Context: an optimization exercise on an open-source flow, tuned for small area, a short achievable clock period and few clock cycles. The choices shown serve that exercise and are no tape-out recipe. Function was checked by simulation only, so behaviour that the tests miss may differ from the original. No activity file was given, so power comes from the tool's default toggle rates.

Clock wires, drivers and flops:
Drawn at 1 px/µm.
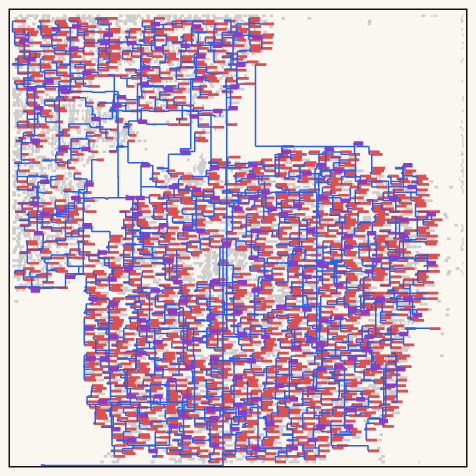
M3 wires:
Drawn at 1 px/µm.
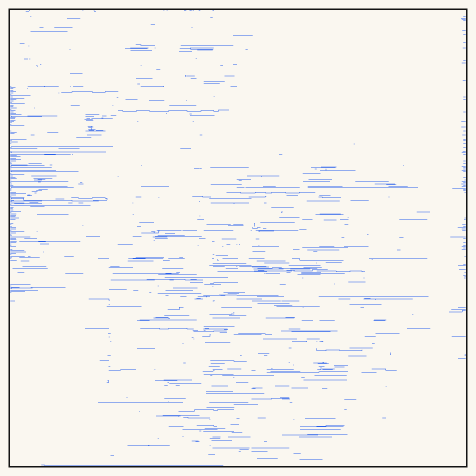
Wiring heat map:
The die is cut into 23 by 23 equal tiles; dark purple is low, yellow is high, scaled to the fullest tile. Values are wire area over tile area, all layers added.
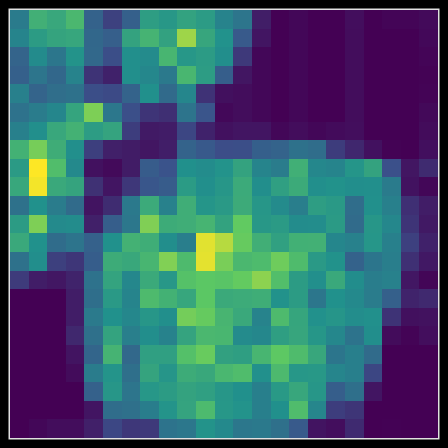
Placement view:
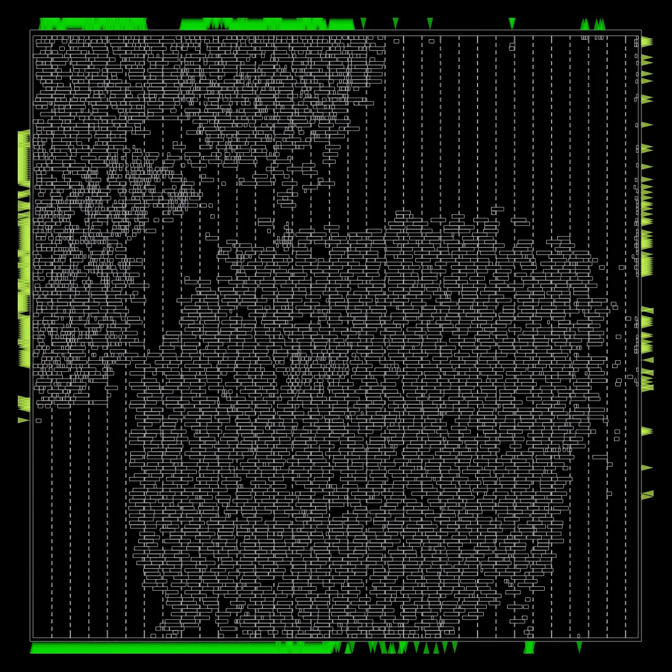
### flow/design.v
`timescale 1ns / 1ps
module tag_manager # (
  parameter TCQ           = 1,
  parameter RAM_ADDR_BITS = 5
)(
  input                     clk,
  input                     reset_n,
  input                     tag_mang_write_en,
  input [2:0]               tag_mang_tc_wr,              
  input [2:0]               tag_mang_attr_wr,            
  input [15:0]              tag_mang_requester_id_wr,    
  input [6:0]               tag_mang_lower_addr_wr,      
  input                     tag_mang_completer_func_wr,  
  input [7:0]               tag_mang_tag_wr,             
  input [3:0]               tag_mang_first_be_wr,        
  input                     tag_mang_read_en,         
  output [2:0]              tag_mang_tc_rd,    
  output [2:0]              tag_mang_attr_rd,    
  output [15:0]             tag_mang_requester_id_rd,    
  output [6:0]              tag_mang_lower_addr_rd,      
  output                    tag_mang_completer_func_rd,  
  output [7:0]              tag_mang_tag_rd,             
  output [3:0]              tag_mang_first_be_rd       
    );
  reg [RAM_ADDR_BITS-1:0] tag_mang_write_id;      
  reg [RAM_ADDR_BITS-1:0] tag_mang_read_id;        
  always @( posedge clk )
    if  ( !reset_n ) 
      tag_mang_write_id <= 1;
    else if ( tag_mang_write_en ) 
      tag_mang_write_id <= tag_mang_write_id + 1;   
  always @( posedge clk )
    if  ( !reset_n ) 
      tag_mang_read_id <= 0;
    else if ( tag_mang_read_en ) 
      tag_mang_read_id <= tag_mang_read_id + 1;
   localparam RAM_WIDTH = 42;
   (* RAM_STYLE="distributed" *)
   reg [RAM_WIDTH-1:0] tag_storage [(2**RAM_ADDR_BITS)-1:0];
   wire [RAM_WIDTH-1:0] completion_data;
   always @(posedge clk)
      if (tag_mang_write_en)
         tag_storage[tag_mang_write_id] <= { tag_mang_attr_wr, tag_mang_tc_wr, tag_mang_requester_id_wr, tag_mang_lower_addr_wr, tag_mang_completer_func_wr, tag_mang_tag_wr, tag_mang_first_be_wr};
   assign completion_data = tag_storage[tag_mang_read_id];
   assign tag_mang_attr_rd           = completion_data[41:39];
   assign tag_mang_tc_rd             = completion_data[38:36];
   assign tag_mang_requester_id_rd   = completion_data[35:20];      
   assign tag_mang_lower_addr_rd     = completion_data[19:13];      
   assign tag_mang_completer_func_rd = completion_data[12];         
   assign tag_mang_tag_rd            = completion_data[11:4];       
   assign tag_mang_first_be_rd       = completion_data[3:0];        
endmodule
`timescale 1ns / 1ps
module axi_read_controller # (
  parameter TCQ                        = 1,
  parameter M_AXI_TDATA_WIDTH          = 32,
  parameter M_AXI_ADDR_WIDTH           = 32,
  parameter OUTSTANDING_READS          = 5,
  parameter  BAR0AXI                   = 64'h00000000,
  parameter  BAR1AXI                   = 64'h00000000,
  parameter  BAR2AXI                   = 64'h00000000,
  parameter  BAR3AXI                   = 64'h00000000,
  parameter  BAR4AXI                   = 64'h00000000,
  parameter  BAR5AXI                   = 64'h00000000, 
  parameter  BAR0SIZE                  = 12,
  parameter  BAR1SIZE                  = 12,
  parameter  BAR2SIZE                  = 12,
  parameter  BAR3SIZE                  = 12,
  parameter  BAR4SIZE                  = 12,
  parameter  BAR5SIZE                  = 12
) (
  input                                 m_axi_aclk,
  input                                 m_axi_aresetn,
  output [M_AXI_TDATA_WIDTH-1 : 0]      m_axi_araddr,
  output [2 : 0]                        m_axi_arprot,
  output                                m_axi_arvalid,
  input                                 m_axi_arready,
  input  [M_AXI_TDATA_WIDTH-1 : 0]      m_axi_rdata,
  input  [1 : 0]                        m_axi_rresp,
  input                                 m_axi_rvalid,
  output                                m_axi_rready,
  input                                 mem_req_valid,
  output                                mem_req_ready,
  input [2:0]                           mem_req_bar_hit,
  input [31:0]                          mem_req_pcie_address,
  input [3:0]                           mem_req_byte_enable,
  input                                 mem_req_write_readn,
  input                                 mem_req_phys_func,
  input [31:0]                          mem_req_write_data,
  input [1:0]                           mem_req_dword_num,
  output                                axi_cpld_valid,
  input                                 axi_cpld_ready,
  output [63:0]                         axi_cpld_data, 
  output [1:0]                          axi_cpld_dword_num
    );
  reg [31:0] m_axi_addr_c;   
  reg [31:0] m_axi_araddr_r;   
  reg        m_axi_arvalid_r;   
  reg        mem_req_ready_r;    
  reg [1:0]  mem_req_dword_num_r;
  reg [31:0] axi_cpld_data_r;
  localparam IDLE      = 4'b0001;
  localparam READ_REQ = 4'b0010;
  localparam READ_RES = 4'b0100;
  reg [3:0] aximm_ar_sm;
  always @(posedge m_axi_aclk)
     if ( !m_axi_aresetn ) begin
        aximm_ar_sm <= IDLE;
        m_axi_araddr_r    <= 32'd0;
        m_axi_arvalid_r   <= 1'b0;
        mem_req_ready_r   <= 1'b0;
        mem_req_dword_num_r <= 2'b00;
        axi_cpld_data_r     <= 32'd0;
     end else
        case (aximm_ar_sm)
           IDLE : begin
              if ( mem_req_valid & !mem_req_write_readn ) begin   
                aximm_ar_sm     <= READ_REQ;
                m_axi_araddr_r    <= m_axi_addr_c;
                m_axi_arvalid_r <= 1'b1;
                mem_req_ready_r <= 1'b0;
                mem_req_dword_num_r <= mem_req_dword_num;
                axi_cpld_data_r     <= 32'd0;
              end else if ( mem_req_dword_num_r!=0 ) begin   
                aximm_ar_sm     <= READ_REQ;
                m_axi_araddr_r    <= m_axi_araddr_r + 4;
                m_axi_arvalid_r <= 1'b1;
                mem_req_ready_r <= 1'b0;
              end else begin
                m_axi_arvalid_r <= 1'b0;
                mem_req_ready_r <= 1'b1;
              end
           end
           READ_REQ : begin
              if (m_axi_arready && mem_req_dword_num_r==1) begin   
                aximm_ar_sm   <= IDLE;
                m_axi_arvalid_r <= 1'b0;
                mem_req_ready_r <= 1'b1;
                mem_req_dword_num_r <= mem_req_dword_num_r - 1;
              end else if (m_axi_arready && mem_req_dword_num_r>1) begin   
                aximm_ar_sm   <= READ_RES;
                m_axi_arvalid_r <= 1'b0;
                mem_req_ready_r <= 1'b1;
                mem_req_dword_num_r <= mem_req_dword_num_r - 1;
              end
           end
           READ_RES : begin   
              if (m_axi_rvalid) begin
                aximm_ar_sm     <= IDLE;
                axi_cpld_data_r <= m_axi_rdata;
              end
           end
           default : begin   
              aximm_ar_sm <= IDLE;
           end   
        endcase
  assign m_axi_arvalid  = m_axi_arvalid_r;
  assign m_axi_arprot   = 0;
  assign m_axi_araddr   = m_axi_araddr_r;
  assign mem_req_ready  = mem_req_ready_r;
  assign axi_cpld_valid  = m_axi_rvalid && mem_req_dword_num_r==0;
  assign m_axi_rready    = axi_cpld_ready;
  assign axi_cpld_data   = (mem_req_dword_num==2)? {m_axi_rdata, axi_cpld_data_r}: {32'd0, m_axi_rdata};
  assign axi_cpld_dword_num = mem_req_dword_num;
  always @(mem_req_bar_hit, mem_req_pcie_address)    
     case (mem_req_bar_hit)
        3'b000: m_axi_addr_c <= { BAR0AXI[M_AXI_ADDR_WIDTH-1:BAR0SIZE], mem_req_pcie_address[BAR0SIZE-1:2],2'b00};
        3'b001: m_axi_addr_c <= { BAR1AXI[M_AXI_ADDR_WIDTH-1:BAR1SIZE], mem_req_pcie_address[BAR1SIZE-1:2],2'b00};
        3'b010: m_axi_addr_c <= { BAR2AXI[M_AXI_ADDR_WIDTH-1:BAR2SIZE], mem_req_pcie_address[BAR2SIZE-1:2],2'b00};
        3'b011: m_axi_addr_c <= { BAR3AXI[M_AXI_ADDR_WIDTH-1:BAR3SIZE], mem_req_pcie_address[BAR3SIZE-1:2],2'b00};
        3'b100: m_axi_addr_c <= { BAR4AXI[M_AXI_ADDR_WIDTH-1:BAR4SIZE], mem_req_pcie_address[BAR4SIZE-1:2],2'b00};
        3'b101: m_axi_addr_c <= { BAR5AXI[M_AXI_ADDR_WIDTH-1:BAR5SIZE], mem_req_pcie_address[BAR5SIZE-1:2],2'b00};
        3'b110: m_axi_addr_c <= 32'd0;
        3'b111: m_axi_addr_c <= 32'd0;
     endcase
endmodule
`timescale 1ns / 1ps
module axi_write_controller# (
  parameter TCQ                        = 1, 
  parameter M_AXI_TDATA_WIDTH          = 32,
  parameter M_AXI_ADDR_WIDTH           = 32,
  parameter M_AXI_IDWIDTH              = 5,
  parameter  BAR0AXI                   = 64'h00000000,
  parameter  BAR1AXI                   = 64'h00000000,
  parameter  BAR2AXI                   = 64'h00000000,
  parameter  BAR3AXI                   = 64'h00000000,
  parameter  BAR4AXI                   = 64'h00000000,
  parameter  BAR5AXI                   = 64'h00000000, 
  parameter  BAR0SIZE                  = 12,
  parameter  BAR1SIZE                  = 12,
  parameter  BAR2SIZE                  = 12,
  parameter  BAR3SIZE                  = 12,
  parameter  BAR4SIZE                  = 12,
  parameter  BAR5SIZE                  = 12
 ) (
  input                                 m_axi_aclk,
  input                                 m_axi_aresetn,
  output [M_AXI_ADDR_WIDTH-1 : 0]       m_axi_awaddr,
  output [2 : 0]                        m_axi_awprot,
  output                                m_axi_awvalid,
  input                                 m_axi_awready,
  output [M_AXI_TDATA_WIDTH-1 : 0]      m_axi_wdata,
  output [M_AXI_TDATA_WIDTH/8-1 : 0]    m_axi_wstrb,
  output                                m_axi_wvalid,
  input                                 m_axi_wready,
  input  [1 : 0]                        m_axi_bresp,
  input                                 m_axi_bvalid,
  output                                m_axi_bready,
  input                                 mem_req_valid,
  output                                mem_req_ready,
  input [2:0]                           mem_req_bar_hit,
  input [31:0]                          mem_req_pcie_address,
  input [3:0]                           mem_req_byte_enable,
  input                                 mem_req_write_readn,
  input                                 mem_req_phys_func,
  input [63:0]                          mem_req_write_data,
  input [1:0]                           mem_req_dword_num
  );
  localparam IDLE       = 5'b00001;
  localparam WRITE_PRE  = 5'b10000;
  localparam WRITE_REQ  = 5'b00010;
  localparam WRITE_DATA = 5'b00100;
  localparam WAIT_ACK   = 5'b01000;
  reg [4:0] aximm_wr_sm;
  reg [4:0] aximm_wr_sm_old;
  reg                 mem_req_ready_r;
  reg                 m_axi_awvalid_r;
  reg                 m_axi_wvalid_r;
  reg [31:0]          m_axi_addr_c;
  reg [31:0]          m_axi_addr_r;
  reg [3:0]           mem_req_byte_enable_r;
  reg [2:0]           mem_req_bar_hit_r;
  reg [31:0]          mem_req_pcie_address_r;
  reg [63:0]          mem_req_write_data_r;
  reg [1:0]           mem_req_dword_num_r;
  reg [1:0]           mem_req_dword_cnt_r;
  always @(posedge m_axi_aclk)
     if ( !m_axi_aresetn ) begin
        aximm_wr_sm     <= IDLE;
        aximm_wr_sm_old <= IDLE;
        mem_req_ready_r <= 1'b0;
        m_axi_awvalid_r <= 1'b0;
        m_axi_wvalid_r  <= 1'b0;
        mem_req_dword_cnt_r <= 'd0;
     end else begin
        aximm_wr_sm_old <= aximm_wr_sm;
        case (aximm_wr_sm)
           IDLE : begin
              if ( mem_req_valid & mem_req_write_readn ) begin
                aximm_wr_sm     <= WRITE_PRE;
                mem_req_ready_r <= 1'b0;
                mem_req_dword_cnt_r <= mem_req_dword_num;
              end else begin
                aximm_wr_sm     <= IDLE;
                mem_req_ready_r <= 1'b1;
                mem_req_dword_cnt_r <= 'd0;
              end
           end
           WRITE_PRE : begin
              if (aximm_wr_sm_old == IDLE) begin
                aximm_wr_sm     <= WRITE_REQ;
                m_axi_awvalid_r <= 1'b1;
                m_axi_addr_r    <= m_axi_addr_c;
              end else begin
                aximm_wr_sm     <= WRITE_REQ;
                m_axi_awvalid_r <= 1'b1;
                m_axi_addr_r    <= m_axi_addr_r + 'd4;
              end
           end
           WRITE_REQ : begin
              if (m_axi_awready) begin
                aximm_wr_sm     <= WRITE_DATA;
                m_axi_awvalid_r <= 1'b0;
                m_axi_wvalid_r  <= 1'b1;
                mem_req_dword_cnt_r <= mem_req_dword_cnt_r - 'd1;
              end 
           end
           WRITE_DATA : begin
              if (m_axi_wready) begin 
                aximm_wr_sm    <= WAIT_ACK;
                m_axi_wvalid_r <= 1'b0;
              end 
           end
	         WAIT_ACK : begin
	           if (m_axi_bvalid) begin
	               if (mem_req_dword_cnt_r == 'd0) begin
                       aximm_wr_sm   <= IDLE;
                       mem_req_ready_r <= 1'b1;  
	               end else begin
                       aximm_wr_sm   <= WRITE_PRE;
                       mem_req_ready_r <= 1'b0;
	               end
               end 
            end 
           default : begin   
              aximm_wr_sm <= IDLE;
           end   
        endcase
     end  
  assign mem_req_ready = mem_req_ready_r;      
  assign m_axi_awaddr  = m_axi_addr_r;
  assign m_axi_awprot  = 0;
  assign m_axi_awvalid = m_axi_awvalid_r;
  assign m_axi_wdata  = (mem_req_dword_num_r == 'd1)? mem_req_write_data_r[31:0]: 
                       ((mem_req_dword_cnt_r == 'd1)? mem_req_write_data_r[31:0]:mem_req_write_data_r[63:32]);
  assign m_axi_wstrb  = mem_req_byte_enable_r;
  assign m_axi_wvalid = m_axi_wvalid_r;
  assign m_axi_bready = 1'b1; 
  always @(posedge m_axi_aclk) begin
    if ( mem_req_valid & mem_req_ready & mem_req_write_readn ) begin
      mem_req_byte_enable_r   <= mem_req_byte_enable;
      mem_req_bar_hit_r       <= mem_req_bar_hit;
      mem_req_pcie_address_r  <= mem_req_pcie_address;
      mem_req_write_data_r    <= mem_req_write_data;
      mem_req_dword_num_r     <= mem_req_dword_num;
    end
  end
  always @( mem_req_bar_hit_r, mem_req_pcie_address_r )    
     case ( mem_req_bar_hit_r )
        3'b000: m_axi_addr_c <= { BAR0AXI[M_AXI_ADDR_WIDTH-1:BAR0SIZE], mem_req_pcie_address_r[BAR0SIZE-1:2],2'b00};
        3'b001: m_axi_addr_c <= { BAR1AXI[M_AXI_ADDR_WIDTH-1:BAR1SIZE], mem_req_pcie_address_r[BAR1SIZE-1:2],2'b00};
        3'b010: m_axi_addr_c <= { BAR2AXI[M_AXI_ADDR_WIDTH-1:BAR2SIZE], mem_req_pcie_address_r[BAR2SIZE-1:2],2'b00};
        3'b011: m_axi_addr_c <= { BAR3AXI[M_AXI_ADDR_WIDTH-1:BAR3SIZE], mem_req_pcie_address_r[BAR3SIZE-1:2],2'b00};
        3'b100: m_axi_addr_c <= { BAR4AXI[M_AXI_ADDR_WIDTH-1:BAR4SIZE], mem_req_pcie_address_r[BAR4SIZE-1:2],2'b00};
        3'b101: m_axi_addr_c <= { BAR5AXI[M_AXI_ADDR_WIDTH-1:BAR5SIZE], mem_req_pcie_address_r[BAR5SIZE-1:2],2'b00};
        3'b110: m_axi_addr_c <= 32'd0;
        3'b111: m_axi_addr_c <= 32'd0;
     endcase  
endmodule
`timescale 1ns / 1ps
module maxi_controller # (   
  parameter M_AXI_TDATA_WIDTH          = 32,
  parameter M_AXI_ADDR_WIDTH           = 32,
  parameter OUTSTANDING_READS          = 5,
  parameter RELAXED_ORDERING           = 1'b0,
  parameter  BAR0AXI                   = 64'h00000000,
  parameter  BAR1AXI                   = 64'h00000000,
  parameter  BAR2AXI                   = 64'h00000000,
  parameter  BAR3AXI                   = 64'h00000000,
  parameter  BAR4AXI                   = 64'h00000000,
  parameter  BAR5AXI                   = 64'h00000000,
  parameter  BAR0SIZE                  = 12,
  parameter  BAR1SIZE                  = 12,
  parameter  BAR2SIZE                  = 12,
  parameter  BAR3SIZE                  = 12,
  parameter  BAR4SIZE                  = 12,
  parameter  BAR5SIZE                  = 12 
 ) (
  input                                 m_axi_aclk,
  input                                 m_axi_aresetn,
  output [M_AXI_ADDR_WIDTH-1 : 0]       m_axi_awaddr,
  output [2 : 0]                        m_axi_awprot,
  output                                m_axi_awvalid,
  input                                 m_axi_awready,
  output [M_AXI_TDATA_WIDTH-1 : 0]      m_axi_wdata,
  output [M_AXI_TDATA_WIDTH/8-1 : 0]    m_axi_wstrb,
  output                                m_axi_wvalid,
  input                                 m_axi_wready,
  input  [1 : 0]                        m_axi_bresp,
  input                                 m_axi_bvalid,
  output                                m_axi_bready,
  output [M_AXI_ADDR_WIDTH-1 : 0]       m_axi_araddr,
  output [2 : 0]                        m_axi_arprot,
  output                                m_axi_arvalid,
  input                                 m_axi_arready,
  input  [M_AXI_TDATA_WIDTH-1 : 0]      m_axi_rdata,
  input  [1 : 0]                        m_axi_rresp,
  input                                 m_axi_rvalid,
  output                                m_axi_rready,
  input                                 mem_req_valid,
  output                                mem_req_ready,
  input [2:0]                           mem_req_bar_hit,
  input [31:0]                          mem_req_pcie_address,
  input [3:0]                           mem_req_byte_enable,
  input                                 mem_req_write_readn,
  input                                 mem_req_phys_func,
  input [63:0]                          mem_req_write_data,
  input [1:0]                           mem_req_dword_num,
  output                                 axi_cpld_valid,
  input                                  axi_cpld_ready,
  output [63:0]                          axi_cpld_data,
  output [1:0]                           axi_cpld_dword_num
  );
  wire mem_req_ready_r;
  wire mem_req_ready_w;
  wire mem_req_valid_wr;
  generate
     if ( RELAXED_ORDERING == 1'b1 ) begin: RELAXED_ORDERING_ENABLED
        assign mem_req_ready = mem_req_write_readn ? mem_req_ready_w : mem_req_ready_r;
        assign mem_req_valid_wr = mem_req_valid ;
     end else begin: RELAXED_ORDERING_DISABLED
        assign mem_req_ready = mem_req_ready_w & mem_req_ready_r;
        assign mem_req_valid_wr = (mem_req_ready_w & mem_req_ready_r) ? mem_req_valid: 1'b0 ;         
     end       
  endgenerate  
  axi_read_controller # (
    .M_AXI_TDATA_WIDTH ( M_AXI_TDATA_WIDTH ),
	.M_AXI_ADDR_WIDTH  ( M_AXI_ADDR_WIDTH ),
    .OUTSTANDING_READS ( OUTSTANDING_READS ),
    .BAR0AXI           ( BAR0AXI ),
    .BAR1AXI           ( BAR1AXI ),  
    .BAR2AXI           ( BAR2AXI ),                
    .BAR3AXI           ( BAR3AXI ),      
    .BAR4AXI           ( BAR4AXI ),                   
    .BAR5AXI           ( BAR5AXI ),
    .BAR0SIZE          ( BAR0SIZE ),
    .BAR1SIZE          ( BAR1SIZE ),
    .BAR2SIZE          ( BAR2SIZE ),
    .BAR3SIZE          ( BAR3SIZE ),
    .BAR4SIZE          ( BAR4SIZE ),
    .BAR5SIZE          ( BAR5SIZE ) 
  ) axi_read_controller (
    .m_axi_aclk              (m_axi_aclk),   
    .m_axi_aresetn           (m_axi_aresetn),
    .m_axi_araddr            (m_axi_araddr),
    .m_axi_arprot            (m_axi_arprot),
    .m_axi_arvalid           (m_axi_arvalid),
    .m_axi_arready           (m_axi_arready),
    .m_axi_rdata             (m_axi_rdata),
    .m_axi_rresp             (m_axi_rresp), 
    .m_axi_rvalid            (m_axi_rvalid),
    .m_axi_rready            (m_axi_rready),
    .mem_req_valid        ( mem_req_valid_wr ),
    .mem_req_ready        ( mem_req_ready_r ),
    .mem_req_bar_hit      ( mem_req_bar_hit ),
    .mem_req_pcie_address ( mem_req_pcie_address ),
    .mem_req_byte_enable  ( mem_req_byte_enable ),
    .mem_req_write_readn  ( mem_req_write_readn ),
    .mem_req_phys_func    ( mem_req_phys_func ),
    .mem_req_write_data   ( mem_req_write_data ),       
    .mem_req_dword_num    ( mem_req_dword_num ),
    .axi_cpld_valid       ( axi_cpld_valid ),
    .axi_cpld_ready       ( axi_cpld_ready ),
    .axi_cpld_data        ( axi_cpld_data ),
    .axi_cpld_dword_num   ( axi_cpld_dword_num )
  );
  axi_write_controller #(
  .M_AXI_TDATA_WIDTH ( M_AXI_TDATA_WIDTH ),
  .M_AXI_ADDR_WIDTH  ( M_AXI_ADDR_WIDTH ),
  .BAR0AXI           ( BAR0AXI ),
  .BAR1AXI           ( BAR1AXI ),  
  .BAR2AXI           ( BAR2AXI ),                
  .BAR3AXI           ( BAR3AXI ),      
  .BAR4AXI           ( BAR4AXI ),                   
  .BAR5AXI           ( BAR5AXI ),
  .BAR0SIZE          ( BAR0SIZE ),
  .BAR1SIZE          ( BAR1SIZE ),
  .BAR2SIZE          ( BAR2SIZE ),
  .BAR3SIZE          ( BAR3SIZE ),
  .BAR4SIZE          ( BAR4SIZE ),
  .BAR5SIZE          ( BAR5SIZE )  
  ) axi_write_controller (
    .m_axi_aclk     ( m_axi_aclk ),
    .m_axi_aresetn  ( m_axi_aresetn ),
    .m_axi_awaddr   ( m_axi_awaddr ),
    .m_axi_awprot   ( m_axi_awprot ),
    .m_axi_awvalid  ( m_axi_awvalid ),
    .m_axi_awready  ( m_axi_awready ),
    .m_axi_wdata    ( m_axi_wdata ),
    .m_axi_wstrb    ( m_axi_wstrb ),
    .m_axi_wvalid   ( m_axi_wvalid ),
    .m_axi_wready   ( m_axi_wready ),
    .m_axi_bresp    ( m_axi_bresp ),
    .m_axi_bvalid   ( m_axi_bvalid ),
    .m_axi_bready   ( m_axi_bready ),
    .mem_req_valid        ( mem_req_valid_wr ),
    .mem_req_ready        ( mem_req_ready_w ),
    .mem_req_bar_hit      ( mem_req_bar_hit ),
    .mem_req_pcie_address ( mem_req_pcie_address ),
    .mem_req_byte_enable  ( mem_req_byte_enable ),
    .mem_req_write_readn  ( mem_req_write_readn ),
    .mem_req_phys_func    ( mem_req_phys_func ),
    .mem_req_write_data   ( mem_req_write_data ),
    .mem_req_dword_num    ( mem_req_dword_num )
);
endmodule
`timescale 1ns / 1ps
module maxis_controller # (
  parameter TCQ                         = 1,   
  parameter M_AXIS_TDATA_WIDTH          = 64,
  parameter OUTSTANDING_READS           = 5 
 ) (
  input                                 axis_clk,
  input                                 axis_aresetn,
  output  [M_AXIS_TDATA_WIDTH-1:0]      m_axis_cc_tdata,
  output  [32:0]                        m_axis_cc_tuser,
  output                                m_axis_cc_tlast,
  output  [M_AXIS_TDATA_WIDTH/32-1:0]   m_axis_cc_tkeep,
  output                                m_axis_cc_tvalid,
  input   [3:0]                         m_axis_cc_tready,
  input                                 axi_cpld_valid,
  output                                axi_cpld_ready,
  input [63:0]                          axi_cpld_data,
  input [1:0]                           axi_cpld_dword_num,
  output                                tag_mang_read_en,         
  input [2:0]                           tag_mang_tc_rd,  
  input [2:0]                           tag_mang_attr_rd,  
  input [15:0]                          tag_mang_requester_id_rd,  
  input [6:0]                           tag_mang_lower_addr_rd,    
  input                                 tag_mang_completer_func_rd, 
  input [7:0]                           tag_mang_tag_rd,            
  input [3:0]                           tag_mang_first_be_rd,
  input                                 completion_ur_req,
  input [7:0]                           completion_ur_tag,
  input [6:0]                           completion_ur_lower_addr,
  input [3:0]                           completion_ur_first_be,
  input [15:0]                          completion_ur_requester_id,
  input [2:0]                           completion_ur_tc,
  input [2:0]                           completion_ur_attr,
  output reg                            completion_ur_done
  );
  localparam IDLE             = 5'b00001;
  localparam TLP_BEAT1_64     = 5'b00010;
  localparam TLP_BEAT1_128    = 5'b00010;
  localparam TLP_BEAT1_256    = 5'b00010;
  localparam TLP_BEAT2_64     = 5'b00100; 
  localparam TLP_BEAT1_UR_64  = 5'b01000; 
  localparam TLP_BEAT1_UR_128 = 5'b01000; 
  localparam TLP_BEAT1_UR_256 = 5'b01000; 
  localparam TLP_BEAT2_UR_64  = 5'b10000; 
  reg [4:0] maxis_sm;
  reg [3:0]                      tag_mang_byte_count;
  reg [2:0]                      completion_ur_byte_count;
  reg                            axi_cpld_ready_r;
  reg                            tag_mang_read_en_r;
  reg [63:0]                     axi_cpld_data_r;
  reg [1:0]                      axi_cpld_dword_num_r;
  reg                               m_axis_cc_tvalid_r;
  reg                               m_axis_cc_tlast_r;
  reg [M_AXIS_TDATA_WIDTH-1:0]      m_axis_cc_tdata_r;
  reg [M_AXIS_TDATA_WIDTH/32-1:0]   m_axis_cc_tkeep_r;
  wire [31:0] dw1_header_32;
  wire [31:0] dw2_header_32;
  wire [31:0] dw3_header_32;
  wire [31:0] dw1_header_32_ur;
  wire [31:0] dw2_header_32_ur;
  wire [31:0] dw3_header_32_ur;
  generate
     if ( M_AXIS_TDATA_WIDTH == 64 ) begin: M_AXIS_TDATA_WIDTH_64  
  always @(posedge axis_clk)
     if (!axis_aresetn) begin
        maxis_sm            <= IDLE; 
        axi_cpld_ready_r    <= 1'b0;        
        m_axis_cc_tvalid_r  <= 1'b0;        
        m_axis_cc_tlast_r   <= 1'b0; 
        m_axis_cc_tkeep_r   <= 2'h3; 
        completion_ur_done <= 1'b0;      
     end
     else
        case (maxis_sm)
           IDLE : begin
             if ( axi_cpld_valid  ) begin
               axi_cpld_ready_r <= 1'b0; 
               maxis_sm         <= TLP_BEAT1_64;              
             end else if ( completion_ur_req & ~completion_ur_done ) begin
               maxis_sm         <= TLP_BEAT1_UR_64;
               axi_cpld_ready_r <= 1'b0;
             end else begin
               axi_cpld_ready_r   <= 1'b1;
             end            
             m_axis_cc_tvalid_r <= 1'b0;
             completion_ur_done <= 1'b0;
             m_axis_cc_tkeep_r  <= 2'h3;
           end
           TLP_BEAT1_64 : begin
             if ( (m_axis_cc_tready[0] == 1'b1 ) & m_axis_cc_tvalid ) begin
               maxis_sm           <= TLP_BEAT2_64;
               m_axis_cc_tdata_r  <= { axi_cpld_data_r, dw3_header_32 };
               m_axis_cc_tlast_r  <= 1'b1;
             end else begin 
               m_axis_cc_tdata_r  <= { dw2_header_32, dw1_header_32 }; 
             end
             m_axis_cc_tvalid_r <= 1'b1;                         
           end
           TLP_BEAT2_64 : begin
             if ( (m_axis_cc_tready[0] == 1'b1 ) & m_axis_cc_tvalid & !completion_ur_req ) begin
               maxis_sm           <= IDLE; 
               m_axis_cc_tvalid_r <= 1'b0;  
               m_axis_cc_tlast_r  <= 1'b0; 
               axi_cpld_ready_r   <= 1'b1;           
             end else if ( (m_axis_cc_tready[0] == 1'b1 ) & m_axis_cc_tvalid & completion_ur_req ) begin
               maxis_sm           <= TLP_BEAT1_UR_64;
               axi_cpld_ready_r   <= 1'b0;
               m_axis_cc_tvalid_r <= 1'b0;  
               m_axis_cc_tlast_r  <= 1'b0;                
             end
             m_axis_cc_tdata_r  <= { axi_cpld_data_r, dw3_header_32 }; 
           end
           TLP_BEAT1_UR_64 : begin
             if ( (m_axis_cc_tready[0] == 1'b1 ) & m_axis_cc_tvalid ) begin
               maxis_sm           <= TLP_BEAT2_UR_64;
               m_axis_cc_tdata_r  <= { 32'd0, dw3_header_32_ur };
               m_axis_cc_tlast_r  <= 1'b1;
               m_axis_cc_tkeep_r  <= 2'h1;
             end else begin 
               m_axis_cc_tdata_r  <= { dw2_header_32_ur, dw1_header_32_ur }; 
             end
             m_axis_cc_tvalid_r   <= 1'b1;
           end
           TLP_BEAT2_UR_64 : begin
             if ( (m_axis_cc_tready[0] == 1'b1 ) & m_axis_cc_tvalid ) begin
               maxis_sm           <= IDLE; 
               m_axis_cc_tvalid_r <= 1'b0;  
               m_axis_cc_tlast_r  <= 1'b0; 
               axi_cpld_ready_r   <= 1'b1;
               completion_ur_done <= 1'b1; 
               m_axis_cc_tkeep_r  <= 2'h3;          
             end else begin            
               m_axis_cc_tvalid_r <= 1'b1; 
             end                         
           end          
           default: begin   
              maxis_sm <= IDLE;
           end
        endcase  
    end else if (M_AXIS_TDATA_WIDTH == 128) begin: M_AXIS_TDATA_WIDTH_128
    always @(posedge axis_clk)
       if (!axis_aresetn) begin
          maxis_sm            <= IDLE; 
          axi_cpld_ready_r    <= 1'b0;        
          m_axis_cc_tvalid_r  <= 1'b0;        
          m_axis_cc_tlast_r   <= 1'b0; 
          m_axis_cc_tkeep_r   <= 4'hF;    
          completion_ur_done <= 1'b0;   
       end
       else
          case (maxis_sm)
             IDLE : begin
               if ( axi_cpld_valid  ) begin
                 axi_cpld_ready_r <= 1'b0; 
                 maxis_sm         <= TLP_BEAT1_128;   
                 m_axis_cc_tkeep_r   <= 4'hF;           
               end else if ( completion_ur_req & ~completion_ur_done ) begin
                 axi_cpld_ready_r <= 1'b0; 
                 maxis_sm         <= TLP_BEAT1_UR_128;
                 m_axis_cc_tkeep_r   <= 4'h7;  
               end else begin
                 axi_cpld_ready_r   <= 1'b1;
               end            
               m_axis_cc_tvalid_r  <= 1'b0; 
               completion_ur_done  <= 1'b0;              
             end
             TLP_BEAT1_128 : begin
               if ( (m_axis_cc_tready[0] == 1'b1 ) & m_axis_cc_tvalid & completion_ur_req ) begin 
                 maxis_sm           <= TLP_BEAT1_UR_128;                
                 m_axis_cc_tlast_r  <= 1'b0;
                 m_axis_cc_tvalid_r <= 1'b0;  
                 m_axis_cc_tkeep_r   <= 4'h7;   
               end else if ( (m_axis_cc_tready[0] == 1'b1 ) & m_axis_cc_tvalid ) begin
                 maxis_sm           <= IDLE;                
                 m_axis_cc_tlast_r  <= 1'b0;
                 m_axis_cc_tvalid_r <= 1'b0; 
               end else begin 
                 m_axis_cc_tlast_r  <= 1'b1;
                 m_axis_cc_tvalid_r <= 1'b1;   
               end               
                 m_axis_cc_tdata_r  <= { axi_cpld_data_r, dw3_header_32, dw2_header_32, dw1_header_32 };                       
             end
             TLP_BEAT1_UR_128 : begin
               if ( (m_axis_cc_tready[0] == 1'b1 ) & m_axis_cc_tvalid ) begin
                 maxis_sm           <= IDLE;                
                 m_axis_cc_tlast_r  <= 1'b0;
                 m_axis_cc_tvalid_r <= 1'b0; 
                 completion_ur_done <= 1'b1;
               end else begin 
                 m_axis_cc_tlast_r  <= 1'b1;
                 m_axis_cc_tvalid_r <= 1'b1;   
               end               
                 m_axis_cc_tdata_r  <= { 32'd0, dw3_header_32_ur, dw2_header_32_ur, dw1_header_32_ur };                       
             end
             default: begin   
                maxis_sm <= IDLE;
             end
          endcase      
    end else if (M_AXIS_TDATA_WIDTH == 256) begin: M_AXIS_TDATA_WIDTH_256
      always @(posedge axis_clk)
         if (!axis_aresetn) begin
            maxis_sm            <= IDLE; 
            axi_cpld_ready_r    <= 1'b0;        
            m_axis_cc_tvalid_r  <= 1'b0;        
            m_axis_cc_tlast_r   <= 1'b0;        
            m_axis_cc_tkeep_r   <= (axi_cpld_dword_num==2'b10)? 8'h1F: 8'h0F; 
            completion_ur_done <= 1'b0;      
         end
         else
            case (maxis_sm)
              IDLE : begin
                if ( axi_cpld_valid ) begin
                  axi_cpld_ready_r <= 1'b0; 
                  maxis_sm         <= TLP_BEAT1_256;  
                  m_axis_cc_tkeep_r   <= (axi_cpld_dword_num==2'b10)? 8'h1F: 8'h0F; 
                end else if ( completion_ur_req & ~completion_ur_done ) begin
                  axi_cpld_ready_r <= 1'b0; 
                  maxis_sm         <= TLP_BEAT1_UR_256;  
                  m_axis_cc_tkeep_r   <= 8'h07;                                                  
                end else begin
                  axi_cpld_ready_r   <= 1'b1;
                end            
                m_axis_cc_tvalid_r <= 1'b0; 
                completion_ur_done  <= 1'b0;
             end
             TLP_BEAT1_256 : begin
               if ( (m_axis_cc_tready[0] == 1'b1 ) & m_axis_cc_tvalid & completion_ur_req ) begin
                 maxis_sm           <= TLP_BEAT1_UR_256;                
                 m_axis_cc_tlast_r  <= 1'b0;
                 m_axis_cc_tvalid_r <= 1'b0; 
                 m_axis_cc_tkeep_r   <= 8'h07;               
               end else if ( (m_axis_cc_tready[0] == 1'b1 ) & m_axis_cc_tvalid ) begin
                 maxis_sm           <= IDLE;                
                 m_axis_cc_tlast_r  <= 1'b0;
                 m_axis_cc_tvalid_r <= 1'b0; 
               end else begin 
                 m_axis_cc_tlast_r  <= 1'b1;
                 m_axis_cc_tvalid_r <= 1'b1;   
               end               
                 m_axis_cc_tdata_r  <= { axi_cpld_data_r, dw3_header_32, dw2_header_32, dw1_header_32 };                       
             end
             TLP_BEAT1_UR_256 : begin
               if ( (m_axis_cc_tready[0] == 1'b1 ) & m_axis_cc_tvalid ) begin
                 maxis_sm           <= IDLE;                
                 m_axis_cc_tlast_r  <= 1'b0;
                 m_axis_cc_tvalid_r <= 1'b0; 
                 completion_ur_done <= 1'b1;
               end else begin 
                 m_axis_cc_tlast_r  <= 1'b1;
                 m_axis_cc_tvalid_r <= 1'b1;   
               end               
                 m_axis_cc_tdata_r  <= { 32'd0, dw3_header_32_ur, dw2_header_32_ur, dw1_header_32_ur };                       
             end
             default: begin   
                maxis_sm <= IDLE;
             end
           endcase        
      end
  endgenerate  
  always @(posedge axis_clk) begin  
    if (axi_cpld_valid & axi_cpld_ready) begin
      axi_cpld_data_r      <= axi_cpld_data;
    end 
  end
  always @(posedge axis_clk) begin  
    if (axi_cpld_valid & axi_cpld_ready) begin
      axi_cpld_dword_num_r <= axi_cpld_dword_num;
    end 
  end
  assign tag_mang_read_en = (axi_cpld_valid & axi_cpld_ready) ? 1'b1 : 1'b0;
  always @( * ) begin
    if (axi_cpld_dword_num==2'b10) begin
      tag_mang_byte_count <= 4'b1000;
    end else begin  
     casex ( tag_mang_first_be_rd )
        4'b1xx1: tag_mang_byte_count <= 4'b0100;
        4'b01x1: tag_mang_byte_count <= 4'b0011;
        4'b1x10: tag_mang_byte_count <= 4'b0011;
        4'b0011: tag_mang_byte_count <= 4'b0010;
        4'b0110: tag_mang_byte_count <= 4'b0010;
        4'b1100: tag_mang_byte_count <= 4'b0010;
        4'b0001: tag_mang_byte_count <= 4'b0001;
        4'b0010: tag_mang_byte_count <= 4'b0001;
        4'b0100: tag_mang_byte_count <= 4'b0001;
        4'b1000: tag_mang_byte_count <= 4'b0001;
        4'b0000: tag_mang_byte_count <= 4'b0001;
        default: tag_mang_byte_count <= 4'b0000;
     endcase  
    end
  end 
  always @( completion_ur_first_be )    
     casex ( completion_ur_first_be )
        4'b1xx1: completion_ur_byte_count <= 3'b100;
        4'b01x1: completion_ur_byte_count <= 3'b011;
        4'b1x10: completion_ur_byte_count <= 3'b011;
        4'b0011: completion_ur_byte_count <= 3'b010;
        4'b0110: completion_ur_byte_count <= 3'b010;
        4'b1100: completion_ur_byte_count <= 3'b010;
        4'b0001: completion_ur_byte_count <= 3'b001;
        4'b0010: completion_ur_byte_count <= 3'b001;
        4'b0100: completion_ur_byte_count <= 3'b001;
        4'b1000: completion_ur_byte_count <= 3'b001;
        4'b0000: completion_ur_byte_count <= 3'b001;
        default: completion_ur_byte_count <= 3'b000;
     endcase 
  assign axi_cpld_ready          = axi_cpld_ready_r;
  assign dw1_header_32           = { 12'd0 ,tag_mang_byte_count, 9'd0, tag_mang_lower_addr_rd };
  assign dw2_header_32           = (axi_cpld_dword_num==2'b10)? { tag_mang_requester_id_rd, 16'd2 }: { tag_mang_requester_id_rd, 16'd1 };
  assign dw3_header_32           = { 1'b0, tag_mang_attr_rd, tag_mang_tc_rd, 1'd0, 16'd0, tag_mang_tag_rd };
  assign dw1_header_32_ur           = { 13'd0 ,completion_ur_byte_count, 9'd0, completion_ur_lower_addr };
  assign dw2_header_32_ur           = { completion_ur_requester_id, 5'd1 ,11'd0 };  
  assign dw3_header_32_ur           = { 1'b0, completion_ur_attr, completion_ur_tc, 1'd0, 16'd0, completion_ur_tag };
  assign m_axis_cc_tuser         = 32'd0;
  assign m_axis_cc_tkeep         = m_axis_cc_tkeep_r;
  assign m_axis_cc_tlast         = m_axis_cc_tlast_r;
  assign m_axis_cc_tdata         = m_axis_cc_tdata_r;
  assign m_axis_cc_tvalid        = m_axis_cc_tvalid_r;
endmodule
`timescale 1ns / 1ps
module saxis_controller # (
  parameter TCQ                         = 1,
  parameter S_AXIS_TDATA_WIDTH          = 64,
  parameter OUTSTANDING_READS           = 5 
 ) (
  input                                 axis_clk,
  input                                 axis_aresetn,
  input  [S_AXIS_TDATA_WIDTH-1:0]       s_axis_cq_tdata,
  input  [84:0]                         s_axis_cq_tuser,
  input                                 s_axis_cq_tlast,
  input  [S_AXIS_TDATA_WIDTH/32-1:0]    s_axis_cq_tkeep,
  input                                 s_axis_cq_tvalid,
  output [21:0]                         s_axis_cq_tready,
  output                               mem_req_valid,
  input                                mem_req_ready,
  output [2:0]                         mem_req_bar_hit,
  output [31:0]                        mem_req_pcie_address,
  output [3:0]                         mem_req_byte_enable,
  output                               mem_req_write_readn,
  output                               mem_req_phys_func,
  output [63:0]                        mem_req_write_data,
  output [1:0]                         mem_req_dword_num,
  output                               tag_mang_write_en,     
  output [2:0]                         tag_mang_tc_wr,
  output [2:0]                         tag_mang_attr_wr,
  output [15:0]                        tag_mang_requester_id_wr,
  output [6:0]                         tag_mang_lower_addr_wr,   
  output                               tag_mang_completer_func_wr, 
  output [7:0]                         tag_mang_tag_wr,           
  output [3:0]                         tag_mang_first_be_wr, 
  output reg                           completion_ur_req,
  output [7:0]                         completion_ur_tag,
  output [6:0]                         completion_ur_lower_addr,
  output [3:0]                         completion_ur_first_be,
  output [15:0]                        completion_ur_requester_id,
  output [2:0]                         completion_ur_tc,
  output [2:0]                         completion_ur_attr,
  input                                completion_ur_done      
  );
   localparam IDLE                = 7'b0000001;
   localparam DW2_PROCESS_64      = 7'b0000010;
   localparam READ_PROCESS_64     = 7'b0000100;
   localparam READ_PROCESS_128    = 7'b0000010;
   localparam READ_PROCESS_256    = 7'b0000010;
   localparam WRITE_DATA_64       = 7'b0001000;
   localparam WRITE_DATA_128      = 7'b0000100;
   localparam WRITE_DATA_256      = 7'b0000100;
   localparam HOLD_VALID          = 7'b0010000;
   localparam COMPLETION_UR       = 7'b0100000;
   localparam WAIT_FOR_LAST       = 7'b1000000;
   reg [6:0] saxis_sm;
   reg [6:0] saxis_sm_r;
   reg [255:0]               s_axis_cq_tdata_wide_r;
   reg [3:0]                 first_be_r; 
   reg                       mem_req_write_readn_r; 
   reg                       mem_read_pulse;
   reg                       s_axis_cq_tready_r;
   reg                       mem_req_valid_r;
   reg [1:0]                 mem_req_dword_num_r;
   always @(posedge axis_clk)
      saxis_sm_r <= saxis_sm;
   generate
      if ( S_AXIS_TDATA_WIDTH == 64 ) begin: S_AXIS_TDATA_WIDTH_64
      always @(posedge axis_clk)
         if (!axis_aresetn) begin
            saxis_sm            <= IDLE;
            mem_read_pulse      <= 1'b0;
            s_axis_cq_tready_r  <= 1'b0; 
            mem_req_valid_r     <= 1'b0;
            completion_ur_req     <= 1'b0;
         end
         else
            case (saxis_sm)
               IDLE : begin
                  if (s_axis_cq_tvalid & s_axis_cq_tready[0] ) begin
                      saxis_sm <= DW2_PROCESS_64;
                      s_axis_cq_tdata_wide_r[63:0] <= s_axis_cq_tdata[63:0];  
                      first_be_r <= s_axis_cq_tuser[3:0];
                  end
                  s_axis_cq_tready_r <= 1'b1;
                  mem_req_valid_r <= 1'b0;
               end
               DW2_PROCESS_64 : begin
                  if (s_axis_cq_tvalid & s_axis_cq_tready[0] ) begin                    
                    if ( s_axis_cq_tdata[14:11] == 4'h0 ) begin          
                      if ( s_axis_cq_tdata[10:0] == 11'd1 ) begin        
                        saxis_sm <= READ_PROCESS_64;
                        mem_req_write_readn_r <= 1'b0;
                        mem_read_pulse <= 1'b1;
                        mem_req_valid_r <= 1'b1;
                        s_axis_cq_tready_r <= 1'b0;
                      end else begin  
                        saxis_sm <= COMPLETION_UR;
                        s_axis_cq_tready_r <= 1'b0;
                      end
                    end else if ( (s_axis_cq_tdata[14:11] == 4'h1) ) begin  
                      if ( s_axis_cq_tdata[10:0] == 11'd1 ) begin  
                        saxis_sm <= WRITE_DATA_64;
                        mem_req_write_readn_r <= 1'b1;
                        mem_req_valid_r <= 1'b0;
                      end else begin  
                        if (s_axis_cq_tlast) begin
                          saxis_sm <= IDLE;
                        end else begin
                          saxis_sm <= WAIT_FOR_LAST;
                        end
                      end
                    end
                    s_axis_cq_tdata_wide_r[127:64] <= s_axis_cq_tdata[63:0]; 
                  end 
               end
               READ_PROCESS_64 : begin
                  if (mem_req_ready) begin
                    saxis_sm <= IDLE;
                    s_axis_cq_tready_r <= 1'b1;
                    mem_req_valid_r <= 1'b0;
                  end else begin
                    s_axis_cq_tready_r <= 1'b0;
                  end
                  mem_read_pulse <= 1'b0;   
               end
               WRITE_DATA_64: begin
                  if (s_axis_cq_tvalid) begin
                    s_axis_cq_tdata_wide_r [159:128] = s_axis_cq_tdata[31:0];
                    if (mem_req_ready) begin
                      saxis_sm <= IDLE;
                      mem_req_valid_r <= 1'b1;
                      s_axis_cq_tready_r <= 1'b1; 
                    end else begin 
                      s_axis_cq_tready_r <= 1'b0;
                      saxis_sm <= HOLD_VALID;  
                      mem_req_valid_r <= 1'b1;                
                    end
                  end
               end
               WAIT_FOR_LAST: begin
                 if (s_axis_cq_tlast) begin
                   saxis_sm <= IDLE;
                 end 
               end 
               COMPLETION_UR: begin
                 if (completion_ur_done) begin
                   saxis_sm <= IDLE;
                   completion_ur_req <= 1'b0;
                 end else begin
                   completion_ur_req <= 1'b1;
                 end
               end 
               HOLD_VALID: begin
                 if (mem_req_ready) begin
                   saxis_sm <= IDLE;
                   mem_req_valid_r <= 1'b0; 
                   s_axis_cq_tready_r <= 1'b1;
                 end 
               end                             
               default: begin   
                  saxis_sm <= IDLE;
	       end
         endcase
       end else if (S_AXIS_TDATA_WIDTH == 128) begin: S_AXIS_TDATA_WIDTH_128
       always @(posedge axis_clk)
          if (!axis_aresetn) begin
             saxis_sm            <= IDLE;
             mem_read_pulse      <= 1'b0;
             s_axis_cq_tready_r  <= 1'b0; 
             mem_req_valid_r     <= 1'b0;
             completion_ur_req   <= 1'b0;
          end
          else
             case ( saxis_sm )
                IDLE : begin
                  mem_req_valid_r               <= 1'b0;
                  if ( s_axis_cq_tvalid & s_axis_cq_tready[0] & (s_axis_cq_tdata[78:75] == 4'h0)  ) begin  
                    if ( s_axis_cq_tdata[10+64:0+64] == 11'd1 ) begin        
                      saxis_sm                      <= READ_PROCESS_128; 
                      mem_req_write_readn_r         <= 1'b0;
                      mem_read_pulse                <= 1'b1;
                      mem_req_valid_r               <= 1'b1;
                      s_axis_cq_tdata_wide_r[127:0] <= s_axis_cq_tdata[127:0]; 
                      first_be_r                    <= s_axis_cq_tuser[3:0];
                      s_axis_cq_tready_r            <= 1'b0;
                    end else begin
                      s_axis_cq_tdata_wide_r[127:0] <= s_axis_cq_tdata[127:0];
                      first_be_r                    <= s_axis_cq_tuser[3:0];
                      saxis_sm                      <= COMPLETION_UR;
                      s_axis_cq_tready_r            <= 1'b0;
                    end
                  end else if (s_axis_cq_tvalid & s_axis_cq_tready[0] & (s_axis_cq_tdata[78:75] == 4'h1)) begin  
                    if ( s_axis_cq_tdata[10+64:0+64] == 11'd1 ) begin        
                      saxis_sm                      <= WRITE_DATA_128;
                      mem_req_write_readn_r         <= 1'b1;
                      mem_req_valid_r               <= 1'b0; 
                      s_axis_cq_tdata_wide_r[127:0] <= s_axis_cq_tdata[127:0]; 
                      first_be_r                    <= s_axis_cq_tuser[3:0]; 
                      s_axis_cq_tready_r            <= 1'b1;  
                    end else begin
                      if (s_axis_cq_tlast) begin
                        saxis_sm <= IDLE;
                      end else begin
                        saxis_sm <= WAIT_FOR_LAST;
                      end                     
                    end              
                  end else begin
                      s_axis_cq_tready_r            <= 1'b1;
                  end                 
                end
                READ_PROCESS_128 : begin
                  if (mem_req_ready) begin
                    saxis_sm <= IDLE;
                    s_axis_cq_tready_r <= 1'b1;
                    mem_req_valid_r <= 1'b0;
                  end else begin
                    s_axis_cq_tready_r <= 1'b0;
                  end
                    mem_read_pulse <= 1'b0;   
                end
                WRITE_DATA_128: begin
                  if (s_axis_cq_tvalid) begin
                    s_axis_cq_tdata_wide_r [159:128] = s_axis_cq_tdata[31:0];
                    if (mem_req_ready) begin
                      saxis_sm <= IDLE;
                      mem_req_valid_r    <= 1'b1;
                      s_axis_cq_tready_r <= 1'b1; 
                    end else begin 
                      s_axis_cq_tready_r <= 1'b0;
                      saxis_sm <= HOLD_VALID;  
                      mem_req_valid_r <= 1'b1;                
                    end
                  end
                end
                WAIT_FOR_LAST: begin
                  if ( s_axis_cq_tlast ) begin
                    saxis_sm <= IDLE;
                  end 
                end 
                COMPLETION_UR: begin
                  if ( completion_ur_done ) begin
                    saxis_sm <= IDLE;
                    completion_ur_req <= 1'b0;
                  end else begin
                    completion_ur_req <= 1'b1;
                  end
                end 
                HOLD_VALID: begin
                  if (mem_req_ready) begin
                    saxis_sm <= IDLE;
                    mem_req_valid_r <= 1'b0; 
                    s_axis_cq_tready_r <= 1'b1;
                  end 
                end 
                default: begin   
                   saxis_sm <= IDLE;
         end
          endcase    
       end else if (S_AXIS_TDATA_WIDTH == 256) begin: S_AXIS_TDATA_WIDTH_256  
       always @(posedge axis_clk)
          if (!axis_aresetn) begin
             saxis_sm            <= IDLE;
             mem_read_pulse      <= 1'b0;
             s_axis_cq_tready_r  <= 1'b0; 
             mem_req_valid_r     <= 1'b0;
             completion_ur_req   <= 1'b0;
             mem_req_dword_num_r <= 2'b00;
          end
          else
             case ( saxis_sm )
                IDLE : begin
                  if ( s_axis_cq_tvalid & s_axis_cq_tready[0] & (s_axis_cq_tdata[78:75] == 4'h0) ) begin  
                    if ( s_axis_cq_tdata[10+64:0+64] == 11'd1 ) begin        
                      saxis_sm                      <= READ_PROCESS_256; 
                      mem_req_write_readn_r         <= 1'b0;
                      mem_read_pulse                <= 1'b1;
                      mem_req_valid_r               <= 1'b1;
                      mem_req_dword_num_r           <= 2'b01;
                      s_axis_cq_tdata_wide_r[127:0] <= s_axis_cq_tdata[127:0]; 
                      first_be_r                    <= s_axis_cq_tuser[3:0];
                      s_axis_cq_tready_r            <= 1'b0;
                    end else if ( s_axis_cq_tdata[10+64:0+64] == 11'd2 ) begin        
                      saxis_sm                      <= READ_PROCESS_256; 
                      mem_req_write_readn_r         <= 1'b0;
                      mem_read_pulse                <= 1'b1;
                      mem_req_valid_r               <= 1'b1;
                      mem_req_dword_num_r           <= 2'b10;
                      s_axis_cq_tdata_wide_r[255:0] <= s_axis_cq_tdata[255:0]; 
                      first_be_r                    <= s_axis_cq_tuser[3:0];
                      s_axis_cq_tready_r            <= 1'b0;
                    end else begin
                      s_axis_cq_tdata_wide_r[127:0] <= s_axis_cq_tdata[127:0];
                      first_be_r                    <= s_axis_cq_tuser[3:0];
                      saxis_sm <= COMPLETION_UR;
                      s_axis_cq_tready_r <= 1'b0;
                    end
                  end else if (s_axis_cq_tvalid & s_axis_cq_tready[0] & (s_axis_cq_tdata[78:75] == 4'h1)) begin  
                    if ( s_axis_cq_tdata[10+64:0+64] == 11'd1 ) begin        
                      saxis_sm                      <= WRITE_DATA_256;
                      mem_req_write_readn_r         <= 1'b1;
                      mem_req_valid_r               <= 1'b1; 
                      mem_req_dword_num_r           <= 2'b01;
                      s_axis_cq_tdata_wide_r[159:0] <= s_axis_cq_tdata[159:0]; 
                      first_be_r                    <= s_axis_cq_tuser[3:0]; 
                      s_axis_cq_tready_r            <= 1'b0;   
                    end else if ( s_axis_cq_tdata[10+64:0+64] == 11'd2 ) begin        
                      saxis_sm                      <= WRITE_DATA_256;
                      mem_req_write_readn_r         <= 1'b1;
                      mem_req_valid_r               <= 1'b1; 
                      mem_req_dword_num_r           <= 2'b10;
                      s_axis_cq_tdata_wide_r[191:0] <= s_axis_cq_tdata[191:0]; 
                      first_be_r                    <= s_axis_cq_tuser[3:0]; 
                      s_axis_cq_tready_r            <= 1'b0;   
                    end else begin
                      if (s_axis_cq_tlast) begin
                        saxis_sm <= IDLE;
                      end else begin
                        saxis_sm <= WAIT_FOR_LAST;
                      end                    
                    end             
                  end else begin
                     s_axis_cq_tready_r            <= 1'b1;
                  end                 
                end
                READ_PROCESS_256 : begin
                  if (mem_req_ready) begin
                    saxis_sm <= IDLE;
                    s_axis_cq_tready_r <= 1'b1;
                    mem_req_valid_r <= 1'b0;
                  end else begin
                    s_axis_cq_tready_r <= 1'b0;
                  end
                    mem_read_pulse <= 1'b0;   
                end
                WRITE_DATA_256: begin
                  if (mem_req_ready) begin
                    saxis_sm <= IDLE;
                    mem_req_valid_r <= 1'b0;
                    s_axis_cq_tready_r <= 1'b1; 
                  end else begin 
                    s_axis_cq_tready_r <= 1'b0;
                    saxis_sm <= HOLD_VALID;  
                    mem_req_valid_r <= 1'b1;                
                  end
                end
                WAIT_FOR_LAST: begin
                  if ( s_axis_cq_tlast ) begin
                    saxis_sm <= IDLE;
                  end 
                end 
                COMPLETION_UR: begin
                  if ( completion_ur_done ) begin
                    saxis_sm <= IDLE;
                    completion_ur_req <= 1'b0;
                  end else begin
                    completion_ur_req <= 1'b1;
                  end
                end 
                HOLD_VALID: begin
                  if (mem_req_ready) begin
                    saxis_sm <= IDLE;
                    mem_req_valid_r <= 1'b0; 
                    s_axis_cq_tready_r <= 1'b1;
                  end 
                end 
                default: begin   
                   saxis_sm <= IDLE;
         end
          endcase             
       end
    endgenerate         
  assign  mem_req_valid                = mem_req_valid_r;
  assign  mem_req_bar_hit              = s_axis_cq_tdata_wide_r[114:112];
  assign  mem_req_pcie_address         = s_axis_cq_tdata_wide_r[31:0];
  assign  mem_req_byte_enable          = first_be_r;
  assign  mem_req_write_readn          = mem_req_write_readn_r;
  assign  mem_req_phys_func            = s_axis_cq_tdata_wide_r[64];
  assign  mem_req_write_data           = s_axis_cq_tdata_wide_r[191:128]; 
  assign  mem_req_dword_num            = mem_req_dword_num_r;
  assign   tag_mang_write_en            = mem_read_pulse;    
  assign   tag_mang_tc_wr               = s_axis_cq_tdata_wide_r[123:121];
  assign   tag_mang_attr_wr             = s_axis_cq_tdata_wide_r[126:124];
  assign   tag_mang_requester_id_wr     = s_axis_cq_tdata_wide_r[95:80];
  assign   tag_mang_lower_addr_wr       = s_axis_cq_tdata_wide_r[6:0];  
  assign   tag_mang_completer_func_wr   = s_axis_cq_tdata_wide_r[104];
  assign   tag_mang_tag_wr              = s_axis_cq_tdata_wide_r[103:96];
  assign   tag_mang_first_be_wr         = first_be_r;
  assign   completion_ur_tag            = s_axis_cq_tdata_wide_r[103:96];
  assign   completion_ur_lower_addr     = s_axis_cq_tdata_wide_r[6:0]; 
  assign   completion_ur_first_be       = first_be_r;
  assign   completion_ur_requester_id   = s_axis_cq_tdata_wide_r[95:80];
  assign   completion_ur_tc             = s_axis_cq_tdata_wide_r[123:121];
  assign   completion_ur_attr           = s_axis_cq_tdata_wide_r[126:124];
  assign   s_axis_cq_tready             = {22{s_axis_cq_tready_r}};
endmodule
`timescale 1ns / 1ps
module pcie_2_axilite # (
 parameter  AXIS_TDATA_WIDTH            = 256, 
 parameter  S_AXI_TDATA_WIDTH           = 32,   
 parameter  S_AXI_ADDR_WIDTH            = 5,  
 parameter  M_AXI_TDATA_WIDTH           = 32,
 parameter  M_AXI_ADDR_WIDTH            = 32,
 parameter  RELAXED_ORDERING            = 1'b0,
 parameter  ENABLE_CONFIG               = 1'b0,
 parameter  BAR2AXI0_TRANSLATION        = 64'h0000000000000000,
 parameter  BAR2AXI1_TRANSLATION        = 64'h0000000050000000,
 parameter  BAR2AXI2_TRANSLATION        = 64'h0000000040000000,
 parameter  BAR2AXI3_TRANSLATION        = 64'h0000000030000000,
 parameter  BAR2AXI4_TRANSLATION        = 64'h0000000020000000,
 parameter  BAR2AXI5_TRANSLATION        = 64'h0000000010000000,
 parameter  BAR0SIZE                    = 64'hFFFF_FFFF_FFF8_0000,
 parameter  BAR1SIZE                    = 64'hFFFF_FFFF_FFFF_FF80,
 parameter  BAR2SIZE                    = 64'hFFFF_FFFF_FFFF_FF80,
 parameter  BAR3SIZE                    = 64'hFFFF_FFFF_FFFF_FF80,
 parameter  BAR4SIZE                    = 64'hFFFF_FFFF_FFFF_FF80,
 parameter  BAR5SIZE                    = 64'hFFFF_FFFF_FFFF_FF80,
 parameter  OUTSTANDING_READS           = 5 
 ) (
  input                                 axi_clk,
  input                                 axi_aresetn,  
  input  [AXIS_TDATA_WIDTH-1:0]         s_axis_cq_tdata,
  input  [84:0]                         s_axis_cq_tuser,
  input                                 s_axis_cq_tlast,
  input  [AXIS_TDATA_WIDTH/32-1:0]      s_axis_cq_tkeep,
  input                                 s_axis_cq_tvalid,
  output   [21:0]                       s_axis_cq_tready,
  output  [159:0]                       m_axis_cc_tdata,
  output                                m_axis_cc_tlast,
  output  [4:0]                         m_axis_cc_tkeep,
  output                                m_axis_cc_tvalid,
  input   [3:0]                         m_axis_cc_tready,
  output [M_AXI_ADDR_WIDTH-1 : 0]       m_axi_awaddr,
  output                                m_axi_awvalid,
  input                                 m_axi_awready,
  output [M_AXI_TDATA_WIDTH-1 : 0]      m_axi_wdata,
  output [M_AXI_TDATA_WIDTH/8-1 : 0]    m_axi_wstrb,
  output                                m_axi_wvalid,
  input                                 m_axi_wready,
  input  [1 : 0]                        m_axi_bresp,
  input                                 m_axi_bvalid,
  output                                m_axi_bready,
  output [M_AXI_ADDR_WIDTH-1 : 0]       m_axi_araddr,
  output                                m_axi_arvalid,
  input                                 m_axi_arready,
  input  [M_AXI_TDATA_WIDTH-1 : 0]      m_axi_rdata,
  input  [1 : 0]                        m_axi_rresp,
  input                                 m_axi_rvalid,
  output                                m_axi_rready
  );
  wire [AXIS_TDATA_WIDTH-1:0]    cc_tdata_full;
  wire [AXIS_TDATA_WIDTH/32-1:0] cc_tkeep_full;
  wire [32:0]                    cc_tuser_full;
  wire [2:0]                     m_axi_awprot;
  wire [2:0]                     m_axi_arprot;
  assign m_axis_cc_tdata = cc_tdata_full[159:0];
  assign m_axis_cc_tkeep = cc_tkeep_full[4:0];
  localparam BAR0SIZE_INT                 = get_size( BAR0SIZE );
  localparam BAR1SIZE_INT                 = get_size( BAR1SIZE );
  localparam BAR2SIZE_INT                 = get_size( BAR2SIZE );
  localparam BAR3SIZE_INT                 = get_size( BAR3SIZE );
  localparam BAR4SIZE_INT                 = get_size( BAR4SIZE );
  localparam BAR5SIZE_INT                 = get_size( BAR5SIZE );
wire        mem_req_valid;
wire        mem_req_ready;
wire [2:0]  mem_req_bar_hit;
wire [31:0] mem_req_pcie_address;
wire [3:0]  mem_req_byte_enable;
wire        mem_req_write_readn;
wire        mem_req_phys_func;
wire [63:0] mem_req_write_data;
wire [1:0]  mem_req_dword_num;
wire        tag_mang_write_en;              
wire [2:0]  tag_mang_tc_wr;   
wire [2:0]  tag_mang_attr_wr;   
wire [15:0] tag_mang_requester_id_wr;   
wire [6:0]  tag_mang_lower_addr_wr;     
wire        tag_mang_completer_func_wr; 
wire [7:0]  tag_mang_tag_wr;            
wire [3:0]  tag_mang_first_be_wr; 
wire        tag_mang_read_en;
wire [2:0]  tag_mang_tc_rd;   
wire [2:0]  tag_mang_attr_rd;   
wire [15:0] tag_mang_requester_id_rd;   
wire [6:0]  tag_mang_lower_addr_rd;     
wire        tag_mang_completer_func_rd; 
wire [7:0]  tag_mang_tag_rd;            
wire [3:0]  tag_mang_first_be_rd; 
wire        axi_cpld_valid;
wire        axi_cpld_ready;
wire [63:0] axi_cpld_data;
wire [1:0]  axi_cpld_dword_num;
  wire               completion_ur_req;
  wire [7:0]         completion_ur_tag;
  wire [6:0]         completion_ur_lower_addr;
  wire [3:0]         completion_ur_first_be;
  wire [15:0]        completion_ur_requester_id;
  wire [2:0]         completion_ur_tc;
  wire [2:0]         completion_ur_attr;
  wire               completion_ur_done; 
  localparam         STAGES       = 3;
  (* ASYNC_REG="TRUE" *) 
  reg [STAGES-1:0]   axi_sreset;
  wire               axi_sresetn;
  always @(posedge axi_clk or negedge axi_aresetn) begin
    if ( !axi_aresetn ) begin
      axi_sreset <= {STAGES{1'b1}};
    end else begin
      axi_sreset <= {axi_sreset[STAGES-2:0], 1'b0};
    end
  end 
  assign axi_sresetn = ~axi_sreset[STAGES-1];           
  saxis_controller # ( 
  	.S_AXIS_TDATA_WIDTH( AXIS_TDATA_WIDTH )
  ) saxis_controller ( 
    .axis_clk                            ( axi_clk ),
    .axis_aresetn                        ( axi_sresetn ),
    .s_axis_cq_tdata                     ( s_axis_cq_tdata ),
    .s_axis_cq_tuser                     ( s_axis_cq_tuser ),
    .s_axis_cq_tlast                     ( s_axis_cq_tlast ),
    .s_axis_cq_tkeep                     ( s_axis_cq_tkeep ),
    .s_axis_cq_tvalid                    ( s_axis_cq_tvalid ),
    .s_axis_cq_tready                    ( s_axis_cq_tready ),
    .mem_req_valid                       ( mem_req_valid ),
    .mem_req_ready                       ( mem_req_ready ),
    .mem_req_bar_hit                     ( mem_req_bar_hit ),
    .mem_req_pcie_address                ( mem_req_pcie_address ),
    .mem_req_byte_enable                 ( mem_req_byte_enable ),
    .mem_req_write_readn                 ( mem_req_write_readn ),
    .mem_req_phys_func                   ( mem_req_phys_func ),
    .mem_req_write_data                  ( mem_req_write_data ),
    .mem_req_dword_num                   ( mem_req_dword_num ),
    .tag_mang_write_en                   ( tag_mang_write_en ),                  
    .tag_mang_tc_wr                      ( tag_mang_tc_wr ),    
    .tag_mang_attr_wr                    ( tag_mang_attr_wr ),    
    .tag_mang_requester_id_wr            ( tag_mang_requester_id_wr ),    
    .tag_mang_lower_addr_wr              ( tag_mang_lower_addr_wr ),      
    .tag_mang_completer_func_wr          ( tag_mang_completer_func_wr ),  
    .tag_mang_tag_wr                     ( tag_mang_tag_wr ),             
    .tag_mang_first_be_wr                ( tag_mang_first_be_wr ),       
    .completion_ur_req                   ( completion_ur_req),
    .completion_ur_tag                   ( completion_ur_tag),
    .completion_ur_lower_addr            ( completion_ur_lower_addr),
    .completion_ur_first_be              ( completion_ur_first_be),
    .completion_ur_requester_id          ( completion_ur_requester_id),
    .completion_ur_tc                    ( completion_ur_tc),
    .completion_ur_attr                  ( completion_ur_attr),
    .completion_ur_done                  ( completion_ur_done) 
);
  maxis_controller # ( 
    .M_AXIS_TDATA_WIDTH    ( AXIS_TDATA_WIDTH )
  	)  maxis_controller ( 
    .axis_clk                      ( axi_clk ),
    .axis_aresetn                  ( axi_sresetn ),
    .m_axis_cc_tdata               ( cc_tdata_full ),
    .m_axis_cc_tuser               ( cc_tuser_full ),
    .m_axis_cc_tlast               ( m_axis_cc_tlast ),
    .m_axis_cc_tkeep               ( cc_tkeep_full ),
    .m_axis_cc_tvalid              ( m_axis_cc_tvalid ),
    .m_axis_cc_tready              ( m_axis_cc_tready ),
    .axi_cpld_valid                ( axi_cpld_valid ),
    .axi_cpld_ready                ( axi_cpld_ready ),
    .axi_cpld_data                 ( axi_cpld_data ),
    .axi_cpld_dword_num            ( axi_cpld_dword_num ),
    .tag_mang_read_en              ( tag_mang_read_en ),          
    .tag_mang_tc_rd                ( tag_mang_tc_rd ),   
    .tag_mang_attr_rd              ( tag_mang_attr_rd ),  
    .tag_mang_requester_id_rd      ( tag_mang_requester_id_rd ),  
    .tag_mang_lower_addr_rd        ( tag_mang_lower_addr_rd ),    
    .tag_mang_completer_func_rd    ( tag_mang_completer_func_rd ), 
    .tag_mang_tag_rd               ( tag_mang_tag_rd ),           
    .tag_mang_first_be_rd          ( tag_mang_first_be_rd ),
    .completion_ur_req             ( completion_ur_req),
    .completion_ur_tag             ( completion_ur_tag),
    .completion_ur_lower_addr      ( completion_ur_lower_addr),
    .completion_ur_first_be        ( completion_ur_first_be),
    .completion_ur_requester_id    ( completion_ur_requester_id),
    .completion_ur_tc              ( completion_ur_tc),
    .completion_ur_attr            ( completion_ur_attr),
    .completion_ur_done            ( completion_ur_done)    
    );
  maxi_controller # (   
    .M_AXI_TDATA_WIDTH  ( M_AXI_TDATA_WIDTH ),
    .M_AXI_ADDR_WIDTH   ( M_AXI_ADDR_WIDTH ),
    .RELAXED_ORDERING   ( RELAXED_ORDERING ),
    .BAR0AXI            ( BAR2AXI0_TRANSLATION ),
    .BAR1AXI            ( BAR2AXI1_TRANSLATION ),  
    .BAR2AXI            ( BAR2AXI2_TRANSLATION ),                
    .BAR3AXI            ( BAR2AXI3_TRANSLATION ),      
    .BAR4AXI            ( BAR2AXI4_TRANSLATION ),                   
    .BAR5AXI            ( BAR2AXI5_TRANSLATION ),
    .BAR0SIZE           ( BAR0SIZE_INT ),
    .BAR1SIZE           ( BAR1SIZE_INT ),
    .BAR2SIZE           ( BAR2SIZE_INT ),
    .BAR3SIZE           ( BAR3SIZE_INT ),
    .BAR4SIZE           ( BAR4SIZE_INT ),
    .BAR5SIZE           ( BAR5SIZE_INT )              		
  	)  maxi_controller ( 
    .m_axi_aclk     ( axi_clk ),
    .m_axi_aresetn  ( axi_sresetn ),
    .m_axi_awaddr   ( m_axi_awaddr ),
    .m_axi_awprot   ( m_axi_awprot ),
    .m_axi_awvalid  ( m_axi_awvalid ),
    .m_axi_awready  ( m_axi_awready ),
    .m_axi_wdata    ( m_axi_wdata ),
    .m_axi_wstrb    ( m_axi_wstrb ),
    .m_axi_wvalid   ( m_axi_wvalid ),
    .m_axi_wready   ( m_axi_wready ),
    .m_axi_bresp    ( m_axi_bresp ),
    .m_axi_bvalid   ( m_axi_bvalid ),
    .m_axi_bready   ( m_axi_bready ),
    .m_axi_araddr   ( m_axi_araddr ),
    .m_axi_arprot   ( m_axi_arprot ),
    .m_axi_arvalid  ( m_axi_arvalid ),
    .m_axi_arready  ( m_axi_arready ),
    .m_axi_rdata    ( m_axi_rdata ),
    .m_axi_rresp    ( m_axi_rresp ),
    .m_axi_rvalid   ( m_axi_rvalid ),
    .m_axi_rready   ( m_axi_rready ),
    .mem_req_valid        ( mem_req_valid ),
    .mem_req_ready        ( mem_req_ready ),
    .mem_req_bar_hit      ( mem_req_bar_hit ),
    .mem_req_pcie_address ( mem_req_pcie_address ),
    .mem_req_byte_enable  ( mem_req_byte_enable ),
    .mem_req_write_readn  ( mem_req_write_readn ),
    .mem_req_phys_func    ( mem_req_phys_func ),
    .mem_req_write_data   ( mem_req_write_data ),
    .mem_req_dword_num    ( mem_req_dword_num ),
    .axi_cpld_valid       ( axi_cpld_valid ),
    .axi_cpld_ready       ( axi_cpld_ready ),
    .axi_cpld_data        ( axi_cpld_data ),
    .axi_cpld_dword_num   ( axi_cpld_dword_num )
    );
  tag_manager # (
    .RAM_ADDR_BITS                 ( OUTSTANDING_READS )
  ) tag_manager (
    .clk                           ( axi_clk ),
    .reset_n                       ( axi_sresetn ),
    .tag_mang_write_en             ( tag_mang_write_en ),
    .tag_mang_tc_wr                ( tag_mang_tc_wr ),  
    .tag_mang_attr_wr              ( tag_mang_attr_wr ),   
    .tag_mang_requester_id_wr      ( tag_mang_requester_id_wr ),    
    .tag_mang_lower_addr_wr        ( tag_mang_lower_addr_wr ),      
    .tag_mang_completer_func_wr    ( tag_mang_completer_func_wr ),  
    .tag_mang_tag_wr               ( tag_mang_tag_wr ),             
    .tag_mang_first_be_wr          ( tag_mang_first_be_wr ),      
    .tag_mang_read_en              ( tag_mang_read_en ),           
    .tag_mang_tc_rd                ( tag_mang_tc_rd ),            
    .tag_mang_attr_rd              ( tag_mang_attr_rd ),         
    .tag_mang_requester_id_rd      ( tag_mang_requester_id_rd ),    
    .tag_mang_lower_addr_rd        ( tag_mang_lower_addr_rd ),      
    .tag_mang_completer_func_rd    ( tag_mang_completer_func_rd ),  
    .tag_mang_tag_rd               ( tag_mang_tag_rd ),             
    .tag_mang_first_be_rd          ( tag_mang_first_be_rd )       
  );    
  function integer get_size ( input [63:0] size );
    integer ii; 
    for ( ii = 5; ii <= 63; ii= ii + 1) begin
       if ( (size[ii] == 1'b1) & (size[ii-1] == 1'b0)) begin 
         get_size = ii; 
       end
    end      
  endfunction		
endmodule
### flow/run.sh
#!/bin/bash
# synth_recipe.tcl (not shown) runs the flow's synth.tcl, then flattens the netlist and writes it again
# the make line also repeats each setting of config.mk as NAME=value (left out here)
make -C /OpenROAD-flow-scripts/flow DESIGN_CONFIG=/design/flow/config.mk WORK_HOME=/design/flow/orfs CLKGATE_MAP_FILE= SYNTH_SCRIPT=/design/flow/synth_recipe.tcl finish
### flow/config.mk
export PLATFORM = sky130hd
export DESIGN_NAME = pcie_2_axilite
export DESIGN_NICKNAME = pcie_2_axilite
export VERILOG_FILES = /design/flow/design.v
export SDC_FILE = /design/flow/constraint.sdc
export NUM_CORES = 4
export LEC_CHECK = 0
export CAP_MARGIN = 20
export CORE_MARGIN = 2
export CORE_UTILIZATION = 35
export PLACE_DENSITY = 0.6
export SLEW_MARGIN = 20
### flow/constraint.sdc
create_clock -name core_clock -period 5.0 [get_ports {axi_clk}]
set_input_delay 1.0000 -clock core_clock [delete_from_list [all_inputs] [get_ports {axi_clk}]]
set_output_delay 1.0000 -clock core_clock [all_outputs]
set_load 0.01 [all_outputs]
==> notes.md <==
Final Cell Area 85600 µm²; # IOs about 690; number of synthesized flops with an enable pin about 1700; Post-Syn Area ~71000 µm²; DRT Pass-1 Iters 7; Final Hold Fails 0; Post-CTS Setup Bufs 0; Post-Synth XOR/XNOR Area less than 1%; R2R depth 5; first-pass GRT wire length approximately 250 mm; Net Switching approximately 6.2 mW; hold path start axi_sreset[1]; leading cell types by count after synthesis edfxtp_1, mux4_2, nand2_1; max-cap violations 0; Die X about 460 µm; CTS tree built; CP top delay family buffers and inverters; WHS Endpoint axi_sreset[2]; Syn Area/Cell ~20 µm²; HPWL after DPL just under 100 mm; top-count cell post-synth edfxtp_1; share of cells above drive strength 1 21.1%; Synth Area in Compound Gates 2.02%; worst-path maximum fanout 12; RD Place Congestion approximately 0.78; port buffer count between 400 and 500; Period Utilization, post-route between 80% and 90%; remaining antenna violation count 0; post-synthesis mux area share roughly 15%; area share of the largest cell type after synthesis roughly 73%; worst-path cell chain inv_1 -> ha_1 -> a21oi_4 -> buf_4 -> mux2_2 -> clkdlybuf4s50_1; deepest clock path buffer count 3; placed cell area 79300 µm²; Finished Layout Cells between 6000 and 7000; Final TNS setup 0 ps; Critical Path Slowest Stage Cell clkdlybuf4s50_1; LEAKAGE around 26 nW; P&R area growth vs syn 19.8%; nets@finish about 4600; maximum clock rate around 0.25 GHz; CP Capture Type primary output; area leader, netlist edfxtp_1; area of the die between 200000 and 250000 µm²; register area about 54000 µm²; Flop pwr share 53.2%; CTS Hold Buffers Added 0; # resized after CTS 0; top cells by area, synth edfxtp_1, mux4_2, dfxtp_1; main combinational cell family by area after synthesis multiplexers; Arrival @ worst endpoint 3030 ps; Min-Delay Path Depth 0; placed insts 6623; Root Driver clkbuf_16; Die Span Y 456 µm; multi-input logic area approximately 16000 µm²; worst-margin pin slew around 1100 ps; Hold/Removal Path Class reg2reg; commonest non-fill, non-tap cell in the layout edfxtp_1; unrepaired setup endpoints after global routing no; logic gate share of total power ~2%; fin. max-slew vios 0; Data required, critical path roughly 4000 ps; Seq cells post-synth roughly 1800; Worst R2R End maxis_controller.m_axis_cc_tdata_r[50]; type of the worst setup path reg2out; Via density 5.16; total gr overflow 0; Remaining DRCs 0; P per Cell Area roughly 370 nW/µm²; initial antenna violation count 13; Final setup violation count 0; WP buf/inv 3; startpoint type of the worst setup path register; yosys synthesis warning count 7; peak supply drop 0.325 mV; clock share of power approximately 45%; post-synthesis sequential area ratio approximately three quarters; number of distinct library cells after synthesis 66; Clock Pin Slew Worst Setup and Hold Paths 60 ps; initial core utilization a little over a third; Synth Area in Adders less than 1%; peak per-stage delay on the critical path around 510 ps; Clock Latency Late Sink between 800 and 900 ps; H-Tree Depth 4; FFs w/ async S/R, synth 0.162%; worst reg-to-reg setup slack between 1500 and 2000 ps; Final Total Pwr 31.5 mW; vias in the first global route about 36000; largest net degree at the start of global routing 84; Simple-Gate Fraction of Synth Area approximately 4.4%; pre-CTS WS between 1000 and 1500 ps; Post-synth top flop edfxtp_1; clk sink count ~1800; clk_skew about 48 ps; slack of the critical path ~970 ps; cts bufs inserted around 190; Iter 0 DRT Violations roughly 3200; commonest non-fill, non-tap cells in the layout edfxtp_1, clkdlybuf4s50_1, mux4_2; Net Sw Frac slightly below 20%; max_slew headroom roughly 28%; clock period minus worst slack around 4000 ps; cells after synthesis roughly 3600; cell internal pwr around 25 mW; status timing/DRC/antenna clean; Hold Slack roughly 360 ps
Testbench counts, summed over its fixed seeds: cycles 34,099.
-- 'clock wires, drivers and flops' (at the start) --
Purple marks clock drivers, count 189. Blue marks clock wires, length 21.9 mm. Red marks flip-flops, count 1849.
Position of the flops: spread over the die. There are 190 routed clock nets.

-- 'M3 wires' (at the start) --
The layer holds 5.8% of the routed length. The layer carries 10200 µm of wire. The wires run mostly horizontal.

-- 'wiring heat map' (at the start) --
19% of the tiles are nearly empty. The emptiest ninth of the die: top right. 32% of the tiles are over half the peak. The mean over all tiles is 0.13. The fullest tile reaches 0.40.
Wirelength per Cell: 25.1 µm
Vias: 36000
Final Routed Wirelength: 175 mm
All-Layer GR Usage: 16.5%

-- 'placement view' (at the start) --
Seq/total area: 63.5%
CORE AREA: 203000 µm²
Fill cells: 17600
FP Rows: 165
final core occ: 42.3%

==> layer usage <==
metal / GRT usage (%) / up-vias / wire length [µm]
li1: - / 15500 / -
met1: 22.0 / 19100 / 73000
met2: 27.5 / 1153 / 87600
met3: 3.07 / 245 / 10200
met4: 5.27 / 6 / 4440
met5: 0 / - / 37
==> how the worst max path moves through the flow <==
stage	from	end	slack (ps)	cells past startpoint
floorplan	s_axis_cq_tdata[76]	saxis_controller.s_axis_cq_tdata_wide_r[160]	310	4
global placement	s_axis_cq_tdata[76]	saxis_controller.s_axis_cq_tdata_wide_r[134]	980	9
detailed placement	s_axis_cq_tdata[76]	saxis_controller.s_axis_cq_tdata_wide_r[98]	1070	7
CTS	register	m_axi_wdata[28]	850	6
global route	register	m_axi_wdata[28]	820	6
finish	register	m_axi_wdata[28]	970	6
==> final cells by class <==
type | count | share of cell area, %
clock buffer | 243 | 5.94
timing repair buffer | 527 | 6.28
sequential | 1849 | 63.5
antenna | 6 | 0.0175
clock inverter | 105 | 1.31
tap | 2672 | 3.90
multi-input combinational | 1549 | 19.0
inverter | 30 | 0.134
==> registers in the layout (all words and copies together), names as in the netlist, 3 cells and up, named ones only <==
signal and cells:
axi_sreset 3, maxi_controller.axi_read_controller.axi_cpld_data_r 32, maxi_controller.axi_read_controller.aximm_ar_sm 3, maxi_controller.axi_read_controller.m_axi_araddr_r 30, maxi_controller.axi_write_controller.aximm_wr_sm 5, maxi_controller.axi_write_controller.aximm_wr_sm_old 5, maxi_controller.axi_write_controller.m_axi_addr_r 30, maxi_controller.axi_write_controller.mem_req_bar_hit_r 3
maxi_controller.axi_write_controller.mem_req_byte_enable_r 4, maxi_controller.axi_write_controller.mem_req_pcie_address_r 17, maxi_controller.axi_write_controller.mem_req_write_data_r 64, maxis_controller.axi_cpld_data_r 64, maxis_controller.m_axis_cc_tdata_r 107, maxis_controller.maxis_sm 5, saxis_controller.first_be_r 4, saxis_controller.s_axis_cq_tdata_wide_r 116
saxis_controller.saxis_sm 6, tag_manager.tag_mang_read_id 5, tag_manager.tag_mang_write_id 5, tag_manager.tag_storage 1312
==> power groups by stage <==
stage	registers (mW)	clock network (mW)	logic (mW)
floorplan	17.1	0	0.415
global placement	17.1	0	0.641
detailed placement	17.1	0	0.644
CTS	16.7	14.4	0.646
global route	16.7	15.0	0.686
finish	16.7	14.1	0.637

-- re-timing with driven ports --
In the flow no input, the clock included, has a driving cell. The finished layout below was timed again as built, in two steps. Step 1 sets driving cells, clkbuf_16 on the clock port and buf_2 on the other inputs (assumed; they add their load-dependent delay and slew). Step 2 also shifts input and output timing later by t, the mid clock arrival at the registers, as if the neighbouring blocks saw the same clock. Three values: ideal, step 1, step 2; two values: the first two.
t, ns: 0.875
setup WS [ns]: 0.969 / 0.888 / 1.054
latest minus earliest clock arrival (ns): 0.050 / 0.050
After both steps this run still meets setup and hold. The setup slack of this run moves by -0.081 ns with the drivers and by +0.085 ns with both steps.
